This is an optimization exercise on Yosys and OpenROAD, whose aim is small area and a short achievable clock period, not a production implementation.
Where RTL was checked, it was by simulation tests only, not by an equivalence proof against the original.
The series may have gaps, and a smaller design here may also do less where the tests do not look.
Function not checked in run 4: the RTL went through the layout flow alone.
No driver is modelled on the clock port, so clocking that relies on it looks cheaper here than on a real chip.

==> run_1/density.png <==
The bar under the picture is 50 um long. 15 x 15 tiles, from dark purple (low) to yellow (high), 0 to 100% covered.
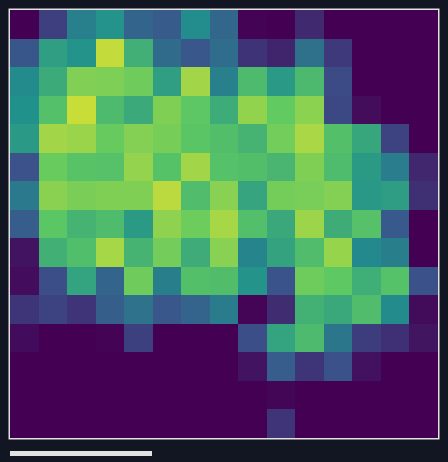
==> run_1/pins.png <==
The bar under the picture is 50 um long. Pins as bars across the die edge, other pins in gray.
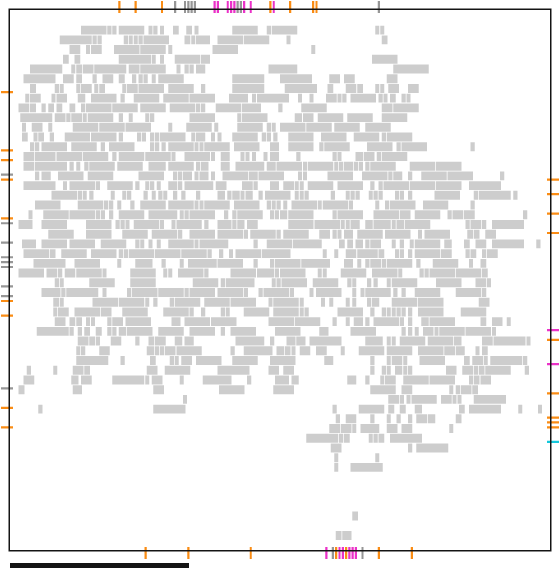
==> run_1/drive_strength.png <==
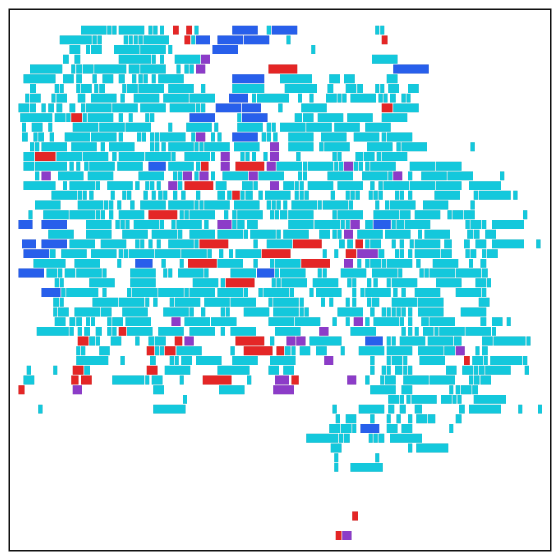
--- flow/design.v: outline only ---
// module full_adder: 9 lines
// module half_adder: 8 lines
// module DaddaKS_16bitMAC: 1728 lines
// module bxor: 3 lines
// module bxnor: 3 lines
// module band: 3 lines
// module bnor: 3 lines
// module bandn: 3 lines
// module bor: 3 lines
// module born: 3 lines
// module aoi21: 3 lines
// module oai21: 3 lines
// module nand2: 3 lines
// module nor2: 3 lines
module DaddaKS_16bitMAC(
    input [15:0] a,
    input [15:0] b,
    input clk,
    input rst,
    input cin,
    output reg [31:0] out,
    output cout
);
  // ...
==> flow/flow/run.sh <==
#!/bin/bash
# The standard layout (standard.sh) with these ORFS settings on top of config.mk's:
#   SETUP_SLACK_MARGIN=6 'BUFFER_PORTS_ARGS=-buffer_cell sky130_fd_sc_hd__buf_1' 'CTS_ARGS=-sink_clustering_enable -repair_clock_nets -buf_list sky130_fd_sc_hd__clkbuf_8 -dont_use_dummy_load'
# and one extra step after global placement: downsize.tcl gives every cell the smallest
# drive strength that keeps the worst setup slack (area recovery; synthesis maps the
# one-gate modules to needlessly large cells).  Each tool's output is in its own log.
set -euo pipefail
bash standard.sh SETUP_SLACK_MARGIN=6 'BUFFER_PORTS_ARGS=-buffer_cell sky130_fd_sc_hd__buf_1' 'CTS_ARGS=-sink_clustering_enable -repair_clock_nets -buf_list sky130_fd_sc_hd__clkbuf_8 -dont_use_dummy_load' place > standard_place.log 2>&1
R=$PWD/orfs/results/sky130hd/DaddaKS_16bitMAC/base
DS_ODB=$R/3_place.odb DS_SDC=$R/3_place.sdc DS_TARGET=6.3 \
  DS_LIB=$FLOW_HOME/platforms/sky130hd/lib/sky130_fd_sc_hd__tt_025C_1v80.lib \
  DS_PLATFORM_DIR=$FLOW_HOME/platforms/sky130hd \
  openroad -no_init -exit flow/downsize.tcl > downsize.log 2>&1
bash standard.sh SETUP_SLACK_MARGIN=6 'BUFFER_PORTS_ARGS=-buffer_cell sky130_fd_sc_hd__buf_1' 'CTS_ARGS=-sink_clustering_enable -repair_clock_nets -buf_list sky130_fd_sc_hd__clkbuf_8 -dont_use_dummy_load' finish > standard_finish.log 2>&1
==> flow/flow/downsize.tcl <==
# Area recovery: give each cell the smallest drive strength of its kind that keeps the
# design's worst setup slack at least DS_TARGET (or the slack it had, if that is lower).
# Reads and rewrites the ODB given in DS_ODB; DS_SDC is its SDC.
read_db $::env(DS_ODB)
read_liberty $::env(DS_LIB)
read_sdc $::env(DS_SDC)
source $::env(DS_PLATFORM_DIR)/setRC.tcl
if {[info exists ::env(DS_PROP)] && $::env(DS_PROP)} { set_propagated_clock [all_clocks] }
estimate_parasitics -placement
set wns0 [sta::worst_slack -max]
set target [expr {min($wns0, $::env(DS_TARGET))}]
puts "downsize: worst slack $wns0, target $target"
set area0 0.0
set saved 0.0
set n 0
set insts [get_cells *]
foreach inst $insts {
  set m [get_property $inst ref_name]
  if {![regexp {^(sky130_fd_sc_hd__[a-z0-9]+)_([0-9]+)$} $m -> base size]} { continue }
  if {[string match *df* $base] || [string match *tap* $base] || [string match *conb* $base] || [string match *clkbuf* $base]} { continue }
  set cands {}
  foreach lc [get_lib_cells */${base}_*] {
    set nm [get_property $lc name]
    if {[regexp "^${base}_(\[0-9\]+)\$" $nm -> s2] && $s2 < $size} { lappend cands [list $s2 $nm] }
  }
  if {![llength $cands]} { continue }
  set cands [lsort -integer -index 0 $cands]
  foreach c $cands {
    set nm [lindex $c 1]
    replace_cell $inst $nm
    if {[sta::worst_slack -max] >= $target} {
      incr n
      puts "downsize: [get_full_name $inst] $m -> $nm"
      break
    }
    replace_cell $inst $m
  }
}
puts "downsize: resized $n cells, worst slack now [sta::worst_slack -max]"
report_design_area
write_db $::env(DS_ODB)
==> flow/standard.sh <==
#!/bin/bash
# synth_recipe.tcl (not shown) runs the flow's synth.tcl, then flattens the netlist and writes it again
# the make line also repeats each setting of config.mk as NAME=value (left out here)
make -C /OpenROAD-flow-scripts/flow DESIGN_CONFIG=/design/flow/config.mk WORK_HOME=/design/flow/orfs CLKGATE_MAP_FILE= SYNTH_SCRIPT=/design/flow/synth_recipe.tcl "${@:-finish}"
==> flow/config.mk <==
export PLATFORM = sky130hd
export DESIGN_NAME = DaddaKS_16bitMAC
export DESIGN_NICKNAME = DaddaKS_16bitMAC
export VERILOG_FILES = /design/flow/design.v
export SDC_FILE = /design/flow/constraint.sdc
export NUM_CORES = 4
export LEC_CHECK = 0
export CAP_MARGIN = 20
export CORE_MARGIN = 2
export CORE_UTILIZATION = 40
export PLACE_DENSITY = 0.75
export SETUP_SLACK_MARGIN = 5
export SLEW_MARGIN = 20
export SYNTH_HIERARCHICAL = 1
==> flow/constraint.sdc <==
create_clock -name core_clock -period 17.0 [get_ports {clk}]
set_input_delay 3.4000 -clock core_clock [delete_from_list [all_inputs] [get_ports {clk}]]
set_output_delay 3.4000 -clock core_clock [all_outputs]
set_load 0.01 [all_outputs]
==> run summary, run 1 <==
- Crit path buf inv count: 2
- Share of layout cells above drive strength 1: 0.1144
- Half-perimeter wire length after placement: 17.15 mm
- Rows: 53
- Number of I/O port buffers: 67
- Most common cell in the netlist: nand2_1
- Final Hold Slack: 0.6625 ns
- Final Cell Area: 9104 um^2
- Clock skew: 0.01476 ns
- CP required: 13.60 ns
- CP Max Fanout: 16
- Clk Latency, worst-skew pair: 0.32 ns
- Fin worst setup slack: 6.068 ns
- Crit path max-delay family: adder cells
- Post-DRT Antenna Nets: 0
- Post-cts sizing count: 131
- Tmin final: 10.93 ns
- Pin count of the biggest net entering global routing: 33
- Final Util: 0.4304
- Clock Sinks: 32
- Post-synth top area cell: fa_1
- Synth Warn #: 7
- CTS Buffer Depth: 2
- Worst hold path depth: 2
- Setup TNS Final: 0 ns
- H-tree depth: 2
- M1 WL: 8.150 mm
- Placed Cells: 1118
- Placed inst area: 8554 um^2
- Initial core utilization: 0.4095
- Status: no timing/DRC/antenna violations
- Critical path arrival: 7.53 ns
- Synthesized cell area: 8662 um^2
- HP Class: flop to flop
- Die height: 151.2 um
- Final net count: 1136
- Seq/Total Area, Yosys: 0.09245
- Area delta synth->final: 5.099%
- Total gr overflow: 0
- Tightest Pin Transition: 0.8832 ns
- Post-synth EDFFs: 0
- Syn nets: 1096
- Number of synthesized register bits: 32
- Avg Inst Size Synth: 10.36 um^2
- Filler cells: 2017
- Drt first pass iters: 6
- DR WL/cell: 19.13 um
- Predominant post-synthesis flop cell: dfrtp_1
- Commonest cells post-synth: nand2_1, fa_1, buf_6
- Gate Count Post-Synth: 836
- Die width: 151.2 um
- Worst r2r path cells: 19
- Max-Cap Viols: 0
- Met2 WL: 11.26 mm
- WP depth: 16
- Post-CTS Setup Inserts: 4
- Slew Viols, Final: 0
- Io pins: 68
- Worst path max stage delay: 0.60 ns
- Top-area cell type share of the netlist area: 0.5200
- CTS root buf: clkbuf_8
- Period utilisation layout: 0.6431
- Vias in the first global route: 6750
- M3 GR Usage: 0.03795
- Final setup violation count: 0
- Multi-input gate area: 6952 um^2
- Met3 Wirelength: 1.673 mm
- CP Class: input pin to output port
- DR vias: 6113
- Seq. cell area: 800.8 um^2
- Netlist cell types: 17
- Die area: 22850 um^2
- Crit end category: output port
- Worst-path clk slew: 0.09 ns
- CP cell instances: buf_12 -> nand2_2 -> fa_1 -> fa_1 -> fa_1 -> fa_2 -> fa_1 -> fa_2 -> nand2_4 -> a21oi_4 -> o21ai_2 -> a21oi_2 -> o21ai_2 -> a21oi_2 -> xnor2_1 -> buf_2
- Asr flop ratio synth: 1.000
- GRT busiest layer: met2
- Antenna diodes: 0
- Top Layer Used: met4
- Fmax: 0.09147 GHz
- Unrepaired setup endpoints after global routing: true
- Initial DRC count: 561
- Reg-to-reg setup timing slack: 11.05 ns
- Synth area leaders: fa_1, nand2_1, dfrtp_1, buf_6, xor2_1
- Final std cells w/o fill: 1149
- Post-Route WL: 21.98 mm
- Max_slew headroom: 0.4050
- Worst setup SP type: input pin
- CTS buffer count: 5
- Pre-CTS setup slack: 5.057 ns
- Drc violations: 0
- Tot GR Track Use: 0.2039
- Vias/cell: 5.320
- Antenna violations before repair: 0
- Max FFs per register: 32
- First-pass GRT wire length: 35.26 mm
- CTS tree: done
- Core area: 21150 um^2
- Post-CTS Hold Buffers: 0
- Grt met1 use: 0.2558
- Met2 Resource Use GR: 0.3518
- Final Hold Vio Count: 0
- RePlAce Congestion: 0.8747
- Most frequent CP cell: fa_1
- Critical path's slowest cell: fa_2
Notes on density.png above:
emptiest ninth of the die: south-west
fullest tile: 92%
mean over tiles: 38%

Notes on pins.png above:
| port | color | pins | direction | edge |
|---|---|---|---|---|
| out | orange | 32 | output | 9 east, 9 west, 7 south, 7 north |
| b | magenta | 16 | input | 8 north, 6 south, 2 east |
| clk | cyan | 1 | input | east |

Notes on drive_strength.png above:
| size | color | cells | share | most used |
|---|---|---|---|---|
| drive 3 to 4 | purple | 34 | 3.9% | buf_4 |
| drive 1 or less | cyan | 774 | 89% | nand2_1 |
| drive 2 | red | 39 | 4.5% | fa_2 |
| drive 6 and up | blue | 27 | 3.1% | buf_12 |

-- run 1: cell usage in the layout (no fill, tap or decap), types with 6 or more instances in the layout --
| cell | n |
|---|---|
| buf_12 | 13 |
| fa_1 | 212 |
| xnor2_1 | 33 |
| nor2_1 | 33 |
| buf_4 | 30 |
| or2_0 | 10 |
| nand2_1 | 283 |
| xor2_1 | 46 |
| o21ai_0 | 13 |
| a21oi_2 | 6 |
| buf_1 | 37 |
| inv_1 | 34 |
| fa_2 | 13 |
| buf_2 | 8 |
| dfrtp_1 | 32 |
| nor2_2 | 6 |
| a21oi_1 | 32 |
-- run 1: layout make-up --
cell class                 instances  area share
tap                              275     0.03780
inverter                          34     0.01402
multi-input combinational        706      0.7636
timing repair buffer              97     0.08906
clock buffer                       5    0.007559
sequential                        32     0.08796
-- run 1: cells by family after synthesis --
group | synth area share
AOI/OAI and AO/OA | 0.04983
xor gates and xnor gates | 0.08089
adders and majority gates | 0.5200
buffers and inverters | 0.09938
DFF | 0.09245
other | 0.0004329
and+or+nand+nor | 0.1570
==> run_1/final_all.png <==
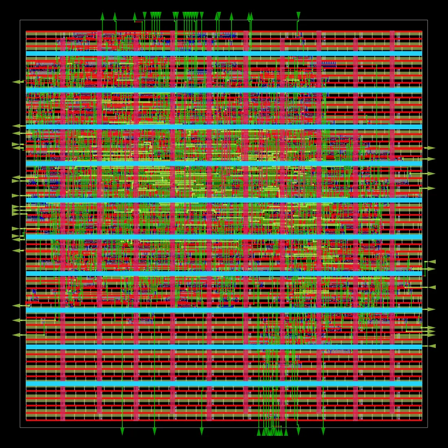

==> run 2, diff against run 1 <==
--- a/flow/config.mk
+++ b/flow/config.mk
@@ -10,3 +10,3 @@
 export CORE_UTILIZATION = 40
-export PLACE_DENSITY = 0.75
+export PLACE_DENSITY = 0.9
 export SETUP_SLACK_MARGIN = 5
==> run_2/final_all.png <==
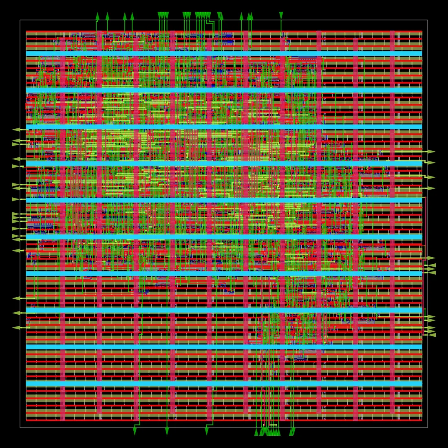
Final Util: 0.4373
Post-Route WL: 23.08 mm
die area: 22850 um^2
Final Cell Area: 9251 um^2

==> run_2/density.png <==
The bar under the picture is 50 um long. 15 x 15 tiles, from dark purple (low) to yellow (high), 0 to 100% covered.
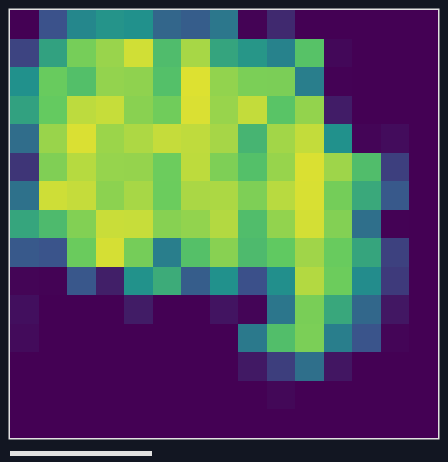
mean over tiles: 39%
tiles over 75% full: 31%
emptiest ninth of the die: south-west

==> run_2/drive_strength.png <==
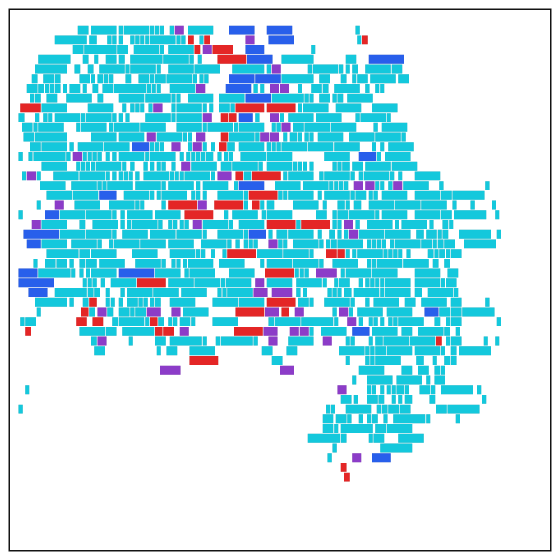
| size | color | cells | share | most used |
|---|---|---|---|---|
| drive 1 or less | cyan | 765 | 86% | nand2_1 |
| drive 6 and up | blue | 26 | 2.9% | buf_12 |
| drive 3 to 4 | purple | 53 | 6.0% | buf_4 |
| drive 2 | red | 43 | 4.8% | fa_2 |

==> run 2 against run 1 <==
Still clean on timing, DRC and antenna. Final area is 1.6% higher. Critical path depth increased by 1. Non-clock buffer count rose by 13. Clock-buffer cell count unchanged. Worst hold slack gained 0.0079 ns. Critical endpoint unchanged.
==> run summary, run 2 <==
- Status: no timing/DRC/antenna violations
- Multi-input gate area: 7003 um^2 (+0.74%)
- Pre-CTS setup slack: 5.171 ns (+0.1140 ns)
- Netlist cell types: 17 (unchanged)
- Drt first pass iters: 5 (-1)
- CP Class: input pin to output port
- Syn nets: 1096 (unchanged)
- Clock skew: 0.02551 ns (+0.01074 ns)
- Seq. cell area: 800.8 um^2 (unchanged)
- Met3 Wirelength: 2.203 mm (+32%)
- Most frequent cells in the layout: nand2_1, fa_1, xor2_1
- Final Hold Vio Count: 0 (unchanged)
- Avg Inst Size Synth: 10.36 um^2 (unchanged)
- Post-CTS Setup Inserts: 3 (-1)
- Clock Sinks: 32 (unchanged)
- First-pass GRT wire length: 35.60 mm (+0.98%)
- Post-synth EDFFs: 0 (unchanged)
- Slew Viols, Final: 0 (unchanged)
- Vias/cell: 5.477 (+2.9%)
- Fmax: 0.09104 GHz (-0.48%)
- Total gr overflow: 0 (unchanged)
- Post-cts sizing count: 126 (-3.8%)
- Drc violations: 0 (unchanged)
- Crit end category: output port
- Share of layout cells above drive strength 1: 0.1375 (+0.02313)
- Critical path arrival: 7.58 ns (+0.05 ns)
- Max-Cap Viols: 0 (unchanged)
- DR WL/cell: 19.85 um (+3.8%)
- CP required: 13.60 ns (about the same)
- Asr flop ratio synth: 1.000 (unchanged)
- Placed inst area: 8554 um^2 (unchanged)
- Pin count of the biggest net entering global routing: 33 (unchanged)
- RePlAce Congestion: 0.8903 (+1.8%)
- H-tree depth: 2 (unchanged)
- Grt met1 use: 0.2502 (-0.005543)
- Initial DRC count: 732 (+30%)
- Io pins: 68 (unchanged)
- Commonest cells post-synth: nand2_1, fa_1, buf_6
- Half-perimeter wire length after placement: 17.58 mm (+2.5%)
- Worst setup SP type: input pin
- Seq/Total Area, Yosys: 0.09245 (unchanged)
- DR vias: 6370 (+4.2%)
- Final net count: 1149 (+1.1%)
- Die height: 151.2 um (unchanged)
- Commonest non-fill, non-tap cell in the layout: nand2_1
- Final std cells w/o fill: 1163 (+1.2%)
- Clk Latency, worst-skew pair: 0.34 ns (+0.02 ns)
- Period utilisation layout: 0.6461 (+0.003071)
- Vias in the first global route: 6876 (+1.9%)
- HP Class: flop to flop
- Tot GR Track Use: 0.2077 (+0.003810)
- Core area: 21150 um^2 (unchanged)
- Final Hold Slack: 0.6704 ns (+0.007900 ns)
- Area delta synth->final: 6.803%
- Unrepaired setup endpoints after global routing: true
- Met2 WL: 11.70 mm (+3.9%)
- Max FFs per register: 32 (unchanged)
- Tmin final: 10.98 ns (+0.05220 ns)
- Predominant post-synthesis flop cell: dfrtp_1
- Top Layer Used: met4
- Synth area leaders: fa_1, nand2_1, dfrtp_1, buf_6, xor2_1
- Post-DRT Antenna Nets: 0 (unchanged)
- Antenna violations before repair: 1 (+1)
- Met2 Resource Use GR: 0.3461 (-0.005682)
- Top-area cell type share of the netlist area: 0.5200 (unchanged)
- Final setup violation count: 0 (unchanged)
- Worst hold path depth: 2 (unchanged)
- Worst r2r path cells: 20 (+1)
- Synthesized cell area: 8662 um^2 (unchanged)
- M3 GR Usage: 0.04548 (+0.007530)
- Worst-path clk slew: 0.08 ns (about the same)
- Number of I/O port buffers: 67 (unchanged)
- Post-synth top area cell: fa_1
- CTS tree: done
- CTS root buf: clkbuf_8
- Synth Warn #: 7 (unchanged)
- Initial core utilization: 0.4095 (unchanged)
- Most common cell in the netlist: nand2_1
- Filler cells: 1891 (-6.2%)
- CP Max Fanout: 9 (-7)
- Reg-to-reg setup timing slack: 11.12 ns (+0.07 ns)
- GRT busiest layer: met2
- M1 WL: 7.696 mm (-5.6%)
- Number of synthesized register bits: 32 (unchanged)
- Fin worst setup slack: 6.016 ns (-0.05220 ns)
- Max_slew headroom: 0.4135 (+0.008550)
- Die width: 151.2 um (unchanged)
- Gate Count Post-Synth: 836 (unchanged)
- Tightest Pin Transition: 0.8705 ns (-0.01269 ns)
- CTS Buffer Depth: 2 (unchanged)
- Setup TNS Final: 0 ns (unchanged)
- Post-CTS Hold Buffers: 0 (unchanged)
- Rows: 53 (unchanged)
- Placed Cells: 1118 (unchanged)
- CTS buffer count: 5 (unchanged)
run 2: cell types whose count changed in the layout (fill, tap and decap cells not counted), moves of 4 or more:
cell,delta
nand2_1,-8
nand2_2,+7
buf_4,+10
buf_12,-4
fa_2,+4
fa_1,-4
nor2_2,-4
clkbuf_4,+4
run 2: logic make-up (layout without fill, tap and decap cells):
family,count (synthesis),after routing,synth area share
other,1,2,0.0004329
flip-flops,32,32,0.09245
AND/OR/NAND/NOR,343,343,0.1570
adder cells (fa/ha/maj),225,225,0.5200
AO/OA/AOI/OAI,57,57,0.04983
XOR/XNOR,80,80,0.08089
buffers and inverters,98,149,0.09938
run 2: worst max-delay path, cell delays in order:
cell and delay (ns):
buf_12 0.11, buf_4 0.15, nand2_1 0.07, fa_1 0.38
fa_1 0.52, fa_1 0.43, fa_1 0.51, fa_1 0.44
fa_1 0.57, nand2_1 0.13, a21oi_2 0.20, o21ai_4 0.09
a21oi_2 0.15, o21ai_1 0.08, a21oi_2 0.14, xnor2_1 0.07
buf_2 0.14
run 2: final cells by class:
cell class,count,area share
sequential,32,0.08656
tap,275,0.03719
inverter,34,0.01379
multi-input combinational,706,0.7570
antenna,1,0.0002705
timing repair buffer,110,0.09778
clock buffer,5,0.007438
==> run_2/met1.png <==
The bar under the picture is 50 um long.
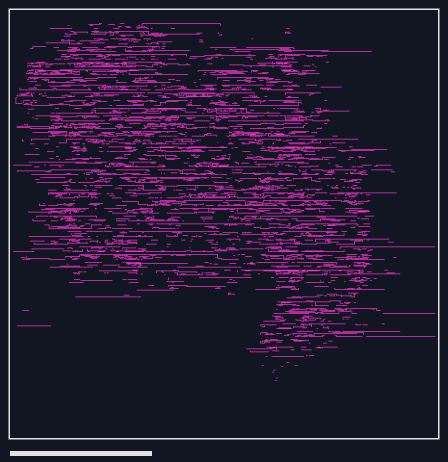

==> run 3, diff against run 2 <==
--- a/flow/config.mk
+++ b/flow/config.mk
@@ -10,3 +10,3 @@
 export CORE_UTILIZATION = 40
-export PLACE_DENSITY = 0.9
+export CTS_BUF_LIST = sky130_fd_sc_hd__clkbuf_8
 export SETUP_SLACK_MARGIN = 5
==> run_3/met1.png <==
The bar under the picture is 50 um long.
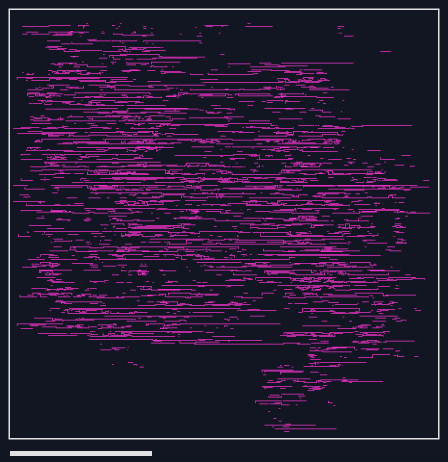
nets with wire on the layer: 952
longest straight run: 60.3 um
wire length on this layer: 8770 um
main direction: horizontal
share of all routed wire: 41%

==> run_3/pins.png <==
The bar under the picture is 50 um long. Pins as bars across the die edge, other pins in gray.
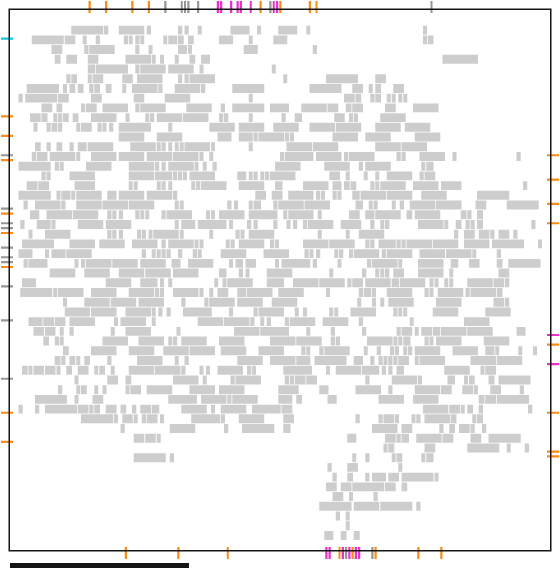
number of I/O port buffers: 67
die height: 151.2 um
die width: 151.2 um

==> run_3/final_all.png <==
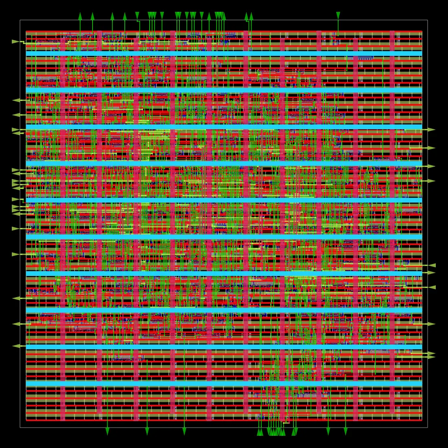
final std cells w/o fill: 1138
Post-Route WL: 21.56 mm

==> run 3 against run 2 <==
First-iteration DRC count decreased by 43%. Clock-buffer cell count unchanged. Synthesized cell count unchanged. Final area decreased by 4.5%. Critical path depth unchanged. Die area unchanged. Highest routed layer unchanged.
==> run summary, run 3 <==
- WP depth: 17 (unchanged)
- Critical path arrival: 7.49 ns (-0.09 ns)
- Final Util: 0.4176 (-0.01970)
- Tot GR Track Use: 0.2071 (-0.0006365)
- Predominant post-synthesis flop cell: dfrtp_1
- Max FFs per register: 32 (unchanged)
- Final Hold Vio Count: 0 (unchanged)
- Half-perimeter wire length after placement: 17.26 mm (-1.8%)
- CP required: 13.60 ns (about the same)
- Drt first pass iters: 5 (unchanged)
- Core area: 21150 um^2 (unchanged)
- First-pass GRT wire length: 35.18 mm (-1.2%)
- Period utilisation layout: 0.6407 (-0.005479)
- Initial core utilization: 0.4095 (unchanged)
- Final net count: 1125 (-2.1%)
- Top-area cell type share of the netlist area: 0.5200 (unchanged)
- Final setup violation count: 0 (unchanged)
- Netlist cell types: 17 (unchanged)
- Max-Cap Viols: 0 (unchanged)
- Clk Latency, worst-skew pair: 0.32 ns (-0.02 ns)
- Pre-CTS setup slack: 5.016 ns (-0.1556 ns)
- XOR/XNOR Fraction of Synth Area: 0.08089 (unchanged)
- Avg Inst Size Synth: 10.36 um^2 (unchanged)
- Syn nets: 1096 (unchanged)
- Synthesized cell area: 8662 um^2 (unchanged)
- Vias in the first global route: 6389 (-7.1%)
- Vias/cell: 5.088 (-7.1%)
- Crit path buf inv count: 3 (unchanged)
- Asr flop ratio synth: 1.000 (unchanged)
- Gate Count Post-Synth: 836 (unchanged)
- Number of synthesized register bits: 32 (unchanged)
- CTS tree: done
- Drc violations: 0 (unchanged)
- Reg-to-reg setup timing slack: 11.42 ns (+0.30 ns)
- Fin worst setup slack: 6.109 ns (+0.09315 ns)
- Initial DRC count: 419 (-43%)
- Commonest cells post-synth: nand2_1, fa_1, buf_6
- HP Class: flop to flop
- Share of layout cells above drive strength 1: 0.08575 (-0.05179)
- DR WL/cell: 18.94 um (-4.6%)
- Worst r2r path cells: 18 (-10%)
- Adder-Cell Fraction of Synth Area: 0.5200 (unchanged)
- CTS buffer count: 5 (unchanged)
- Post-synth top area cell: fa_1
- Total gr overflow: 0 (unchanged)
- Fmax: 0.09182 GHz (+0.86%)
- Post-DRT Antenna Nets: 0 (unchanged)
- Crit path max-delay family: adder cells
- Die area: 22850 um^2 (unchanged)
- CP cell instances: buf_1 -> buf_6 -> nand2_1 -> fa_1 -> fa_1 -> fa_1 -> fa_2 -> fa_1 -> fa_1 -> nand2_1 -> nand2_1 -> nor2_2 -> nand2_2 -> o21ai_4 -> a21oi_2 -> xnor2_1 -> buf_2
- Slew Viols, Final: 0 (unchanged)
- Post-CTS Hold Buffers: 0 (unchanged)
- Crit end category: output port
- Critical path's slowest cell: fa_1
- Most frequent cells in the layout: nand2_1, fa_1, xor2_1
- Antenna violations before repair: 0 (-1)
- Worst hold path depth: 2 (unchanged)
- Worst path max stage delay: 0.51 ns (-0.06 ns)
- Placed Cells: 1124 (+0.54%)
- Synth Area in Simple Gates: 0.1570 (unchanged)
- Post-synth EDFFs: 0 (unchanged)
- Tmin final: 10.89 ns (-0.09315 ns)
- CP Class: input pin to output port
- Share of synthesized area spent on multiplexers: 0 (unchanged)
- Rows: 53 (unchanged)
- Most frequent CP cell: fa_1
- Synth area leaders: fa_1, nand2_1, dfrtp_1, buf_6, xor2_1
- Worst-path clk slew: 0.08 ns (about the same)
- Post-synthesis compound-gate area fraction: 0.04983 (unchanged)
- Seq/Total Area, Yosys: 0.09245 (unchanged)
- Pin count of the biggest net entering global routing: 33 (unchanged)
- H-tree depth: 2 (unchanged)
- Status: no timing/DRC/antenna violations
- CTS Buffer Depth: 2 (unchanged)
- Tightest Pin Transition: 0.7413 ns (-0.1292 ns)
- Worst setup SP type: input pin
- Largest family of logic cells by synthesized area: adder cells
- Synth Warn #: 7 (unchanged)
- Area delta synth->final: 1.993%
- Max_slew headroom: 0.5006 (+0.08708)
- Clock skew: 0.003091 ns (-0.02242 ns)
- Io pins: 68 (unchanged)
- CTS root buf: clkbuf_8
- Most common cell in the netlist: nand2_1
- Commonest non-fill, non-tap cell in the layout: nand2_1
- Clock Sinks: 32 (unchanged)
- DR vias: 5790 (-9.1%)
- CP Max Fanout: 7 (-2)
- Setup TNS Final: 0 ns (unchanged)
- Unrepaired setup endpoints after global routing: true
- Antenna diodes: 0 (-1)
- RePlAce Congestion: 0.8767 (-1.5%)
-- run 3: cell counts after synthesis --
No cell type changed its count.
-- run 3: metal layers --
layer | GRT usage | wire length, um
met1 | 0.2829 | 8769
met2 | 0.3436 | 10840
met3 | 0.03042 | 1220
met4 | 0.06355 | 726
met5 | 0 | 0
-- run 3: layout make-up --
| cell class | instances | area, um^2 |
|---|---|---|
| fill | 2088 | 12320 |
| timing repair buffer | 86 | 561.8 |
| clock buffer | 5 | 68.82 |
| inverter | 34 | 127.6 |
| sequential | 32 | 800.8 |
| multi-input combinational | 706 | 6932 |
| tap | 275 | 344.1 |
-- run 3: stage by stage --
| stage | hold slack (ns) | cell area (um^2) |
|---|---|---|
| after floorplan | 0.6758 | 8662 |
| after global placement | 0.6472 | 8600 |
| after detailed placement | 0.6503 | 8600 |
| after CTS | 0.6706 | 8677 |
| after global routing | 0.7112 | 8835 |
| final | 0.6634 | 8835 |
-- run 3: repair_timing --
action,4_1_cts,5_1_grt
pin swaps,4,12
resized for setup,131,38
setup buffers,6,2
setup endpoints to repair,1,1
hold endpoints to repair,0,0
==> run_3/drive_strength.png <==
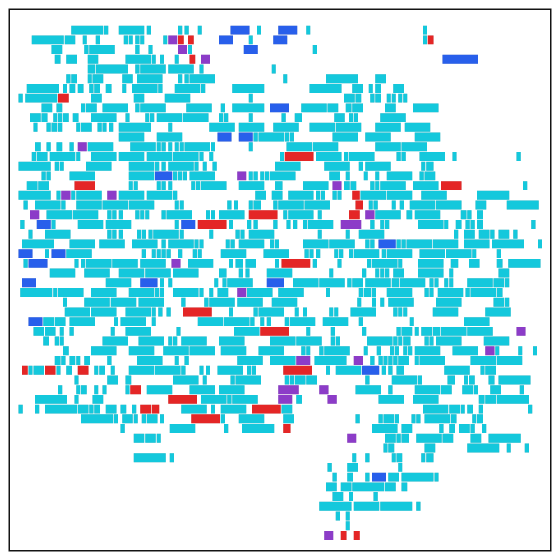

==> run 4, diff against run 3 <==
--- a/flow/design.v
+++ b/flow/design.v
@@ -815,6 +815,4 @@
 wire g_12;
-wire t_12;
 wire p_13;
 wire g_13;
-wire t_13;
 wire p_14;
@@ -848,6 +846,4 @@
 wire g_23;
-wire t_23;
 wire p_24;
 wire g_24;
-wire t_24;
 wire p_25;
@@ -1558,6 +1554,4 @@
 bnor pg12 (.a(c468), .b(s469), .y(g_12));
-nand2 pt12 (.a(c468), .b(s469), .y(t_12));
 bxor px13 (.a(c470), .b(s471), .y(p_13));
 bnor pg13 (.a(c470), .b(s471), .y(g_13));
-nand2 pt13 (.a(c470), .b(s471), .y(t_13));
 bxor px14 (.a(c472), .b(s473), .y(p_14));
@@ -1591,6 +1585,4 @@
 bnor pg23 (.a(c490), .b(s491), .y(g_23));
-nand2 pt23 (.a(c490), .b(s491), .y(t_23));
 bxor px24 (.a(c492), .b(s493), .y(p_24));
 bnor pg24 (.a(c492), .b(s493), .y(g_24));
-nand2 pt24 (.a(c492), .b(s493), .y(t_24));
 bxor px25 (.a(c494), .b(s495), .y(p_25));
@@ -1622,4 +1614,4 @@
 nand2 uP11_10_518 (.a(p_11), .b(p_10), .y(P11_10_518));
-aoi21 uG13_12_519 (.a(t_13), .b(g_12), .c(g_13), .y(G13_12_519));
-nand2 uP13_12_520 (.a(t_13), .b(t_12), .y(P13_12_520));
+aoi21 uG13_12_519 (.a(p_13), .b(g_12), .c(g_13), .y(G13_12_519));
+nand2 uP13_12_520 (.a(p_13), .b(p_12), .y(P13_12_520));
 aoi21 uG15_14_521 (.a(t_15), .b(g_14), .c(g_15), .y(G15_14_521));
@@ -1632,6 +1624,6 @@
 nand2 uP21_20_528 (.a(t_21), .b(t_20), .y(P21_20_528));
-aoi21 uG23_22_529 (.a(t_23), .b(g_22), .c(g_23), .y(G23_22_529));
-nand2 uP23_22_530 (.a(t_23), .b(t_22), .y(P23_22_530));
+aoi21 uG23_22_529 (.a(p_23), .b(g_22), .c(g_23), .y(G23_22_529));
+nand2 uP23_22_530 (.a(p_23), .b(t_22), .y(P23_22_530));
 aoi21 uG25_24_531 (.a(p_25), .b(g_24), .c(g_25), .y(G25_24_531));
-nand2 uP25_24_532 (.a(p_25), .b(t_24), .y(P25_24_532));
+nand2 uP25_24_532 (.a(p_25), .b(p_24), .y(P25_24_532));
 aoi21 uG27_26_533 (.a(p_27), .b(g_26), .c(g_27), .y(G27_26_533));
@@ -1692,3 +1684,3 @@
 assign gi588 = ~G11_0_568;
-aoi21 uG12_0_589 (.a(t_12), .b(gi588), .c(g_12), .y(G12_0_589));
+aoi21 uG12_0_589 (.a(p_12), .b(gi588), .c(g_12), .y(G12_0_589));
 aoi21 uG14_0_590 (.a(t_14), .b(G13_0_574), .c(g_14), .y(G14_0_590));
@@ -1699,3 +1691,3 @@
 aoi21 uG22_0_595 (.a(t_22), .b(G21_0_577), .c(g_22), .y(G22_0_595));
-aoi21 uG24_0_596 (.a(t_24), .b(G23_0_566), .c(g_24), .y(G24_0_596));
+aoi21 uG24_0_596 (.a(p_24), .b(G23_0_566), .c(g_24), .y(G24_0_596));
 aoi21 uG26_0_597 (.a(p_26), .b(G25_0_579), .c(g_26), .y(G26_0_597));
--- a/flow/config.mk
+++ b/flow/config.mk
@@ -10,3 +10,2 @@
 export CORE_UTILIZATION = 40
-export CTS_BUF_LIST = sky130_fd_sc_hd__clkbuf_8
 export SETUP_SLACK_MARGIN = 5
==> run_4/drive_strength.png <==
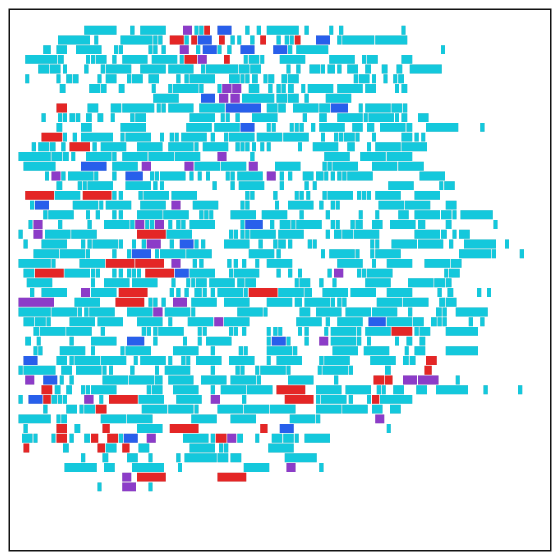
| size | color | cells | share | most used |
|---|---|---|---|---|
| drive 1 or less | cyan | 774 | 88% | nand2_1 |
| drive 3 to 4 | purple | 38 | 4.3% | buf_4 |
| drive 6 and up | blue | 25 | 2.8% | buf_6 |
| drive 2 | red | 46 | 5.2% | fa_2 |

==> run_4/met1.png <==
The bar under the picture is 50 um long.
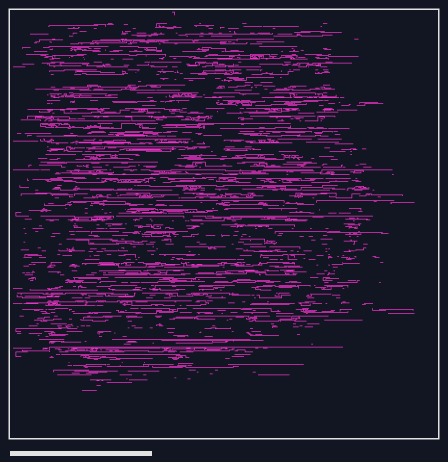
main direction: horizontal
longest straight run: 104 um
wire length on this layer: 8770 um
share of all routed wire: 39%

==> run 4 against run 3 <==
Core utilization rose by 1.1 points. Critical path type unchanged.
==> run summary, run 4 <==
- Final net count: 1145 (+1.8%)
- Tot GR Track Use: 0.2124 (+0.005330)
- CTS buffer count: 5 (unchanged)
- Post-DRT Antenna Nets: 0 (unchanged)
- Status: no timing/DRC/antenna violations
- Total gr overflow: 0 (unchanged)
- Avg Inst Size Synth: 10.41 um^2 (+0.51%)
- Half-perimeter wire length after placement: 17.06 mm (-1.2%)
- H-tree depth: 2 (unchanged)
- Post-CTS Hold Buffers: 0 (unchanged)
- Final Hold Vio Count: 0 (unchanged)
- Antenna violations before repair: 0 (unchanged)
- Rows: 53 (unchanged)
- Reg-to-reg setup timing slack: 11.14 ns (-0.28 ns)
- Worst setup SP type: input pin
- Vias/cell: 5.136 (+0.95%)
- Max FFs per register: 32 (unchanged)
- Max_slew headroom: 0.4941 (-0.006507)
- Syn nets: 1092 (-0.36%)
- Commonest non-fill, non-tap cell in the layout: nand2_1
- Placed inst area: 8650 um^2 (+0.58%)
- Critical path arrival: 7.70 ns (+0.21 ns)
- GRT busiest layer: met2
- Predominant post-synthesis flop cell: dfrtp_1
- Setup TNS Final: 0 ns (unchanged)
- DR WL/cell: 19.44 um (+2.6%)
- Post-synth EDFFs: 0 (unchanged)
- Grt met1 use: 0.2811 (-0.001815)
- Max-Cap Viols: 0 (unchanged)
- Met2 Resource Use GR: 0.3457 (+0.002065)
- Synth Warn #: 7 (unchanged)
- Drc violations: 0 (unchanged)
- Share of synthesized area spent on multiplexers: 0 (unchanged)
- Share of layout cells above drive strength 1: 0.1234 (+0.03770)
- Period utilisation layout: 0.6530 (+0.01231)
- Final setup violation count: 0 (unchanged)
- Drt first pass iters: 5 (unchanged)
- Seq/Total Area, Yosys: 0.09242 (about the same)
- Tmin final: 11.10 ns (+0.2093 ns)
- RePlAce Congestion: 0.8348 (-4.8%)
- Worst r2r path cells: 19 (+1)
- Final Cell Area: 9061 um^2 (+2.6%)
- CTS root buf: clkbuf_8
- Core area: 21150 um^2 (unchanged)
- Clock Sinks: 32 (unchanged)
- Clock skew: 0.007729 ns (+0.004639 ns)
- Post-Route WL: 22.51 mm (+4.4%)
- Post-synth top area cell: fa_1
- Pre-CTS setup slack: 5.021 ns (+0.005130 ns)
- Largest family of logic cells by synthesized area: adder cells
- Placed Cells: 1127 (+0.27%)
- Pin count of the biggest net entering global routing: 33 (unchanged)
- First-pass GRT wire length: 36.07 mm (+2.6%)
- Clk Latency, worst-skew pair: 0.33 ns (about the same)
- Number of I/O port buffers: 67 (unchanged)
- Number of synthesized register bits: 32 (unchanged)
- Asr flop ratio synth: 1.000 (unchanged)
- Initial core utilization: 0.4096 (about the same)
- HP Class: flop to flop
- Final Hold Slack: 0.6628 ns (-0.0005080 ns)
- CP required: 13.60 ns (about the same)
- Most frequent cells in the layout: nand2_1, fa_1, buf_1
- Area delta synth->final: 4.578%
- Worst-path clk slew: 0.08 ns (about the same)
- Fmax: 0.09009 GHz (-1.9%)
==> run_4/final_all.png <==
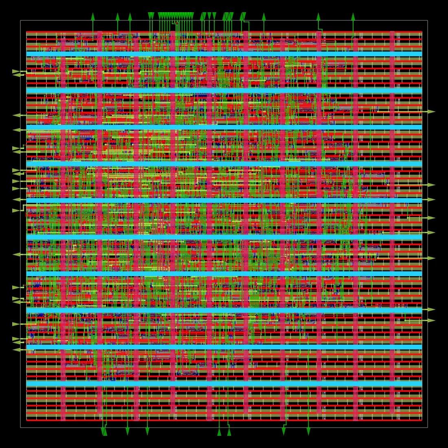
die height: 151.2 um
Final Util: 0.4283

## run 4: cell count changes after synthesis, sizes merged
cell   previous run  this run
nand2           288       284
## run 4: cell type report
type                    instances  area share
flip-flops and latches         32     0.08837
multi-input cells             702      0.7709
inverters                      34     0.01408
clock buffers                   5    0.007595
repair buffers                110     0.08105
well taps                     275     0.03797
## run 4: per-layer routing
| layer | wire (um) | share of wire |
|---|---|---|
| met4 | 1047 | 0.047 |
| met5 | 0 | 0 |
| met2 | 11060 | 0.49 |
| met1 | 8771 | 0.39 |
| met3 | 1632 | 0.072 |
## run 4: timing repair
| item | in CTS | in global routing |
|---|---|---|
| endpoints found under the setup margin | 1 | 1 |
| pin swaps | 28 | 21 |
| setup buffers | 21 | 4 |
| resized for setup | 175 | 32 |
## run 4: worst max-delay path, stage by stage
cell     delay (ns)
buf_6          0.09
buf_6          0.12
buf_6          0.12
nand2_4        0.05
fa_1           0.46
fa_2           0.61
fa_1           0.46
fa_2           0.38
fa_1           0.51
fa_2           0.65
nor2_4         0.05
a21oi_2        0.14
o21ai_2        0.08
a21oi_2        0.14
o21ai_1        0.09
a21oi_2        0.14
xnor2_1        0.08
buf_2          0.14
==> run_4/density.png <==
The bar under the picture is 50 um long. 15 x 15 tiles, from dark purple (low) to yellow (high), 0 to 100% covered.
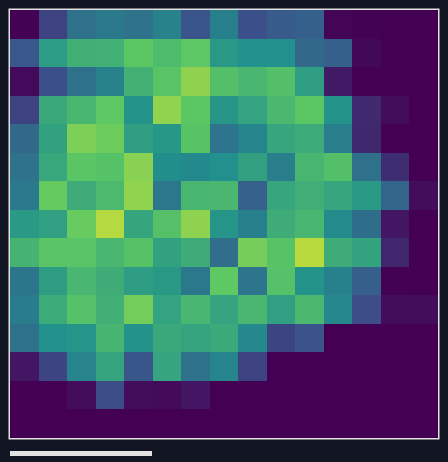

==> run 5, diff against run 4 <==
--- a/flow/design.v
+++ b/flow/design.v
@@ -815,4 +815,6 @@
 wire g_12;
+wire t_12;
 wire p_13;
 wire g_13;
+wire t_13;
 wire p_14;
@@ -846,4 +848,6 @@
 wire g_23;
+wire t_23;
 wire p_24;
 wire g_24;
+wire t_24;
 wire p_25;
@@ -1554,4 +1558,6 @@
 bnor pg12 (.a(c468), .b(s469), .y(g_12));
+nand2 pt12 (.a(c468), .b(s469), .y(t_12));
 bxor px13 (.a(c470), .b(s471), .y(p_13));
 bnor pg13 (.a(c470), .b(s471), .y(g_13));
+nand2 pt13 (.a(c470), .b(s471), .y(t_13));
 bxor px14 (.a(c472), .b(s473), .y(p_14));
@@ -1585,4 +1591,6 @@
 bnor pg23 (.a(c490), .b(s491), .y(g_23));
+nand2 pt23 (.a(c490), .b(s491), .y(t_23));
 bxor px24 (.a(c492), .b(s493), .y(p_24));
 bnor pg24 (.a(c492), .b(s493), .y(g_24));
+nand2 pt24 (.a(c492), .b(s493), .y(t_24));
 bxor px25 (.a(c494), .b(s495), .y(p_25));
@@ -1614,4 +1622,4 @@
 nand2 uP11_10_518 (.a(p_11), .b(p_10), .y(P11_10_518));
-aoi21 uG13_12_519 (.a(p_13), .b(g_12), .c(g_13), .y(G13_12_519));
-nand2 uP13_12_520 (.a(p_13), .b(p_12), .y(P13_12_520));
+aoi21 uG13_12_519 (.a(t_13), .b(g_12), .c(g_13), .y(G13_12_519));
+nand2 uP13_12_520 (.a(t_13), .b(t_12), .y(P13_12_520));
 aoi21 uG15_14_521 (.a(t_15), .b(g_14), .c(g_15), .y(G15_14_521));
@@ -1624,6 +1632,6 @@
 nand2 uP21_20_528 (.a(t_21), .b(t_20), .y(P21_20_528));
-aoi21 uG23_22_529 (.a(p_23), .b(g_22), .c(g_23), .y(G23_22_529));
-nand2 uP23_22_530 (.a(p_23), .b(t_22), .y(P23_22_530));
+aoi21 uG23_22_529 (.a(t_23), .b(g_22), .c(g_23), .y(G23_22_529));
+nand2 uP23_22_530 (.a(t_23), .b(t_22), .y(P23_22_530));
 aoi21 uG25_24_531 (.a(p_25), .b(g_24), .c(g_25), .y(G25_24_531));
-nand2 uP25_24_532 (.a(p_25), .b(p_24), .y(P25_24_532));
+nand2 uP25_24_532 (.a(p_25), .b(t_24), .y(P25_24_532));
 aoi21 uG27_26_533 (.a(p_27), .b(g_26), .c(g_27), .y(G27_26_533));
@@ -1684,3 +1692,3 @@
 assign gi588 = ~G11_0_568;
-aoi21 uG12_0_589 (.a(p_12), .b(gi588), .c(g_12), .y(G12_0_589));
+aoi21 uG12_0_589 (.a(t_12), .b(gi588), .c(g_12), .y(G12_0_589));
 aoi21 uG14_0_590 (.a(t_14), .b(G13_0_574), .c(g_14), .y(G14_0_590));
@@ -1691,3 +1699,3 @@
 aoi21 uG22_0_595 (.a(t_22), .b(G21_0_577), .c(g_22), .y(G22_0_595));
-aoi21 uG24_0_596 (.a(p_24), .b(G23_0_566), .c(g_24), .y(G24_0_596));
+aoi21 uG24_0_596 (.a(t_24), .b(G23_0_566), .c(g_24), .y(G24_0_596));
 aoi21 uG26_0_597 (.a(p_26), .b(G25_0_579), .c(g_26), .y(G26_0_597));
==> flow/flow/run.sh (replaced) <==
#!/bin/bash
# The standard layout (standard.sh) with these ORFS settings on top of config.mk's:
#   SETUP_SLACK_MARGIN=5.5 'BUFFER_PORTS_ARGS=-buffer_cell sky130_fd_sc_hd__buf_1' 'CTS_ARGS=-sink_clustering_enable -repair_clock_nets -buf_list sky130_fd_sc_hd__clkbuf_8 -dont_use_dummy_load'
# and one extra step after global placement: downsize.tcl gives every cell the smallest
# drive strength that keeps the worst setup slack (area recovery; synthesis maps the
# one-gate modules to needlessly large cells).  Each tool's output is in its own log.
set -euo pipefail
bash standard.sh SETUP_SLACK_MARGIN=5.5 'BUFFER_PORTS_ARGS=-buffer_cell sky130_fd_sc_hd__buf_1' 'CTS_ARGS=-sink_clustering_enable -repair_clock_nets -buf_list sky130_fd_sc_hd__clkbuf_8 -dont_use_dummy_load' place > standard_place.log 2>&1
R=$PWD/orfs/results/sky130hd/DaddaKS_16bitMAC/base
DS_ODB=$R/3_place.odb DS_SDC=$R/3_place.sdc DS_TARGET=5.8 \
  DS_LIB=$FLOW_HOME/platforms/sky130hd/lib/sky130_fd_sc_hd__tt_025C_1v80.lib \
  DS_PLATFORM_DIR=$FLOW_HOME/platforms/sky130hd \
  openroad -no_init -exit flow/downsize.tcl > downsize.log 2>&1
bash standard.sh SETUP_SLACK_MARGIN=5.5 'BUFFER_PORTS_ARGS=-buffer_cell sky130_fd_sc_hd__buf_1' 'CTS_ARGS=-sink_clustering_enable -repair_clock_nets -buf_list sky130_fd_sc_hd__clkbuf_8 -dont_use_dummy_load' finish > standard_finish.log 2>&1
--- a/flow/config.mk
+++ b/flow/config.mk
@@ -10,2 +10,3 @@
 export CORE_UTILIZATION = 40
+export CTS_BUF_LIST = sky130_fd_sc_hd__clkbuf_8
 export SETUP_SLACK_MARGIN = 5
==> run_5/density.png <==
The bar under the picture is 50 um long. 15 x 15 tiles, from dark purple (low) to yellow (high), 0 to 100% covered.
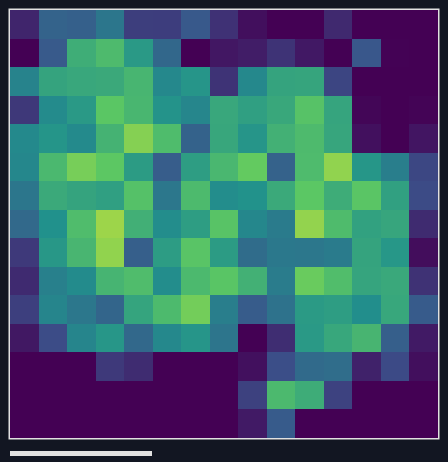
tiles over 75% full: 4.0%
mean over tiles: 36%
nearly empty tiles: 21%
fullest tile: 85%

==> run_5/pins.png <==
The bar under the picture is 50 um long. Pins as bars across the die edge, other pins in gray.
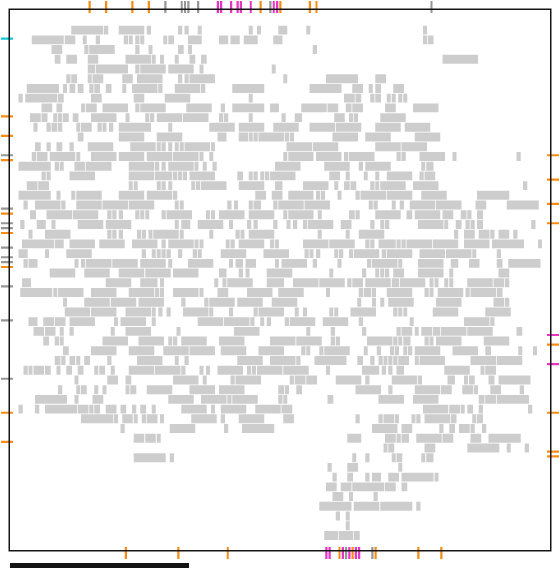
| port | color | pins | direction | edge |
|---|---|---|---|---|
| clk | cyan | 1 | input | west |
| b | magenta | 16 | input | 8 north, 6 south, 2 east |
| out | orange | 32 | output | 8 south, 8 east, 8 north, 8 west |
all pins by edge: 23 north, 19 west, 16 south, 10 east

==> run 5 against run 4 <==
Synthesized cell count up 0.48%. Wire length down 4.7%. Core utilization is 2.2 points lower. Critical path depth decreased by 2.
==> run summary, run 5 <==
- Status: no timing/DRC/antenna violations
- Critical path arrival: 7.86 ns (+0.16 ns)
- Post-CTS Setup Inserts: 0 (-100%)
- First-pass GRT wire length: 35.00 mm (-3.0%)
- Post-DRT Antenna Nets: 0 (unchanged)
- Clk Latency, worst-skew pair: 0.32 ns (about the same)
- Number of I/O port buffers: 67 (unchanged)
- Met3 Wirelength: 1.127 mm (-31%)
- Worst setup SP type: input pin
- Met2 Resource Use GR: 0.3430 (-0.002747)
- Synth Warn #: 7 (unchanged)
- H-tree depth: 2 (unchanged)
- Share of layout cells above drive strength 1: 0.04678 (-0.07666)
- Half-perimeter wire length after placement: 17.26 mm (+1.2%)
- Post-synth EDFFs: 0 (unchanged)
- Final setup violation count: 0 (unchanged)
- Share of synthesized area spent on multiplexers: 0 (unchanged)
- Period utilisation layout: 0.6624 (+0.009396)
- Pin count of the biggest net entering global routing: 33 (unchanged)
- RePlAce Congestion: 0.8767 (+5.0%)
- Grt met1 use: 0.2813 (about the same)
- Most frequent cells in the layout: nand2_1, fa_1, xor2_1
- Drt first pass iters: 5 (unchanged)
- Most frequent CP cell: fa_1
- Asr flop ratio synth: 1.000 (unchanged)
- Max FFs per register: 32 (unchanged)
- Post-cts sizing count: 54 (-69%)
- Worst path max stage delay: 0.55 ns (-0.10 ns)
- Die height: 151.2 um (about the same)
- Initial core utilization: 0.4095 (about the same)
- Setup TNS Final: 0 ns (unchanged)
- Commonest non-fill, non-tap cell in the layout: nand2_1
- Max_slew headroom: 0.5193 (+0.02521)
- Antenna violations before repair: 2 (+2)
- Predominant post-synthesis flop cell: dfrtp_1
- Rows: 53 (unchanged)
- Total gr overflow: 0 (unchanged)
- Post-CTS Hold Buffers: 0 (unchanged)
- Final net count: 1117 (-2.4%)
- Critical path's slowest cell: fa_1
- HP Class: flop to flop
- Number of synthesized register bits: 32 (unchanged)
- Largest family of logic cells by synthesized area: adder cells
- CP cell instances: clkbuf_4 -> nand2_1 -> fa_1 -> fa_1 -> fa_1 -> fa_1 -> fa_1 -> fa_1 -> nor2_1 -> a21oi_1 -> o21ai_1 -> a21oi_1 -> o21ai_0 -> a21oi_1 -> xnor2_1 -> buf_1
- Worst r2r path cells: 18 (-1)
- Pre-CTS setup slack: 5.016 ns (-0.005130 ns)
- Max-Cap Viols: 0 (unchanged)
- Unrepaired setup endpoints after global routing: false
- CTS buffer count: 5 (unchanged)
- Tot GR Track Use: 0.2064 (-0.005981)
- WP depth: 16 (-2)
- Seq/Total Area, Yosys: 0.09245 (about the same)
- Fmax: 0.08881 GHz (-1.4%)
- Avg Inst Size Synth: 10.36 um^2 (-0.51%)
- Tmin final: 11.26 ns (+0.1597 ns)
- Reg-to-reg setup timing slack: 11.32 ns (+0.18 ns)
- CTS root buf: clkbuf_8
- Crit end category: output port
- Post-synth top area cell: fa_1
- M1 WL: 8.816 mm (+0.51%)
- Worst-path clk slew: 0.08 ns (about the same)
- Clock Sinks: 32 (unchanged)
- Crit path buf inv count: 2 (-2)
- DR WL/cell: 18.96 um (-2.5%)
- Clock skew: 0.006041 ns (-0.001688 ns)
- Core area: 21150 um^2 (unchanged)
- Syn nets: 1096 (+0.37%)
- Slew Viols, Final: 0
- Vias/cell: 5.112 (-0.47%)
- Final Hold Vio Count: 0 (unchanged)
- Area delta synth->final: -0.7656%
- GRT busiest layer: met2
- Top Layer Used: met4
- Crit path max-delay family: adder cells
- Drc violations: 0 (unchanged)
- Post-Route WL: 21.45 mm (-4.7%)
==> run_5/met1.png <==
The bar under the picture is 50 um long.
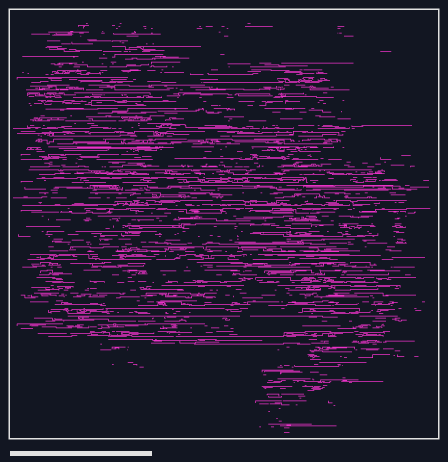
wire length on this layer: 8820 um
share of all routed wire: 41%

-- run 5: cell count changes in the layout (fill, tap and decap cells not counted), moves of 7 or more --
cell      change
a21oi_1       +7
a21oi_2       -7
buf_4        -31
buf_6        -16
clkbuf_4     +14
fa_1         +16
fa_2         -16
nand2_1      +12
-- run 5: cell type report --
type	count	area (um^2)
Fill cell	2116	12560
Multi-Input combinational cell	706	6825
Sequential cell	32	800.8
Timing Repair Buffer	78	426.7
Tap cell	275	344.1
Inverter	34	127.6
Clock buffer	5	68.82
Antenna cell	1	2.502
-- run 5: cells by family after synthesis --
| group | Yosys count |
|---|---|
| AO/OA/AOI/OAI | 57 |
| adder cells (fa/ha/maj) | 225 |
| XOR/XNOR | 80 |
| other | 1 |
| flip-flops | 32 |
| AND/OR/NAND/NOR | 343 |
| buffers and inverters | 98 |
-- run 5: stage by stage --
step | utilization | hold WS, ns | area (um^2) | std cells
floorplan | - | 0.6758 | 8662 | 836
finish | 0.4063 | 0.6649 | 8596 | 1131
CTS | 0.4050 | 0.6706 | 8568 | 1129
detailed placement | 0.4065 | 0.6503 | 8600 | 1124
global route | 0.4063 | 0.7112 | 8596 | 1131
global placement | 0.4065 | 0.6472 | 8600 | 1124
==> run_5/final_all.png <==
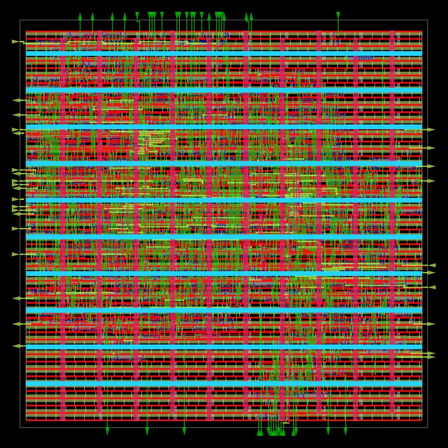

==> run 6, diff against run 5 <==
==> flow/flow/run.sh (replaced) <==
#!/bin/bash
# The standard layout (standard.sh) with these ORFS settings on top of config.mk's:
#   SETUP_SLACK_MARGIN=6.5 'BUFFER_PORTS_ARGS=-buffer_cell sky130_fd_sc_hd__buf_1' 'CTS_ARGS=-sink_clustering_enable -repair_clock_nets -buf_list sky130_fd_sc_hd__clkbuf_8 -dont_use_dummy_load'
# and one extra step after global placement: downsize.tcl gives every cell the smallest
# drive strength that keeps the worst setup slack (area recovery; synthesis maps the
# one-gate modules to needlessly large cells).  Each tool's output is in its own log.
set -euo pipefail
bash standard.sh SETUP_SLACK_MARGIN=6.5 'BUFFER_PORTS_ARGS=-buffer_cell sky130_fd_sc_hd__buf_1' 'CTS_ARGS=-sink_clustering_enable -repair_clock_nets -buf_list sky130_fd_sc_hd__clkbuf_8 -dont_use_dummy_load' place > standard_place.log 2>&1
R=$PWD/orfs/results/sky130hd/DaddaKS_16bitMAC/base
DS_ODB=$R/3_place.odb DS_SDC=$R/3_place.sdc DS_TARGET=6.8 \
  DS_LIB=$FLOW_HOME/platforms/sky130hd/lib/sky130_fd_sc_hd__tt_025C_1v80.lib \
  DS_PLATFORM_DIR=$FLOW_HOME/platforms/sky130hd \
  openroad -no_init -exit flow/downsize.tcl > downsize.log 2>&1
bash standard.sh SETUP_SLACK_MARGIN=6.5 'BUFFER_PORTS_ARGS=-buffer_cell sky130_fd_sc_hd__buf_1' 'CTS_ARGS=-sink_clustering_enable -repair_clock_nets -buf_list sky130_fd_sc_hd__clkbuf_8 -dont_use_dummy_load' finish > standard_finish.log 2>&1
==> run_6/final_all.png <==
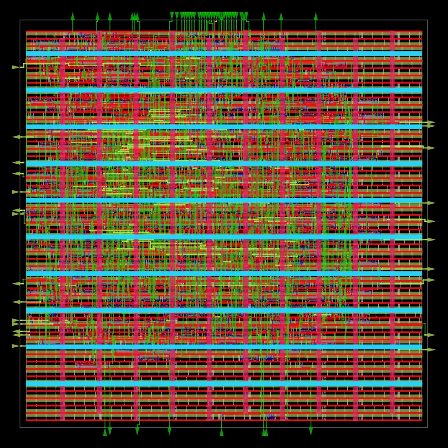
Post-Route WL: 21.81 mm
io pins: 68
die height: 151.2 um
final std cells w/o fill: 1145
Final Util: 0.4168

==> run_6/density.png <==
The bar under the picture is 50 um long. 15 x 15 tiles, from dark purple (low) to yellow (high), 0 to 100% covered.
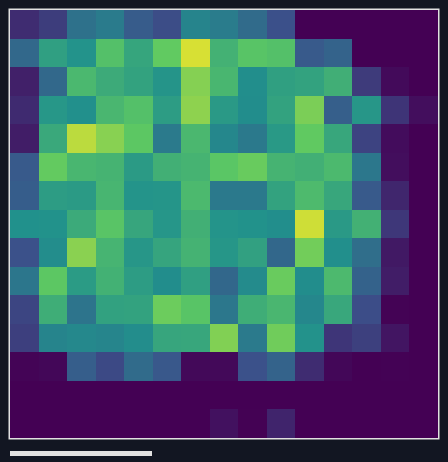
core area: 21150 um^2
initial core utilization: 0.4095

==> run_6/pins.png <==
The bar under the picture is 50 um long. Pins as bars across the die edge, other pins in gray.
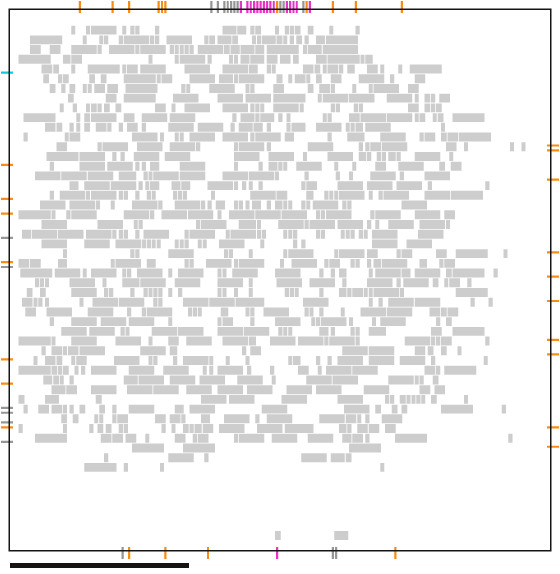

==> run 6 against run 5 <==
Global-route usage grew 0.15 points. Clock-buffer cell count is the same.
==> run summary, run 6 <==
- Status: no timing/DRC/antenna violations
- Post-synth EDFFs: 0 (unchanged)
- #MultiIn Comb: 706 (unchanged)
- CTS root buf: clkbuf_8
- Most common cell in the netlist: nand2_1
- Initial DRC count: 402
- Final Cell Area: 8816 um^2 (+2.6%)
- Post-DRT Antenna Nets: 0 (unchanged)
- Number of synthesized register bits: 32 (unchanged)
- Grt met1 use: 0.2767 (-0.004644)
- Clock skew: 0.008709 ns (+0.002667 ns)
- Non-Clock Buffer Count: 93 (+19%)
- Unrepaired setup endpoints after global routing: true
- Gate Count Post-Synth: 836
- Final net count: 1132 (+1.3%)
- Tot GR Track Use: 0.2079 (+0.001489)
- Clock Sinks: 32 (unchanged)
- Reg-to-reg setup timing slack: 11.10 ns (-0.22 ns)
- Multi-input combinational area share: 0.7779 (-0.01614)
- Pin count of the biggest net entering global routing: 33 (unchanged)
- Fraction of area in registers: 0.09083 (-0.002327)
- Drt first pass iters: 6 (+1)
- Worst hold path depth: 2
- Predominant post-synthesis flop cell: dfrtp_1
- FF+latch count: 32 (unchanged)
- Die area: 22850 um^2
- Most frequent CP cell: fa_1
- Placed inst area: 8594 um^2 (about the same)
- XOR/XNOR Fraction of Synth Area: 0.08089
- Share of layout cells above drive strength 1: 0.07816 (+0.03138)
- H-tree depth: 2 (unchanged)
- Netlist cell types: 17
- Vias in the first global route: 6361
- Crit end category: output port
- M3 GR Usage: 0.03464
- Setup TNS Final: 0 ns (unchanged)
- Met3 Wirelength: 1.301 mm (+15%)
- Tap cells: 275 (unchanged)
- Fin worst setup slack: 5.923 ns
- Non-clk invs: 34 (unchanged)
- Clock-cell share of area: 0.007806 (-0.0002000)
- First-pass GRT wire length: 35.39 mm (+1.1%)
- Syn nets: 1096 (unchanged)
- Total gr overflow: 0 (unchanged)
- Final Hold Vio Count: 0 (unchanged)
- Critical path's slowest cell: fa_1
- Number of I/O port buffers: 67 (unchanged)
- Fmax: 0.09028 GHz (+1.7%)
- Worst r2r path cells: 19 (+1)
- Period utilisation layout: 0.6516 (-0.01079)
- CP required: 13.60 ns
- RePlAce Congestion: 0.8542 (-2.6%)
- HP Class: flop to flop
- CTS Buffer Depth: 2
- Commonest non-fill, non-tap cell in the layout: nand2_1
- WP depth: 17 (+1)
- Met2 WL: 10.86 mm
- CP Max Fanout: 8
- Top-area cell type share of the netlist area: 0.5200
- Worst setup SP type: input pin
- Top Layer Used: met4
- Max-Cap Viols: 0 (unchanged)
- Post-synthesis compound-gate area fraction: 0.04983
- Non-clock buffer share: 0.06997 (+0.02033)
- Max FFs per register: 32 (unchanged)
- Met2 Resource Use GR: 0.3411 (-0.001818)
- Rows: 53 (unchanged)
- Worst path max stage delay: 0.61 ns (+0.06 ns)
- Area delta synth->final: 1.777%
- Commonest cells post-synth: nand2_1, fa_1, buf_6
- Critical path arrival: 7.68 ns (-0.18 ns)
- GRT busiest layer: met2
- DR WL/cell: 19.05 um (+0.46%)
- Half-perimeter wire length after placement: 16.98 mm (-1.7%)
- Synth area leaders: fa_1, nand2_1, dfrtp_1, buf_6, xor2_1
- Share of synthesized area spent on multiplexers: 0 (unchanged)
- Antenna violations before repair: 0 (-2)
- Pre-CTS setup slack: 5.343 ns (+0.3276 ns)
- Final setup violation count: 0 (unchanged)
- Crit path buf inv count: 3 (+1)
- Worst-path clk slew: 0.07 ns (about the same)
- Largest family of logic cells by synthesized area: adder cells
- Adder-Cell Fraction of Synth Area: 0.5200
- Synth Area in Simple Gates: 0.1570
- Clk Latency, worst-skew pair: 0.32 ns (about the same)
- Asr flop ratio synth: 1.000 (unchanged)
- M1 WL: 8.832 mm (+0.18%)
- Synth Warn #: 7 (unchanged)
- CP Class: input pin to output port
- CP cell instances: buf_1 -> buf_6 -> nand2_1 -> fa_1 -> fa_1 -> fa_1 -> fa_2 -> fa_1 -> fa_1 -> nand2_2 -> a21oi_2 -> o21ai_0 -> a21oi_1 -> o21ai_4 -> a21oi_2 -> xnor2_1 -> buf_2
- Synthesized cell area: 8662 um^2
- Most frequent cells in the layout: nand2_1, fa_1, xor2_1
- Tightest Pin Transition: 0.8116 ns
- Post-synth top area cell: fa_1
- Max_slew headroom: 0.4532 (-0.06609)
- Seq/Total Area, Yosys: 0.09245 (unchanged)
- Seq. cell area: 800.8 um^2 (unchanged)
- Tmin final: 11.08 ns (-0.1834 ns)
- Clock buffer cells: 5 (unchanged)
- Filler cells: 2083 (-1.6%)
- Vias/cell: 5.099 (-0.27%)
- Die width: 151.2 um
- Drc violations: 0 (unchanged)
- DR vias: 5838
- Slew Viols, Final: 0 (unchanged)
- Multi-input gate area: 6858 um^2 (+0.48%)
- Avg Inst Size Synth: 10.36 um^2 (unchanged)
- Antenna diodes: 0 (-1)
- CTS buffer count: 5 (unchanged)
- CTS tree: done
- Crit path max-delay family: adder cells
- Dominant kind of cell: multi-input gates
==> run 6: cell count changes in the layout (fill, tap and decap cells not counted), moves of 2 or more <==
cell | before | now
a21oi_1 | 39 | 35
fa_1 | 225 | 223
buf_1 | 44 | 39
buf_4 | 1 | 25
o21ai_0 | 16 | 14
clkbuf_4 | 14 | 0
buf_6 | 1 | 13
a21oi_2 | 0 | 4
fa_2 | 0 | 2
clkbuf_2 | 4 | 1
o21ai_1 | 1 | 3
==> run 6: what timing repair did <==
action / in CTS / in global routing
resized for setup: 125 / 5
endpoints found under the setup margin: 1 / 1
hold buffers: 0 / 0
pin swaps: 1 / 4
endpoints found under the hold margin: 0 / 0
buffers inserted: 16 / 3
==> run 6: cell families (layout without fill, tap and decap cells) <==
group	count (synthesis)	in the layout
buf+inv	98	132
compound gates	57	57
other cells	1	1
flops	32	32
simple gates	343	343
xor+xnor	80	80
fa+ha+maj	225	225
==> run 6: per-stage QoR <==
stage | cells | hold slack, ns
after detailed placement | 1120 | 0.6494
after CTS | 1141 | 0.6666
after global placement | 1120 | 0.6482
after global routing | 1145 | 0.7067
after floorplan | 836 | 0.6758
final | 1145 | 0.6677
==> run_6/met1.png <==
The bar under the picture is 50 um long.
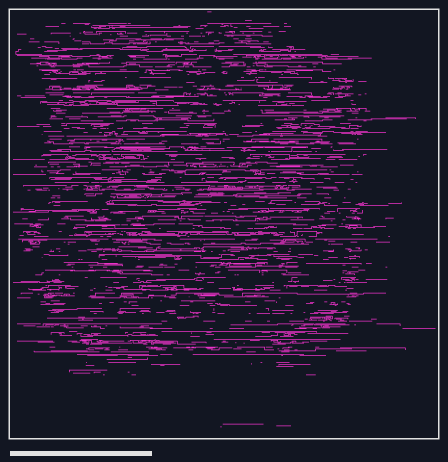

==> run 7, diff against run 6 <==
==> flow/flow/run.sh (replaced) <==
#!/bin/bash
set -euo pipefail
R=$PWD/orfs/results/sky130hd/DaddaKS_16bitMAC/base
downsize() {
  DS_ODB=$R/$1.odb DS_SDC=$R/$1.sdc DS_TARGET=99 DS_PROP=$2 DS_TRADEOFF=$3 \
    DS_LIB=$FLOW_HOME/platforms/sky130hd/lib/sky130_fd_sc_hd__tt_025C_1v80.lib \
    DS_PLATFORM_DIR=$FLOW_HOME/platforms/sky130hd \
    openroad -no_init -exit flow/downsize.tcl > downsize_$1.log 2>&1
}
bash standard.sh 'BUFFER_PORTS_ARGS=-buffer_cell sky130_fd_sc_hd__buf_1' 'CTS_ARGS=-sink_clustering_enable -repair_clock_nets -buf_list sky130_fd_sc_hd__clkbuf_8 -dont_use_dummy_load' SETUP_SLACK_MARGIN=6 place > standard_place.log 2>&1
downsize 3_place 0 0
bash standard.sh 'BUFFER_PORTS_ARGS=-buffer_cell sky130_fd_sc_hd__buf_1' 'CTS_ARGS=-sink_clustering_enable -repair_clock_nets -buf_list sky130_fd_sc_hd__clkbuf_8 -dont_use_dummy_load' SETUP_SLACK_MARGIN=6 cts > standard_cts.log 2>&1
downsize 4_cts 1 1
bash standard.sh 'BUFFER_PORTS_ARGS=-buffer_cell sky130_fd_sc_hd__buf_1' 'CTS_ARGS=-sink_clustering_enable -repair_clock_nets -buf_list sky130_fd_sc_hd__clkbuf_8 -dont_use_dummy_load' SETUP_SLACK_MARGIN=0 finish > standard_finish.log 2>&1
--- a/flow/flow/downsize.tcl
+++ b/flow/flow/downsize.tcl
@@ -12,2 +12,11 @@
 puts "downsize: worst slack $wns0, target $target"
+set tradeoff [expr {[info exists ::env(DS_TRADEOFF)] ? $::env(DS_TRADEOFF) : 0}]
+set tradeoff_k [expr {$tradeoff ? $::env(DS_TRADEOFF) : 0}]
+set cur_wns $wns0
+set cur_area 0.0
+foreach i [get_cells *] {
+  set lc [get_lib_cells -quiet */[get_property $i ref_name]]
+  if {[llength $lc]} { set cur_area [expr {$cur_area + [get_property $lc area]}] }
+}
+puts "downsize: cell area $cur_area"
 set area0 0.0
@@ -30,3 +39,12 @@
     replace_cell $inst $nm
-    if {[sta::worst_slack -max] >= $target} {
+    set wns [sta::worst_slack -max]
+    set ok [expr {$wns >= $target}]
+    if {!$ok && $tradeoff} {
+      set da [expr {[get_property [get_lib_cells */$m] area] - [get_property [get_lib_cells */$nm] area]}]
+      set dp [expr {$cur_wns - $wns}]
+      if {$dp / (17.0 - $cur_wns) < $tradeoff_k * $da / $cur_area} { set ok 1 }
+    }
+    if {$ok} {
+      set cur_area [expr {$cur_area - [get_property [get_lib_cells */$m] area] + [get_property [get_lib_cells */$nm] area]}]
+      set cur_wns $wns
       incr n
==> run_7/met1.png <==
The bar under the picture is 50 um long.
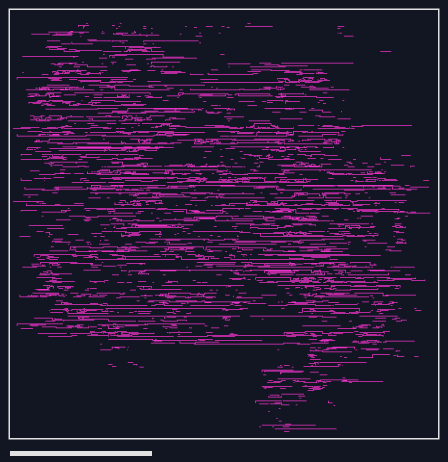
longest straight run: 60.7 um
nets with wire on the layer: 959

==> run_7/pins.png <==
The bar under the picture is 50 um long. Pins as bars across the die edge, other pins in gray.
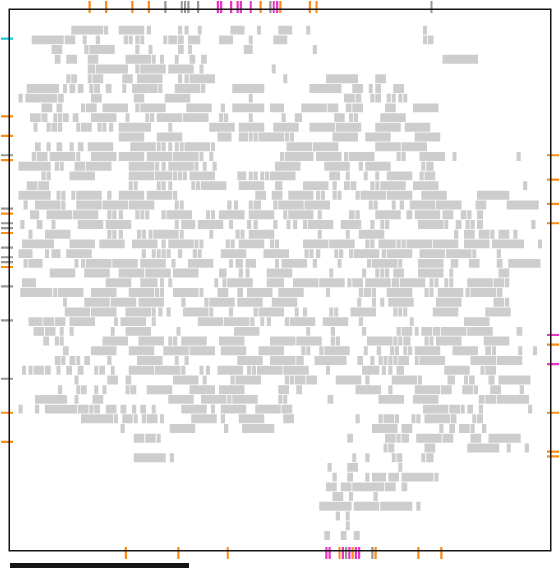
| port | color | pins | direction | edge |
|---|---|---|---|---|
| b | magenta | 16 | input | 8 north, 6 south, 2 east |
| clk | cyan | 1 | input | west |
| out | orange | 32 | output | 8 south, 8 east, 8 north, 8 west |

==> run_7/density.png <==
The bar under the picture is 50 um long. 15 x 15 tiles, from dark purple (low) to yellow (high), 0 to 100% covered.
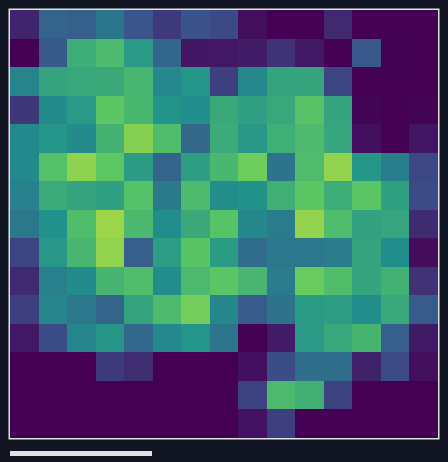
mean over tiles: 36%
nearly empty tiles: 21%
fullest tile: 85%
tiles over 75% full: 4.0%

==> run 7 against run 6 <==
Global-route usage is 0.084 points lower. Flip-flop and latch count stayed put. Die area stayed put. Non-clock buffer count is 9 lower. Critical path type unchanged.
==> run summary, run 7 <==
- CP Class: input pin to output port
- Crit path max-delay family: adder cells
- Filler cells: 2115 (+1.5%)
- Tot GR Track Use: 0.2071 (-0.0008379)
- Post-DRT Antenna Nets: 0 (unchanged)
- Status: no timing/DRC/antenna violations
- Half-perimeter wire length after placement: 17.26 mm (+1.7%)
- Seq/Total Area, Yosys: 0.09245 (unchanged)
- Final setup violation count: 0 (unchanged)
- Commonest non-fill, non-tap cell in the layout: nand2_1
- Max FFs per register: 32 (unchanged)
- Clk Latency, worst-skew pair: 0.32 ns (about the same)
- Predominant post-synthesis flop cell: dfrtp_1
- Initial core utilization: 0.4095 (unchanged)
- Most common cell in the netlist: nand2_1
- First-pass GRT wire length: 35.16 mm (-0.66%)
- Area delta synth->final: 0.01445%
- Number of I/O port buffers: 67 (unchanged)
- Die width: 151.2 um (unchanged)
- HP Class: flop to flop
- CTS root buf: clkbuf_8
- Final Hold Slack: 0.6624 ns (-0.005260 ns)
- Rows: 53 (unchanged)
- Unrepaired setup endpoints after global routing: false
- Netlist cell types: 17 (unchanged)
- Antenna violations before repair: 1 (+1)
- RePlAce Congestion: 0.8767 (+2.6%)
- Fmax: 0.09000 GHz (-0.30%)
- XOR/XNOR Fraction of Synth Area: 0.08089 (unchanged)
- Final net count: 1123 (-0.80%)
- Share of layout cells above drive strength 1: 0.05226 (-0.02590)
- Post-synth top area cell: fa_1
- Setup TNS Final: 0 ns (unchanged)
- Tmin final: 11.11 ns (+0.03358 ns)
- Crit end category: output port
- Most frequent cells in the layout: nand2_1, fa_1, buf_1
- Post-synthesis compound-gate area fraction: 0.04983 (unchanged)
- CTS tree: done
- Post-CTS Hold Buffers: 0 (unchanged)
- Io pins: 68 (unchanged)
- Die height: 151.2 um (unchanged)
- Most frequent CP cell: fa_1
- H-tree depth: 2 (unchanged)
- DR vias: 5822 (-0.27%)
- Core area: 21150 um^2 (unchanged)
- CTS Buffer Depth: 2 (unchanged)
- Critical path arrival: 7.71 ns (+0.03 ns)
- Worst r2r path cells: 18 (-1)
- Synth Warn #: 7 (unchanged)
- Vias in the first global route: 6397 (+0.57%)
- Number of synthesized register bits: 32 (unchanged)
- WP depth: 17 (unchanged)
- Commonest cells post-synth: nand2_1, fa_1, buf_6
- Post-Route WL: 21.58 mm (-1.1%)
- Pin count of the biggest net entering global routing: 33 (unchanged)
- Clock Sinks: 32 (unchanged)
- Share of synthesized area spent on multiplexers: 0 (unchanged)
- Post-cts sizing count: 131 (+4.8%)
- Worst-path clk slew: 0.08 ns (about the same)
- Synth area leaders: fa_1, nand2_1, dfrtp_1, buf_6, xor2_1
- Multi-input gate area: 6842 um^2 (-0.24%)
- Drc violations: 0 (unchanged)
==> run 7: metal layers <==
| metal | track usage | vias to the layer above | wire length (um) |
|---|---|---|---|
| met3 | 0.03163 | 46 | 1327 |
| met4 | 0.06355 | 0 | 653 |
| li1 | - | 2532 | - |
| met1 | 0.2821 | 3019 | 8794 |
| met2 | 0.3436 | 225 | 10800 |
| met5 | 0 | - | 0 |
==> run 7: area by class of cell <==
cell class / instances / share of cell area
Sequential cell: 32 / 0.09243
Clock buffer: 5 / 0.007943
Timing Repair Buffer: 84 / 0.05517
Multi-Input combinational cell: 706 / 0.7897
Tap cell: 275 / 0.03972
Antenna cell: 1 / 0.0002889
Inverter: 34 / 0.01473
==> run 7: per-stage QoR <==
stage                     setup slack [ns]  area, um^2  instances
after floorplan                      6.121        8662        836
after global placement               5.049        8600       1124
after detailed placement             5.016        8600       1124
after CTS                            6.000        8677       1135
after global routing                 5.574        8663       1137
final                                5.889        8663       1137
==> run 7: tightest hold or removal path, delay by kind of cell (launching register included) <==
kind / cells / cell delay (ns)
XOR/XNOR: 2 / 0.25
flip-flops: 1 / 0.38
==> run_7/final_all.png <==
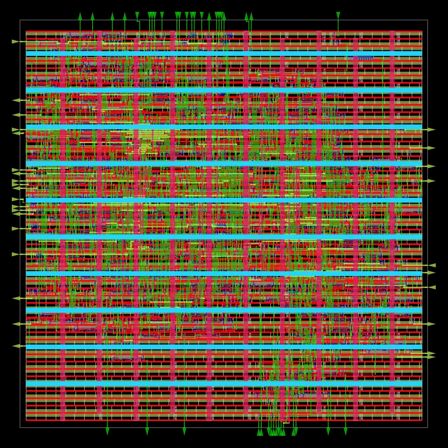

==> run 8, diff against run 7 <==
--- a/flow/flow/run.sh
+++ b/flow/flow/run.sh
@@ -13,2 +13,2 @@
 downsize 4_cts 1 1
-bash standard.sh 'BUFFER_PORTS_ARGS=-buffer_cell sky130_fd_sc_hd__buf_1' 'CTS_ARGS=-sink_clustering_enable -repair_clock_nets -buf_list sky130_fd_sc_hd__clkbuf_8 -dont_use_dummy_load' SETUP_SLACK_MARGIN=0 finish > standard_finish.log 2>&1
+bash standard.sh 'BUFFER_PORTS_ARGS=-buffer_cell sky130_fd_sc_hd__buf_1' 'CTS_ARGS=-sink_clustering_enable -repair_clock_nets -buf_list sky130_fd_sc_hd__clkbuf_8 -dont_use_dummy_load' SETUP_SLACK_MARGIN=6 finish > standard_finish.log 2>&1
==> run_8/final_all.png <==
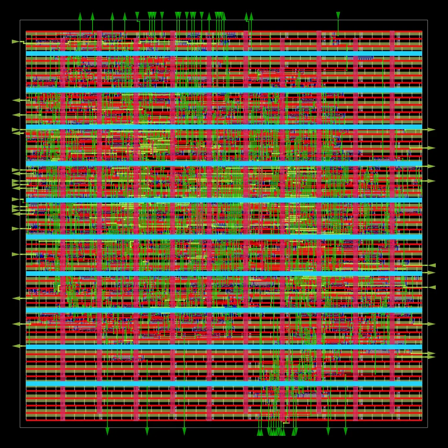
Rows: 53
Final Cell Area: 8842 um^2
Post-Route WL: 21.61 mm
final std cells w/o fill: 1138

==> run_8/density.png <==
The bar under the picture is 50 um long. 15 x 15 tiles, from dark purple (low) to yellow (high), 0 to 100% covered.
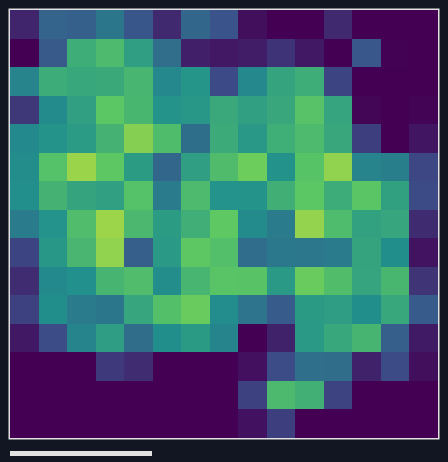
fullest tile: 85%
nearly empty tiles: 21%
mean over tiles: 37%
tiles over 75% full: 4.0%

==> run_8/met1.png <==
The bar under the picture is 50 um long.
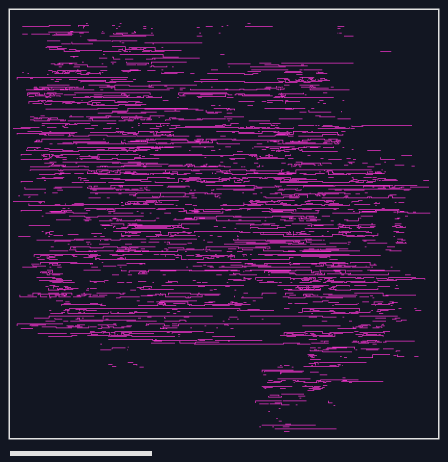
main direction: horizontal
share of all routed wire: 41%
nets with wire on the layer: 957
longest straight run: 60.3 um

==> run 8 against run 7 <==
Maximum frequency up 1.9%. Via count about the same. Register-to-register slack worse by 0.06 ns. Highest routed layer unchanged. Global-route usage unchanged. Worst setup slack better by 0.21 ns. Die area unchanged. Area after synthesis unchanged. Critical path depth down 1.
==> run summary, run 8 <==
- Setup TNS Final: 0 ns (unchanged)
- Worst-path clk slew: 0.08 ns (about the same)
- Core area: 21150 um^2 (unchanged)
- Fin worst setup slack: 6.098 ns (+0.2086 ns)
- Dominant kind of cell: multi-input gates
- Vias in the first global route: 6397 (unchanged)
- Tmin final: 10.90 ns (-0.2086 ns)
- Final Hold Vio Count: 0
- Total gr overflow: 0
- Post-CTS Hold Buffers: 0 (unchanged)
- DR WL/cell: 18.99 um
- Commonest non-fill, non-tap cell in the layout: nand2_1
- Io pins: 68 (unchanged)
- Pin count of the biggest net entering global routing: 33 (unchanged)
- Pre-CTS setup slack: 5.016 ns (unchanged)
- Post-synth top area cell: fa_1
- CTS Buffer Depth: 2 (unchanged)
- Clock-cell share of area: 0.007783 (-0.0001607)
- Worst hold path depth: 2
- Die area: 22850 um^2
- HP Class: flop to flop
- Placed Cells: 1124 (unchanged)
- Seq. cell area: 800.8 um^2
- Synthesized cell area: 8662 um^2
- Predominant post-synthesis flop cell: dfrtp_1
- Multi-input gate area: 6954 um^2 (+1.6%)
- Worst r2r path cells: 18 (unchanged)
- Worst setup SP type: input pin
- Max FFs per register: 32 (unchanged)
- Clock buffer cells: 5 (unchanged)
- Critical path arrival: 7.50 ns (-0.21 ns)
- RePlAce Congestion: 0.8767 (unchanged)
- Placed inst area: 8600 um^2 (unchanged)
- Reg-to-reg setup timing slack: 11.38 ns
- Final Hold Slack: 0.6624 ns (-0.000006000 ns)
- Max_slew headroom: 0.4715
- Commonest cells post-synth: nand2_1, fa_1, buf_6
- FF+latch count: 32 (unchanged)
- Tightest Pin Transition: 0.7845 ns
- Final net count: 1125 (+0.18%)
- Unrepaired setup endpoints after global routing: true
- Initial core utilization: 0.4095 (unchanged)
- CTS root buf: clkbuf_8
- Final Util: 0.4180
- Area delta synth->final: 2.080%
- Die height: 151.2 um (unchanged)
- Clock skew: 0.003785 ns
- Fmax: 0.09173 GHz (+1.9%)
- Final setup violation count: 0 (unchanged)
- Non-Clock Buffer Count: 86 (+2.4%)
- Drt first pass iters: 5
- Asr flop ratio synth: 1.000
- Fraction of area in registers: 0.09056 (-0.001870)
- H-tree depth: 2 (unchanged)
- CP required: 13.60 ns
- Clk Latency, worst-skew pair: 0.32 ns (about the same)
- Gate Count Post-Synth: 836
- Top-area cell type share of the netlist area: 0.5200
- Most frequent cells in the layout: nand2_1, fa_1, buf_1
- First-pass GRT wire length: 35.16 mm (unchanged)
- Max-Cap Viols: 0
- Non-clock buffer share: 0.06184 (+0.006666)
- Clock Sinks: 32 (unchanged)
- DR vias: 5826 (+0.069%)
- Number of I/O port buffers: 67 (unchanged)
- CTS buffer count: 5
- Multi-input combinational area share: 0.7865 (-0.003244)
- Period utilisation layout: 0.6413
- Avg Inst Size Synth: 10.36 um^2
- Tap cells: 275 (unchanged)
- Filler cells: 2091 (-1.1%)
- Status: no timing/DRC/antenna violations
- Half-perimeter wire length after placement: 17.26 mm (unchanged)
- CTS tree: done
- Post-synth EDFFs: 0
- Synth Warn #: 7 (unchanged)
- Number of synthesized register bits: 32 (unchanged)
- Seq/Total Area, Yosys: 0.09245 (unchanged)
- Crit end category: output port
- Share of layout cells above drive strength 1: 0.09154 (+0.03928)
- Non-clk invs: 34 (unchanged)
- Vias/cell: 5.120
- Slew Viols, Final: 0
- Initial DRC count: 405
- CP Class: input pin to output port
- Antenna diodes: 0 (-1)
- CP Max Fanout: 16
- Post-DRT Antenna Nets: 0 (unchanged)
- Drc violations: 0 (unchanged)
- Netlist cell types: 17 (unchanged)
- Most common cell in the netlist: nand2_1
- Die width: 151.2 um (unchanged)
- Synth area leaders: fa_1, nand2_1, dfrtp_1, buf_6, xor2_1
- Tot GR Track Use: 0.2071 (unchanged)
- Syn nets: 1096
- #MultiIn Comb: 706 (unchanged)
- Antenna violations before repair: 0 (-1)
run 8: cell types whose count changed in the layout (fill, tap and decap cells not counted), sizes merged:
cell	change
buf	-6
clkbuf	+9
diode	-1
clkdlybuf4s18	-1
run 8: metal layers:
metal | track usage | part of all wire
met1 | 0.2821 | 0.41
met2 | 0.3436 | 0.50
met3 | 0.03163 | 0.057
met4 | 0.06355 | 0.029
met5 | 0 | 0
run 8: kinds of logic after synthesis:
family,count (synthesis),share of synthesized area
xor+xnor,80,0.08089
compound gates,57,0.04983
simple gates,343,0.1570
buf+inv,98,0.09938
fa+ha+maj,225,0.5200
other cells,1,0.0004329
flops,32,0.09245
run 8: repair_timing:
item,in CTS,in global routing
endpoints found under the setup margin,1,1
resized for setup,131,59
pin swaps,4,16
buffers inserted,6,2
run 8: critical path, cell delays in order:
cell	delay (ns)
buf_8	0.14
nand2_1	0.10
fa_1	0.51
fa_2	0.57
fa_2	0.44
fa_2	0.36
fa_2	0.44
fa_2	0.63
nor2_4	0.05
a21oi_4	0.18
o21ai_2	0.10
a21oi_2	0.17
o21ai_2	0.07
a21oi_2	0.12
xnor2_1	0.07
buf_2	0.13
==> run_8/drive_strength.png <==
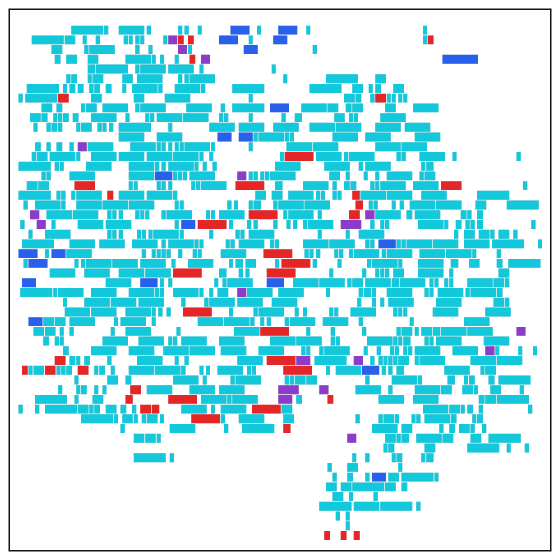

==> run 9, diff against run 8 <==
==> flow/flow/run.sh (replaced) <==
#!/bin/bash
set -euo pipefail
R=$PWD/orfs/results/sky130hd/DaddaKS_16bitMAC/base
downsize() {
  DS_ODB=$R/$1.odb DS_SDC=$R/$1.sdc DS_TARGET=99 DS_PROP=$2 DS_TRADEOFF=$3 \
    DS_LIB=$FLOW_HOME/platforms/sky130hd/lib/sky130_fd_sc_hd__tt_025C_1v80.lib \
    DS_PLATFORM_DIR=$FLOW_HOME/platforms/sky130hd \
    openroad -no_init -exit flow/downsize.tcl > downsize_$1.log 2>&1
}
bash standard.sh 'BUFFER_PORTS_ARGS=-buffer_cell sky130_fd_sc_hd__buf_4' 'CTS_ARGS=-sink_clustering_enable -repair_clock_nets -buf_list sky130_fd_sc_hd__clkbuf_8 -dont_use_dummy_load' SETUP_SLACK_MARGIN=6 place > standard_place.log 2>&1
downsize 3_place 0 0
bash standard.sh 'BUFFER_PORTS_ARGS=-buffer_cell sky130_fd_sc_hd__buf_4' 'CTS_ARGS=-sink_clustering_enable -repair_clock_nets -buf_list sky130_fd_sc_hd__clkbuf_8 -dont_use_dummy_load' SETUP_SLACK_MARGIN=6 cts > standard_cts.log 2>&1
downsize 4_cts 1 1
bash standard.sh 'BUFFER_PORTS_ARGS=-buffer_cell sky130_fd_sc_hd__buf_4' 'CTS_ARGS=-sink_clustering_enable -repair_clock_nets -buf_list sky130_fd_sc_hd__clkbuf_8 -dont_use_dummy_load' SETUP_SLACK_MARGIN=0 finish > standard_finish.log 2>&1
==> run_9/drive_strength.png <==
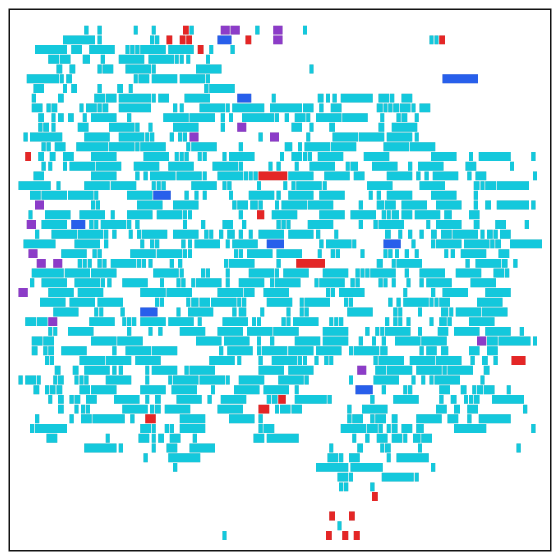
Final Cell Area: 8638 um^2
area delta synth->final: -0.2745%
fin worst setup slack: 5.558 ns
Non-Clock Buffer Count: 87

==> run_9/density.png <==
The bar under the picture is 50 um long. 15 x 15 tiles, from dark purple (low) to yellow (high), 0 to 100% covered.
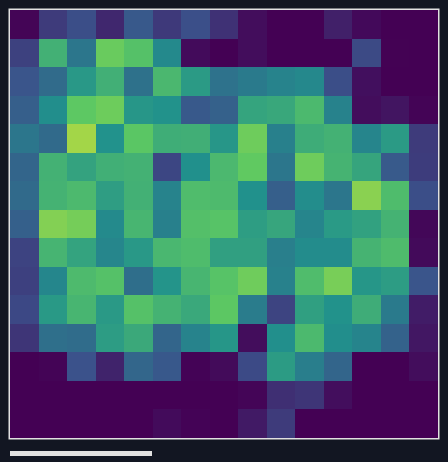
nearly empty tiles: 20%
mean over tiles: 36%
fullest tile: 86%
tiles over 75% full: 4.9%

==> run 9 against run 8 <==
Still clean. Final cell count about the same. Register-to-register slack got worse by 0.72 ns. Wire length is 0.50% higher.
==> run summary, run 9 <==
- Status: no timing/DRC/antenna violations
- CTS Buffer Depth: 2 (unchanged)
- Seq/Total Area, Yosys: 0.09245 (unchanged)
- Clk Latency, worst-skew pair: 0.33 ns (about the same)
- Pin count of the biggest net entering global routing: 33 (unchanged)
- Final Hold Slack: 0.6625 ns (+0.00003600 ns)
- Setup TNS Final: 0 ns (unchanged)
- Vias in the first global route: 6573 (+2.8%)
- Largest family of logic cells by synthesized area: adder cells
- Final net count: 1126 (+0.089%)
- CTS root buf: clkbuf_8
- H-tree depth: 2 (unchanged)
- Rows: 53 (unchanged)
- Drc violations: 0 (unchanged)
- CP cell instances: buf_2 -> buf_1 -> buf_1 -> nand2_1 -> xor2_1 -> fa_1 -> fa_1 -> fa_1 -> fa_1 -> xor2_1 -> a21oi_1 -> o21ai_0 -> a21oi_1 -> o21ai_1 -> buf_1 -> a21oi_1 -> xnor2_1 -> buf_1
- CP Max Fanout: 6 (-10)
- Post-synth top area cell: fa_1
- Crit path buf inv count: 5 (+3)
- DR WL/cell: 19.07 um (+0.42%)
- XOR/XNOR Fraction of Synth Area: 0.08089 (unchanged)
- Gate Count Post-Synth: 836 (unchanged)
- HP Class: flop to flop
- Multi-input gate area: 6839 um^2 (-1.7%)
- Unrepaired setup endpoints after global routing: false
- Initial core utilization: 0.4095 (unchanged)
- Period utilisation layout: 0.6730 (+0.03174)
- Die width: 151.2 um (unchanged)
- Crit path max-delay family: adder cells
- Synth area leaders: fa_1, nand2_1, dfrtp_1, buf_6, xor2_1
- Most frequent cells in the layout: nand2_1, fa_1, buf_1
- Synth Area in Simple Gates: 0.1570 (unchanged)
- Core area: 21150 um^2 (unchanged)
- Drt first pass iters: 4 (-1)
- Post-CTS Hold Buffers: 0 (unchanged)
- Vias/cell: 5.083 (-0.72%)
- Post-DRT Antenna Nets: 0 (unchanged)
- Total gr overflow: 0 (unchanged)
- CTS buffer count: 5 (unchanged)
- Seq. cell area: 800.8 um^2 (unchanged)
- Syn nets: 1096 (unchanged)
- Predominant post-synthesis flop cell: dfrtp_1
- Initial DRC count: 350 (-14%)
- Die area: 22850 um^2 (unchanged)
- RePlAce Congestion: 0.8388 (-4.3%)
- Synth Warn #: 7 (unchanged)
- Commonest cells post-synth: nand2_1, fa_1, buf_6
- Max-Cap Viols: 0 (unchanged)
- Critical path arrival: 8.04 ns (+0.54 ns)
- WP depth: 18 (+2)
- Reg-to-reg setup timing slack: 10.66 ns (-0.72 ns)
- First-pass GRT wire length: 35.89 mm (+2.1%)
- Post-synthesis compound-gate area fraction: 0.04983 (unchanged)
- Worst path max stage delay: 0.54 ns (-0.09 ns)
- Tot GR Track Use: 0.2113 (+0.004252)
- Commonest non-fill, non-tap cell in the layout: nand2_1
- Clock skew: 0.009639 ns (+0.005854 ns)
- Synthesized cell area: 8662 um^2 (unchanged)
- Worst setup SP type: input pin
- Netlist cell types: 17 (unchanged)
- Number of synthesized register bits: 32 (unchanged)
- Worst hold path depth: 2 (unchanged)
- Share of synthesized area spent on multiplexers: 0 (unchanged)
- Final Hold Vio Count: 0 (unchanged)
- Worst-path clk slew: 0.08 ns (about the same)
- Worst r2r path cells: 20 (+2)
- Tightest Pin Transition: 0.7442 ns (-0.04033 ns)
- Final setup violation count: 0 (unchanged)
- Io pins: 68 (unchanged)
- Asr flop ratio synth: 1.000 (unchanged)
- Share of layout cells above drive strength 1: 0.05324 (-0.03830)
- Clock Sinks: 32 (unchanged)
- Fmax: 0.08740 GHz (-4.7%)
- Slew Viols, Final: 0 (unchanged)
- Post-synth EDFFs: 0 (unchanged)
- CP required: 13.60 ns (about the same)
- CP Class: input pin to output port
- Number of I/O port buffers: 67 (unchanged)
- DR vias: 5789 (-0.64%)
- Critical path's slowest cell: fa_1
- Tmin final: 11.44 ns (+0.5396 ns)
- Antenna diodes: 0 (unchanged)
==> run_9/final_all.png <==
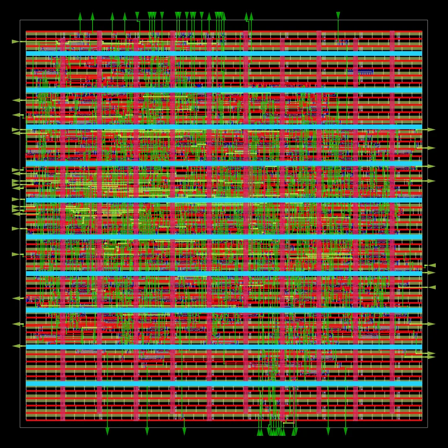
final std cells w/o fill: 1139
Final Util: 0.4084
Post-Route WL: 21.72 mm

[run 9: cell counts after synthesis]
Identical to the previous run, type by type.
[run 9: metal layers]
layer	part of all wire	track usage	vias to the layer above	wire (um)
met2	0.51	0.3648	178	11090
met4	0.017	0.04673	0	376
met1	0.41	0.2825	3054	8986
li1	-	-	2530	-
met5	0	0	-	0
met3	0.058	0.03373	27	1267
[run 9: metrics by stage]
step	cells	util	cell area, um^2	setup slack, ns
floorplan	836	-	8662	6.121
global placement	1116	0.4156	8791	5.696
detailed placement	1116	0.4156	8791	5.709
CTS	1138	0.4165	8810	5.999
global route	1139	0.4084	8638	5.136
finish	1139	0.4084	8638	5.558
[run 9: what timing repair did]
item | CTS | global route
setup endpoints to repair | 1 | 0
buffers inserted | 17 | 0
gates resized for setup | 79 | 0
[run 9: worst min-delay path: stages, from the launching register on]
cell and delay, ns:
dfrtp_1 0.38, xnor2_1 0.17, xor2_1 0.08
[run 9: layout make-up]
| type | count | area share |
|---|---|---|
| Clock buffer | 5 | 0.007966 |
| Inverter | 34 | 0.01477 |
| Multi-Input combinational cell | 706 | 0.7917 |
| Timing Repair Buffer | 87 | 0.05301 |
| Sequential cell | 32 | 0.09270 |
| Tap cell | 275 | 0.03983 |
==> run_9/pins.png <==
The bar under the picture is 50 um long. Pins as bars across the die edge, other pins in gray.
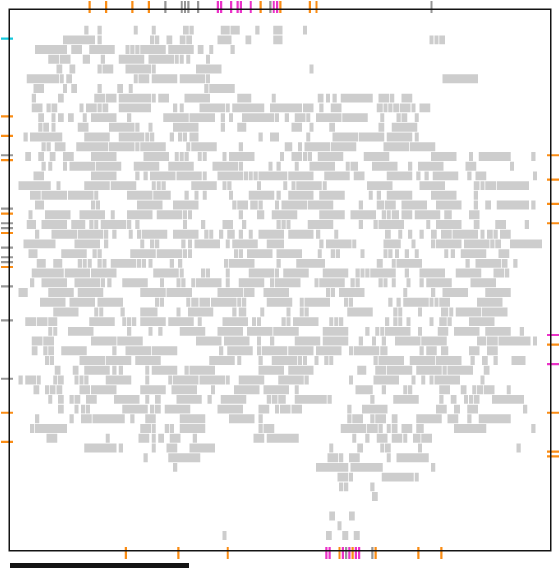

==> run 10, diff against run 9 <==
==> flow/flow/run.sh (replaced) <==
#!/bin/bash
set -euo pipefail
R=$PWD/orfs/results/sky130hd/DaddaKS_16bitMAC/base
downsize() {
  DS_ODB=$R/$1.odb DS_SDC=$R/$1.sdc DS_TARGET=99 DS_PROP=$2 DS_TRADEOFF=$3 \
    DS_LIB=$FLOW_HOME/platforms/sky130hd/lib/sky130_fd_sc_hd__tt_025C_1v80.lib \
    DS_PLATFORM_DIR=$FLOW_HOME/platforms/sky130hd \
    openroad -no_init -exit flow/downsize.tcl > downsize_$1.log 2>&1
}
bash standard.sh 'BUFFER_PORTS_ARGS=-buffer_cell sky130_fd_sc_hd__buf_8' 'CTS_ARGS=-sink_clustering_enable -repair_clock_nets -buf_list sky130_fd_sc_hd__clkbuf_8 -dont_use_dummy_load' SETUP_SLACK_MARGIN=6 place > standard_place.log 2>&1
downsize 3_place 0 0
bash standard.sh 'BUFFER_PORTS_ARGS=-buffer_cell sky130_fd_sc_hd__buf_8' 'CTS_ARGS=-sink_clustering_enable -repair_clock_nets -buf_list sky130_fd_sc_hd__clkbuf_8 -dont_use_dummy_load' SETUP_SLACK_MARGIN=6 cts > standard_cts.log 2>&1
downsize 4_cts 1 1
bash standard.sh 'BUFFER_PORTS_ARGS=-buffer_cell sky130_fd_sc_hd__buf_8' 'CTS_ARGS=-sink_clustering_enable -repair_clock_nets -buf_list sky130_fd_sc_hd__clkbuf_8 -dont_use_dummy_load' SETUP_SLACK_MARGIN=0 finish > standard_finish.log 2>&1
==> run_10/pins.png <==
The bar under the picture is 50 um long. Pins as bars across the die edge, other pins in gray.
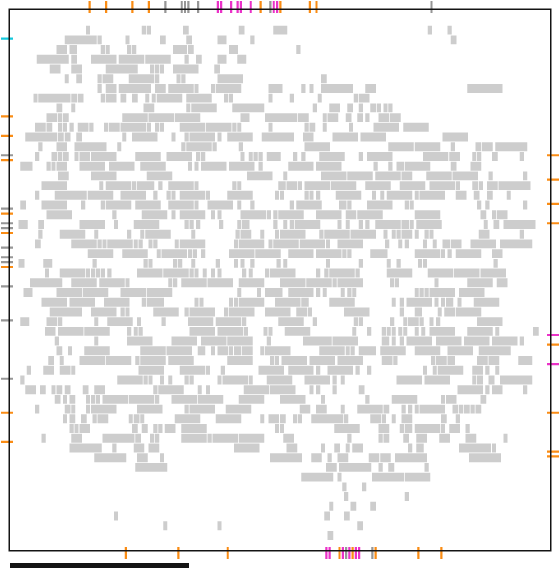

==> run_10/density.png <==
The bar under the picture is 50 um long. 15 x 15 tiles, from dark purple (low) to yellow (high), 0 to 100% covered.
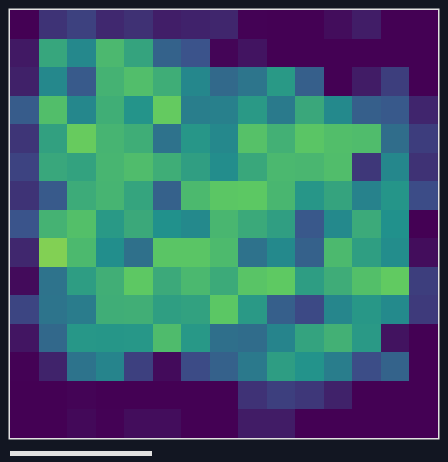
Final Util: 0.4064

==> run 10 against run 9 <==
Wire length up 1.0%. First-iteration DRC count is 2.9% lower. Flip-flop and latch count unchanged. Register-to-register slack worse by 0.11 ns. Final cell count shrank 0.70%. Worst hold slack gained 0.0079 ns. Sequential share of layout area is essentially flat. Via count down 1.3%. Synthesized cell count unchanged. Die area unchanged. Critical endpoint unchanged. Largest cell class unchanged.
==> run summary, run 10 <==
- Status: no timing/DRC/antenna violations
- Syn nets: 1096 (unchanged)
- Met2 Resource Use GR: 0.3682 (+0.003409)
- Unrepaired setup endpoints after global routing: false
- Initial DRC count: 340 (-2.9%)
- CP Class: input pin to output port
- Rows: 53 (unchanged)
- Commonest cells post-synth: nand2_1, fa_1, buf_6
- Worst setup SP type: input pin
- Worst hold path depth: 2 (unchanged)
- Final Hold Slack: 0.6703 ns (+0.007873 ns)
- Setup TNS Final: 0 ns (unchanged)
- Period utilisation layout: 0.6882 (+0.01518)
- Drt first pass iters: 5 (+1)
- CTS Buffer Depth: 2 (unchanged)
- Area delta synth->final: -0.7511%
- Crit path max-delay family: adder cells
- CP cell instances: buf_2 -> nand2_1 -> fa_1 -> fa_1 -> fa_1 -> fa_2 -> fa_1 -> fa_1 -> nand2_1 -> nand2_1 -> nor2_1 -> nand2_1 -> o21ai_2 -> buf_1 -> a21oi_1 -> xnor2_1 -> buf_1
- Io pins: 68 (unchanged)
- Crit path buf inv count: 3 (-2)
- Clock skew: 0.02110 ns (+0.01146 ns)
- Commonest non-fill, non-tap cell in the layout: nand2_1
- Grt met1 use: 0.2698 (-0.01272)
- Total gr overflow: 0 (unchanged)
- M1 WL: 8.818 mm (-1.9%)
- Netlist cell types: 17 (unchanged)
- Final net count: 1118 (-0.71%)
- Core area: 21150 um^2 (unchanged)
- Final Hold Vio Count: 0 (unchanged)
- Antenna diodes: 0 (unchanged)
- Predominant post-synthesis flop cell: dfrtp_1
- RePlAce Congestion: 0.8625 (+2.8%)
- Number of I/O port buffers: 67 (unchanged)
- Synth Warn #: 7 (unchanged)
- Clock Sinks: 32 (unchanged)
- CP required: 13.60 ns (about the same)
- Critical path's slowest cell: fa_1
- Max-Cap Viols: 0 (unchanged)
- WP depth: 17 (-1)
- DR WL/cell: 19.40 um (+1.7%)
- Met2 WL: 11.26 mm (+1.5%)
- Worst path max stage delay: 0.59 ns (+0.05 ns)
- Clk Latency, worst-skew pair: 0.32 ns (about the same)
- Tightest Pin Transition: 0.8621 ns (+0.1179 ns)
- Post-synth top area cell: fa_1
- Multi-input gate area: 6832 um^2 (-0.11%)
- HP Class: flop to flop
- Reg-to-reg setup timing slack: 10.55 ns (-0.11 ns)
- Top Layer Used: met4
- Initial core utilization: 0.4095 (unchanged)
- Share of layout cells above drive strength 1: 0.05257 (-0.0006706)
- Critical path arrival: 8.30 ns (+0.26 ns)
- Seq. cell area: 800.8 um^2 (unchanged)
- GRT busiest layer: met2
- Post-synth EDFFs: 0 (unchanged)
- Worst r2r path cells: 19 (-5.0%)
- Post-Route WL: 21.94 mm (+1.0%)
- CTS buffer count: 5 (unchanged)
- Number of synthesized register bits: 32 (unchanged)
- Slew Viols, Final: 0 (unchanged)
- Tot GR Track Use: 0.2110 (-0.0002952)
- Drc violations: 0 (unchanged)
- Synth area leaders: fa_1, nand2_1, dfrtp_1, buf_6, xor2_1
- Die width: 151.2 um (unchanged)
- DR vias: 5714 (-1.3%)
- Met3 Wirelength: 1.199 mm (-5.4%)
- Synthesized cell area: 8662 um^2 (unchanged)
- First-pass GRT wire length: 35.84 mm (-0.13%)
- Asr flop ratio synth: 1.000 (unchanged)
- Final setup violation count: 0 (unchanged)
- CTS root buf: clkbuf_8
- Gate Count Post-Synth: 836 (unchanged)
- Post-DRT Antenna Nets: 0 (unchanged)
- Fmax: 0.08547 GHz (-2.2%)
- Most frequent cells in the layout: nand2_1, fa_1, xor2_1
- H-tree depth: 2 (unchanged)
- Worst-path clk slew: 0.09 ns (about the same)
- Pin count of the biggest net entering global routing: 33 (unchanged)
- Tmin final: 11.70 ns (+0.2581 ns)
- M3 GR Usage: 0.03283 (-0.0009036)
- Vias in the first global route: 6644 (+1.1%)
==> run_10/drive_strength.png <==
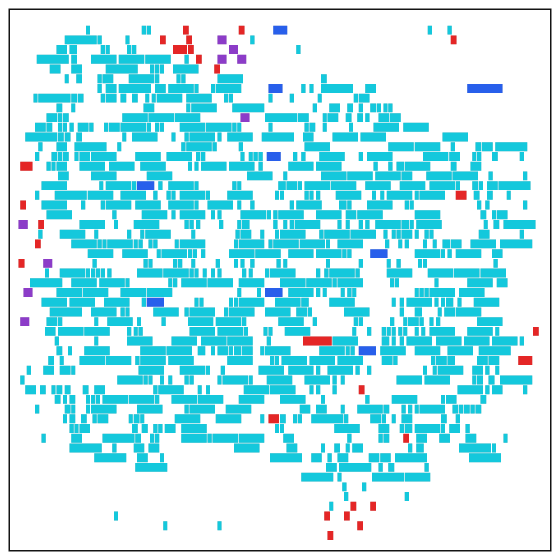
| size | color | cells | share | most used |
|---|---|---|---|---|
| drive 3 to 4 | purple | 9 | 1.1% | buf_4 |
| drive 6 and up | blue | 9 | 1.1% | clkbuf_8 |
| drive 1 or less | cyan | 811 | 95% | nand2_1 |
| drive 2 | red | 27 | 3.2% | buf_2 |

-- run 10: kinds of logic after synthesis --
group	share of synthesized area
xor gates and xnor gates	0.08089
buffers and inverters	0.09938
and+or+nand+nor	0.1570
other	0.0004329
DFF	0.09245
adders and majority gates	0.5200
AOI/OAI and AO/OA	0.04983
-- run 10: what timing repair did --
| item | in CTS | in global routing |
|---|---|---|
| buffers inserted | 9 | 0 |
| hold buffers | 0 | 0 |
| resized for setup | 66 | 0 |
| endpoints found under the setup margin | 1 | 0 |
-- run 10: stage by stage --
step / worst slack (ns) / instances / utilization / instance area (um^2)
after floorplan: 6.121 / 836 / - / 8662
after global placement: 5.624 / 1116 / 0.4393 / 9294
after detailed placement: 5.573 / 1116 / 0.4393 / 9294
after CTS: 5.854 / 1130 / 0.4116 / 8707
after global routing: 5.146 / 1131 / 0.4064 / 8597
final: 5.300 / 1131 / 0.4064 / 8597
-- run 10: final cells by class --
type                       instances  share of cell area
tap                              275             0.04002
timing repair buffer              79             0.04934
sequential                        32             0.09315
inverter                          34             0.01484
clock buffer                       5            0.008005
multi-input combinational        706              0.7946
==> run_10/met1.png <==
The bar under the picture is 50 um long.
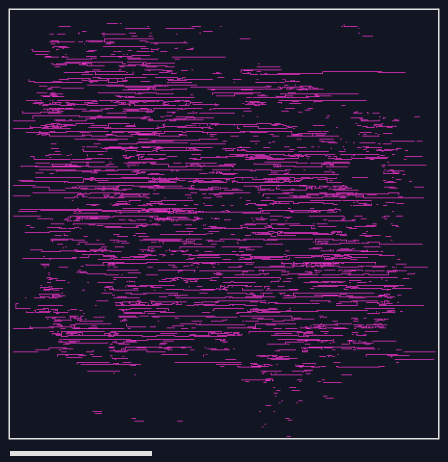

==> run 11, diff against run 10 <==
==> flow/flow/run.sh (replaced) <==
#!/bin/bash
set -euo pipefail
R=$PWD/orfs/results/sky130hd/DaddaKS_16bitMAC/base
downsize() {
  DS_ODB=$R/$1.odb DS_SDC=$R/$1.sdc DS_TARGET=99 DS_PROP=$2 DS_TRADEOFF=$3 \
    DS_LIB=$FLOW_HOME/platforms/sky130hd/lib/sky130_fd_sc_hd__tt_025C_1v80.lib \
    DS_PLATFORM_DIR=$FLOW_HOME/platforms/sky130hd \
    openroad -no_init -exit flow/downsize.tcl > downsize_$1.log 2>&1
}
bash standard.sh 'BUFFER_PORTS_ARGS=-buffer_cell sky130_fd_sc_hd__buf_1' 'CTS_ARGS=-sink_clustering_enable -repair_clock_nets -buf_list sky130_fd_sc_hd__clkbuf_8 -dont_use_dummy_load' SETUP_SLACK_MARGIN=6.5 place > standard_place.log 2>&1
downsize 3_place 0 0
bash standard.sh 'BUFFER_PORTS_ARGS=-buffer_cell sky130_fd_sc_hd__buf_1' 'CTS_ARGS=-sink_clustering_enable -repair_clock_nets -buf_list sky130_fd_sc_hd__clkbuf_8 -dont_use_dummy_load' SETUP_SLACK_MARGIN=6.5 cts > standard_cts.log 2>&1
downsize 4_cts 1 1
bash standard.sh 'BUFFER_PORTS_ARGS=-buffer_cell sky130_fd_sc_hd__buf_1' 'CTS_ARGS=-sink_clustering_enable -repair_clock_nets -buf_list sky130_fd_sc_hd__clkbuf_8 -dont_use_dummy_load' SETUP_SLACK_MARGIN=0 finish > standard_finish.log 2>&1
==> run_11/met1.png <==
The bar under the picture is 50 um long.
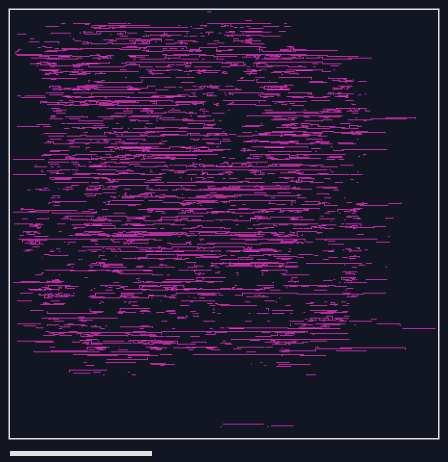
share of all routed wire: 41%
wire length on this layer: 8870 um

==> run_11/final_all.png <==
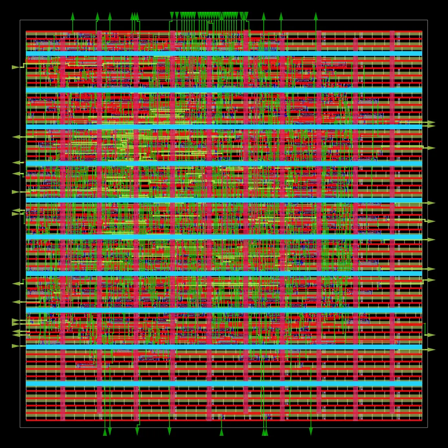
Final Util: 0.4079
Post-Route WL: 21.81 mm
final std cells w/o fill: 1143
Final Cell Area: 8628 um^2

==> run 11 against run 10 <==
Still clean. Worst hold slack worse by 0.0033 ns. Largest cell class unchanged.
==> run summary, run 11 <==
- Number of I/O port buffers: 67 (unchanged)
- WP depth: 18 (+1)
- Period utilisation layout: 0.6745 (-0.01374)
- Total gr overflow: 0 (unchanged)
- Final setup violation count: 0 (unchanged)
- DR vias: 5862 (+2.6%)
- Synth area leaders: fa_1, nand2_1, dfrtp_1, buf_6, xor2_1
- Crit path max-delay family: adder cells
- Tot GR Track Use: 0.2079 (-0.003119)
- Placed inst area: 8594 um^2 (-7.5%)
- Die width: 151.2 um (unchanged)
- Clock Sinks: 32 (unchanged)
- Die area: 22850 um^2
- H-tree depth: 2 (unchanged)
- Synth Warn #: 7 (unchanged)
- Clock skew: 0.009885 ns (-0.01122 ns)
- Tmin final: 11.47 ns (-0.2336 ns)
- Worst hold path depth: 2 (unchanged)
- Share of layout cells above drive strength 1: 0.04844 (-0.004127)
- Initial DRC count: 445 (+31%)
- Worst path max stage delay: 0.58 ns (about the same)
- Multi-input gate area: 6829 um^2 (about the same)
- Tightest Pin Transition: 0.8026 ns (-0.05946 ns)
- Slew Viols, Final: 0 (unchanged)
- CP Class: input pin to output port
- Placed Cells: 1120 (+0.36%)
- Crit path buf inv count: 4 (+1)
- Predominant post-synthesis flop cell: dfrtp_1
- CTS buffer count: 5 (unchanged)
- Status: no timing/DRC/antenna violations
- Max-Cap Viols: 0 (unchanged)
- Pre-CTS setup slack: 5.343 ns (-0.2297 ns)
- Critical path's slowest cell: fa_1
- Number of synthesized register bits: 32 (unchanged)
- Area delta synth->final: -0.3900%
- Drc violations: 0 (unchanged)
- Pin count of the biggest net entering global routing: 33 (unchanged)
- Unrepaired setup endpoints after global routing: false
- Vias in the first global route: 6368 (-4.2%)
- Final net count: 1129 (+0.98%)
- Setup TNS Final: 0 ns (unchanged)
- Core area: 21150 um^2 (unchanged)
- Post-synth top area cell: fa_1
- DR WL/cell: 19.08 um (-1.6%)
- Io pins: 68 (unchanged)
- Reg-to-reg setup timing slack: 10.99 ns (+0.44 ns)
- CP cell instances: buf_1 -> buf_2 -> buf_1 -> nand2_1 -> or2_0 -> fa_1 -> fa_1 -> fa_1 -> fa_1 -> fa_1 -> nor2_1 -> a21oi_2 -> o21ai_1 -> a21oi_1 -> o21ai_0 -> a21oi_1 -> xnor2_1 -> buf_1
- Gate Count Post-Synth: 836 (unchanged)
- Seq. cell area: 800.8 um^2 (unchanged)
- Fin worst setup slack: 5.534 ns (+0.2336 ns)
- Initial core utilization: 0.4095 (unchanged)
- Netlist cell types: 17 (unchanged)
- CP required: 13.60 ns (about the same)
- Post-synth EDFFs: 0 (unchanged)
- Worst r2r path cells: 19 (unchanged)
- Most frequent cells in the layout: nand2_1, fa_1, buf_1
- Commonest non-fill, non-tap cell in the layout: nand2_1
- Clk Latency, worst-skew pair: 0.32 ns (about the same)
- HP Class: flop to flop
- Syn nets: 1096 (unchanged)
- Drt first pass iters: 5 (unchanged)
- Post-DRT Antenna Nets: 0 (unchanged)
- CTS Buffer Depth: 2 (unchanged)
- Synthesized cell area: 8662 um^2 (unchanged)
- Final Hold Slack: 0.6671 ns (-0.003251 ns)
- Fmax: 0.08721 GHz (+2.0%)
- Worst setup SP type: input pin
- Rows: 53 (unchanged)
==> run_11/density.png <==
The bar under the picture is 50 um long. 15 x 15 tiles, from dark purple (low) to yellow (high), 0 to 100% covered.
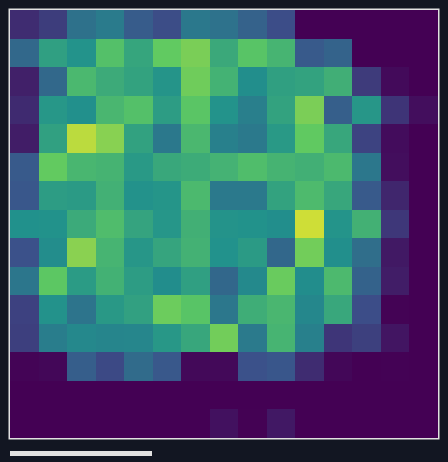
nearly empty tiles: 23%
tiles over 75% full: 6.2%
fullest tile: 93%
mean over tiles: 36%

[run 11: cell counts after synthesis]
No cell type changed its count.
[run 11: metal layers]
metal  track usage  vias to the layer above  wire (um)  share of wire
met5             0                        -          0              0
met3       0.03705                       48       1309          0.060
met4       0.08364                        0        799          0.037
met2        0.3416                      208      10820           0.50
li1              -                     2551          -              -
met1        0.2745                     3055       8874           0.41
[run 11: cells by family (layout without fill, tap and decap cells)]
| logic type | count (synthesis) | in the layout | synth area share |
|---|---|---|---|
| AOI/OAI and AO/OA | 57 | 57 | 0.04983 |
| xor gates and xnor gates | 80 | 80 | 0.08089 |
| adders and majority gates | 225 | 225 | 0.5200 |
| buffers and inverters | 98 | 129 | 0.09938 |
| DFF | 32 | 32 | 0.09245 |
| other | 1 | 2 | 0.0004329 |
| and+or+nand+nor | 343 | 343 | 0.1570 |
[run 11: timing repair]
item	in CTS	in global routing
endpoints found under the setup margin	1	0
endpoints found under the hold margin	0	0
setup buffers	16	0
gates resized for setup	125	0
[run 11: area by class of cell]
class	instances	share of cell area
well taps	275	0.03988
multi-input cells	706	0.7915
inverters	34	0.01479
clock buffers	5	0.007976
flip-flops and latches	32	0.09281
repair buffers	90	0.05278
diodes	1	0.0002900
==> run 12, diff against run 11 <==
--- a/flow/flow/run.sh
+++ b/flow/flow/run.sh
@@ -9,5 +9,5 @@
 }
-bash standard.sh 'BUFFER_PORTS_ARGS=-buffer_cell sky130_fd_sc_hd__buf_1' 'CTS_ARGS=-sink_clustering_enable -repair_clock_nets -buf_list sky130_fd_sc_hd__clkbuf_8 -dont_use_dummy_load' SETUP_SLACK_MARGIN=6.5 place > standard_place.log 2>&1
+bash standard.sh 'BUFFER_PORTS_ARGS=-buffer_cell sky130_fd_sc_hd__buf_1' 'CTS_ARGS=-sink_clustering_enable -repair_clock_nets -buf_list sky130_fd_sc_hd__clkbuf_8 -dont_use_dummy_load' SETUP_SLACK_MARGIN=7 place > standard_place.log 2>&1
 downsize 3_place 0 0
-bash standard.sh 'BUFFER_PORTS_ARGS=-buffer_cell sky130_fd_sc_hd__buf_1' 'CTS_ARGS=-sink_clustering_enable -repair_clock_nets -buf_list sky130_fd_sc_hd__clkbuf_8 -dont_use_dummy_load' SETUP_SLACK_MARGIN=6.5 cts > standard_cts.log 2>&1
+bash standard.sh 'BUFFER_PORTS_ARGS=-buffer_cell sky130_fd_sc_hd__buf_1' 'CTS_ARGS=-sink_clustering_enable -repair_clock_nets -buf_list sky130_fd_sc_hd__clkbuf_8 -dont_use_dummy_load' SETUP_SLACK_MARGIN=7 cts > standard_cts.log 2>&1
 downsize 4_cts 1 1
==> run_12/pins.png <==
The bar under the picture is 50 um long. Pins as bars across the die edge, other pins in gray.
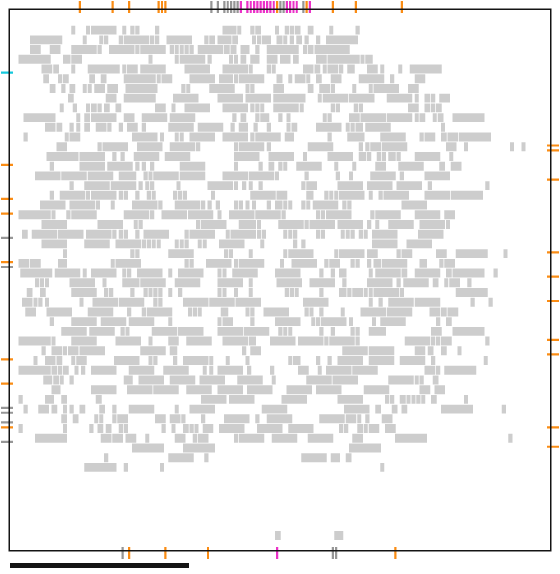
| port | color | pins | direction | edge |
|---|---|---|---|---|
| b | magenta | 16 | input | 15 north, 1 south |
| out | orange | 32 | output | 11 north, 10 east, 7 west, 4 south |
| clk | cyan | 1 | input | west |

==> run_12/drive_strength.png <==
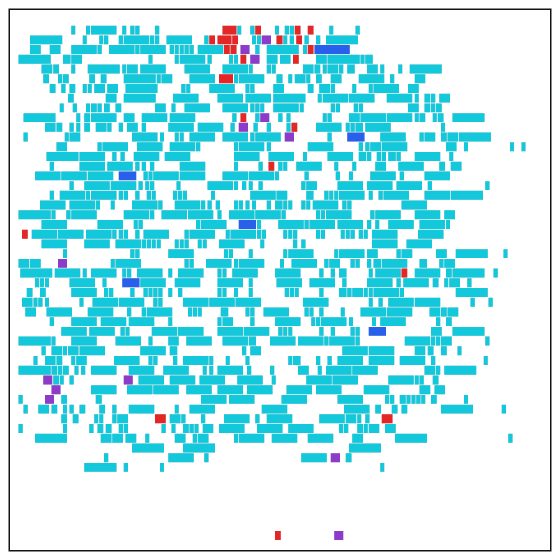
| size | color | cells | share | most used |
|---|---|---|---|---|
| drive 1 or less | cyan | 825 | 95% | nand2_1 |
| drive 6 and up | blue | 6 | 0.69% | clkbuf_8 |
| drive 2 | red | 23 | 2.7% | buf_2 |
| drive 3 to 4 | purple | 13 | 1.5% | buf_4 |

==> run 12 against run 11 <==
Still clean. Worst setup slack stayed put. Critical path depth is the same. First-iteration DRC count did not move.
==> run summary, run 12 <==
- Adder-Cell Fraction of Synth Area: 0.5200 (unchanged)
- Number of synthesized register bits: 32 (unchanged)
- Clock-cell share of area: 0.007976 (unchanged)
- Placed inst area: 8594 um^2 (unchanged)
- Commonest non-fill, non-tap cell in the layout: nand2_1
- Non-clk invs: 34 (unchanged)
- Vias/cell: 5.129
- Clock Sinks: 32 (unchanged)
- XOR/XNOR Fraction of Synth Area: 0.08089 (unchanged)
- Predominant post-synthesis flop cell: dfrtp_1
- H-tree depth: 2 (unchanged)
- Die width: 151.2 um (unchanged)
- Multi-input gate area: 6829 um^2 (unchanged)
- Slew Viols, Final: 0 (unchanged)
- Post-Route WL: 21.81 mm (unchanged)
- Tmin final: 11.47 ns (unchanged)
- HP Class: flop to flop
- Io pins: 68 (unchanged)
- Post-CTS Hold Buffers: 0
- Share of synthesized area spent on multiplexers: 0 (unchanged)
- Dominant kind of cell: multi-input gates
- Antenna diodes: 1 (unchanged)
- Placed Cells: 1120 (unchanged)
- Critical path arrival: 8.07 ns
- Drc violations: 0 (unchanged)
- Clock buffer cells: 5 (unchanged)
- Die area: 22850 um^2 (unchanged)
- Most frequent cells in the layout: nand2_1, fa_1, buf_1
- Seq. cell area: 800.8 um^2 (unchanged)
- Total gr overflow: 0 (unchanged)
- Synth Warn #: 7 (unchanged)
- Most common cell in the netlist: nand2_1
- Asr flop ratio synth: 1.000
- Max_slew headroom: 0.4593
- CP required: 13.60 ns (about the same)
- Avg Inst Size Synth: 10.36 um^2
- DR WL/cell: 19.08 um (unchanged)
- Fraction of area in registers: 0.09281 (unchanged)
- Clk Latency, worst-skew pair: 0.32 ns (about the same)
- Status: no timing/DRC/antenna violations
- Post-DRT Antenna Nets: 0 (unchanged)
- CTS Buffer Depth: 2 (unchanged)
- CTS buffer count: 5 (unchanged)
- Top-area cell type share of the netlist area: 0.5200
- Half-perimeter wire length after placement: 16.98 mm
- Area delta synth->final: -0.3900% (unchanged)
- Pre-CTS setup slack: 5.343 ns (unchanged)
- Commonest cells post-synth: nand2_1, fa_1, buf_6
- DR vias: 5862 (unchanged)
- First-pass GRT wire length: 35.40 mm
- Post-cts sizing count: 125 (unchanged)
- Final setup violation count: 0 (unchanged)
- CTS tree: done
- Initial core utilization: 0.4095 (unchanged)
- Synth area leaders: fa_1, nand2_1, dfrtp_1, buf_6, xor2_1
- Worst hold path depth: 2 (unchanged)
- Post-synth top area cell: fa_1
- Worst setup SP type: input pin
- Synth Area in Simple Gates: 0.1570 (unchanged)
- Vias in the first global route: 6368 (unchanged)
- Reg-to-reg setup timing slack: 10.99 ns (about the same)
- Post-CTS Setup Inserts: 16 (unchanged)
- Tot GR Track Use: 0.2079 (unchanged)
- Netlist cell types: 17 (unchanged)
- Max FFs per register: 32
- Multi-input combinational area share: 0.7915 (unchanged)
- FF+latch count: 32 (unchanged)
- Antenna violations before repair: 0
- Final std cells w/o fill: 1143 (unchanged)
- Final Hold Vio Count: 0
- Worst r2r path cells: 19 (unchanged)
- Final Cell Area: 8628 um^2 (unchanged)
- Tap cells: 275 (unchanged)
- Post-synthesis compound-gate area fraction: 0.04983 (unchanged)
- Period utilisation layout: 0.6745 (unchanged)
- Share of layout cells above drive strength 1: 0.04844 (unchanged)
- Non-Clock Buffer Count: 90 (unchanged)
- Worst-path clk slew: 0.07 ns
- Die height: 151.2 um
- Setup TNS Final: 0 ns (unchanged)
- Number of I/O port buffers: 67 (unchanged)
- RePlAce Congestion: 0.8542
- Pin count of the biggest net entering global routing: 33 (unchanged)
- Initial DRC count: 445 (unchanged)
- Fmax: 0.08721 GHz (unchanged)
- Rows: 53 (unchanged)
- Clock skew: 0.009885 ns (unchanged)
- CP Class: input pin to output port
- Seq/Total Area, Yosys: 0.09245
- Largest family of logic cells by synthesized area: adder cells
- Drt first pass iters: 5 (unchanged)
- Unrepaired setup endpoints after global routing: false
- Core area: 21150 um^2 (unchanged)
- Max-Cap Viols: 0 (unchanged)
- Gate Count Post-Synth: 836 (unchanged)
- Non-clock buffer share: 0.05278 (unchanged)
- Synthesized cell area: 8662 um^2 (unchanged)
- Syn nets: 1096 (unchanged)
- Crit end category: output port
- CP Max Fanout: 9
- Final net count: 1129 (unchanged)
- CTS root buf: clkbuf_8
- Filler cells: 2125
- Post-synth EDFFs: 0 (unchanged)
- #MultiIn Comb: 706 (unchanged)
- Fin worst setup slack: 5.534 ns (unchanged)
- Tightest Pin Transition: 0.8026 ns (unchanged)
[run 12: metrics by stage]
stage / utilization / hold slack, ns
after global placement: 0.4063 / 0.6482
after CTS: 0.4137 / 0.6666
after detailed placement: 0.4063 / 0.6494
after floorplan: - / 0.6758
final: 0.4079 / 0.6671
after global routing: 0.4078 / 0.7067
[run 12: worst max-delay path, cell delays in order]
cell     delay [ns]
buf_1          0.06
buf_2          0.17
buf_1          0.46
nand2_1        0.16
or2_0          0.27
fa_1           0.58
fa_1           0.45
fa_1           0.39
fa_1           0.51
fa_1           0.46
nor2_1         0.20
a21oi_2        0.09
o21ai_1        0.19
a21oi_1        0.10
o21ai_0        0.18
a21oi_1        0.07
xnor2_1        0.16
buf_1          0.17
[run 12: routing by layer]
layer	GRT usage	routed length, um
met5	0	0
met4	0.08364	799
met3	0.03705	1309
met2	0.3416	10820
met1	0.2745	8874

-- port drivers added, routing unchanged --
The results above use ideal ports. As a check the final layouts listed here were re-extracted and re-timed, cells and wires unchanged.
Step 1: set_driving_cell puts a clkbuf_16 on clk and a buf_2 on each other input, an assumption about the parent block.
Step 2, shift: input delay + t, output delay - t, t = (earliest + latest rising clock arrival at the registers) / 2. This alone moves slack from input paths to output paths.
a / b / c = ideal ports / drivers / drivers and shift; a / b = the first two.
run | t (ns) | slack for setup (ns) | slew at the worst register clock pin (ns)
run 1 | 0.350 | 6.068 / 5.979 / 5.979 | 0.09 / 0.09
run 2 | 0.368 | 6.016 / 5.944 / 5.944 | 0.09 / 0.09
run 3 | 0.359 | 6.109 / 6.065 / 6.065 | 0.09 / 0.09
run 4 | 0.365 | 5.899 / 5.848 / 5.848 | 0.08 / 0.08
run 5 | 0.356 | 5.740 / 5.702 / 5.702 | 0.09 / 0.09
run 6 | 0.350 | 5.923 / 5.896 / 5.896 | 0.08 / 0.08
run 7 | 0.358 | 5.889 / 5.852 / 5.852 | 0.08 / 0.08
run 8 | 0.360 | 6.098 / 6.045 / 6.045 | 0.08 / 0.08
run 9 | 0.362 | 5.558 / 5.530 / 5.530 | 0.09 / 0.09
run 10 | 0.354 | 5.300 / 5.275 / 5.275 | 0.09 / 0.09
run 11 | 0.351 | 5.534 / 5.487 / 5.487 | 0.08 / 0.08
run 12 | 0.351 | 5.534 / 5.487 / 5.487 | 0.08 / 0.08
After both steps every run listed still meets setup and hold. The setup slack of run 1, which loses most, moves by -0.089 ns with the drivers and by -0.089 ns with both steps.
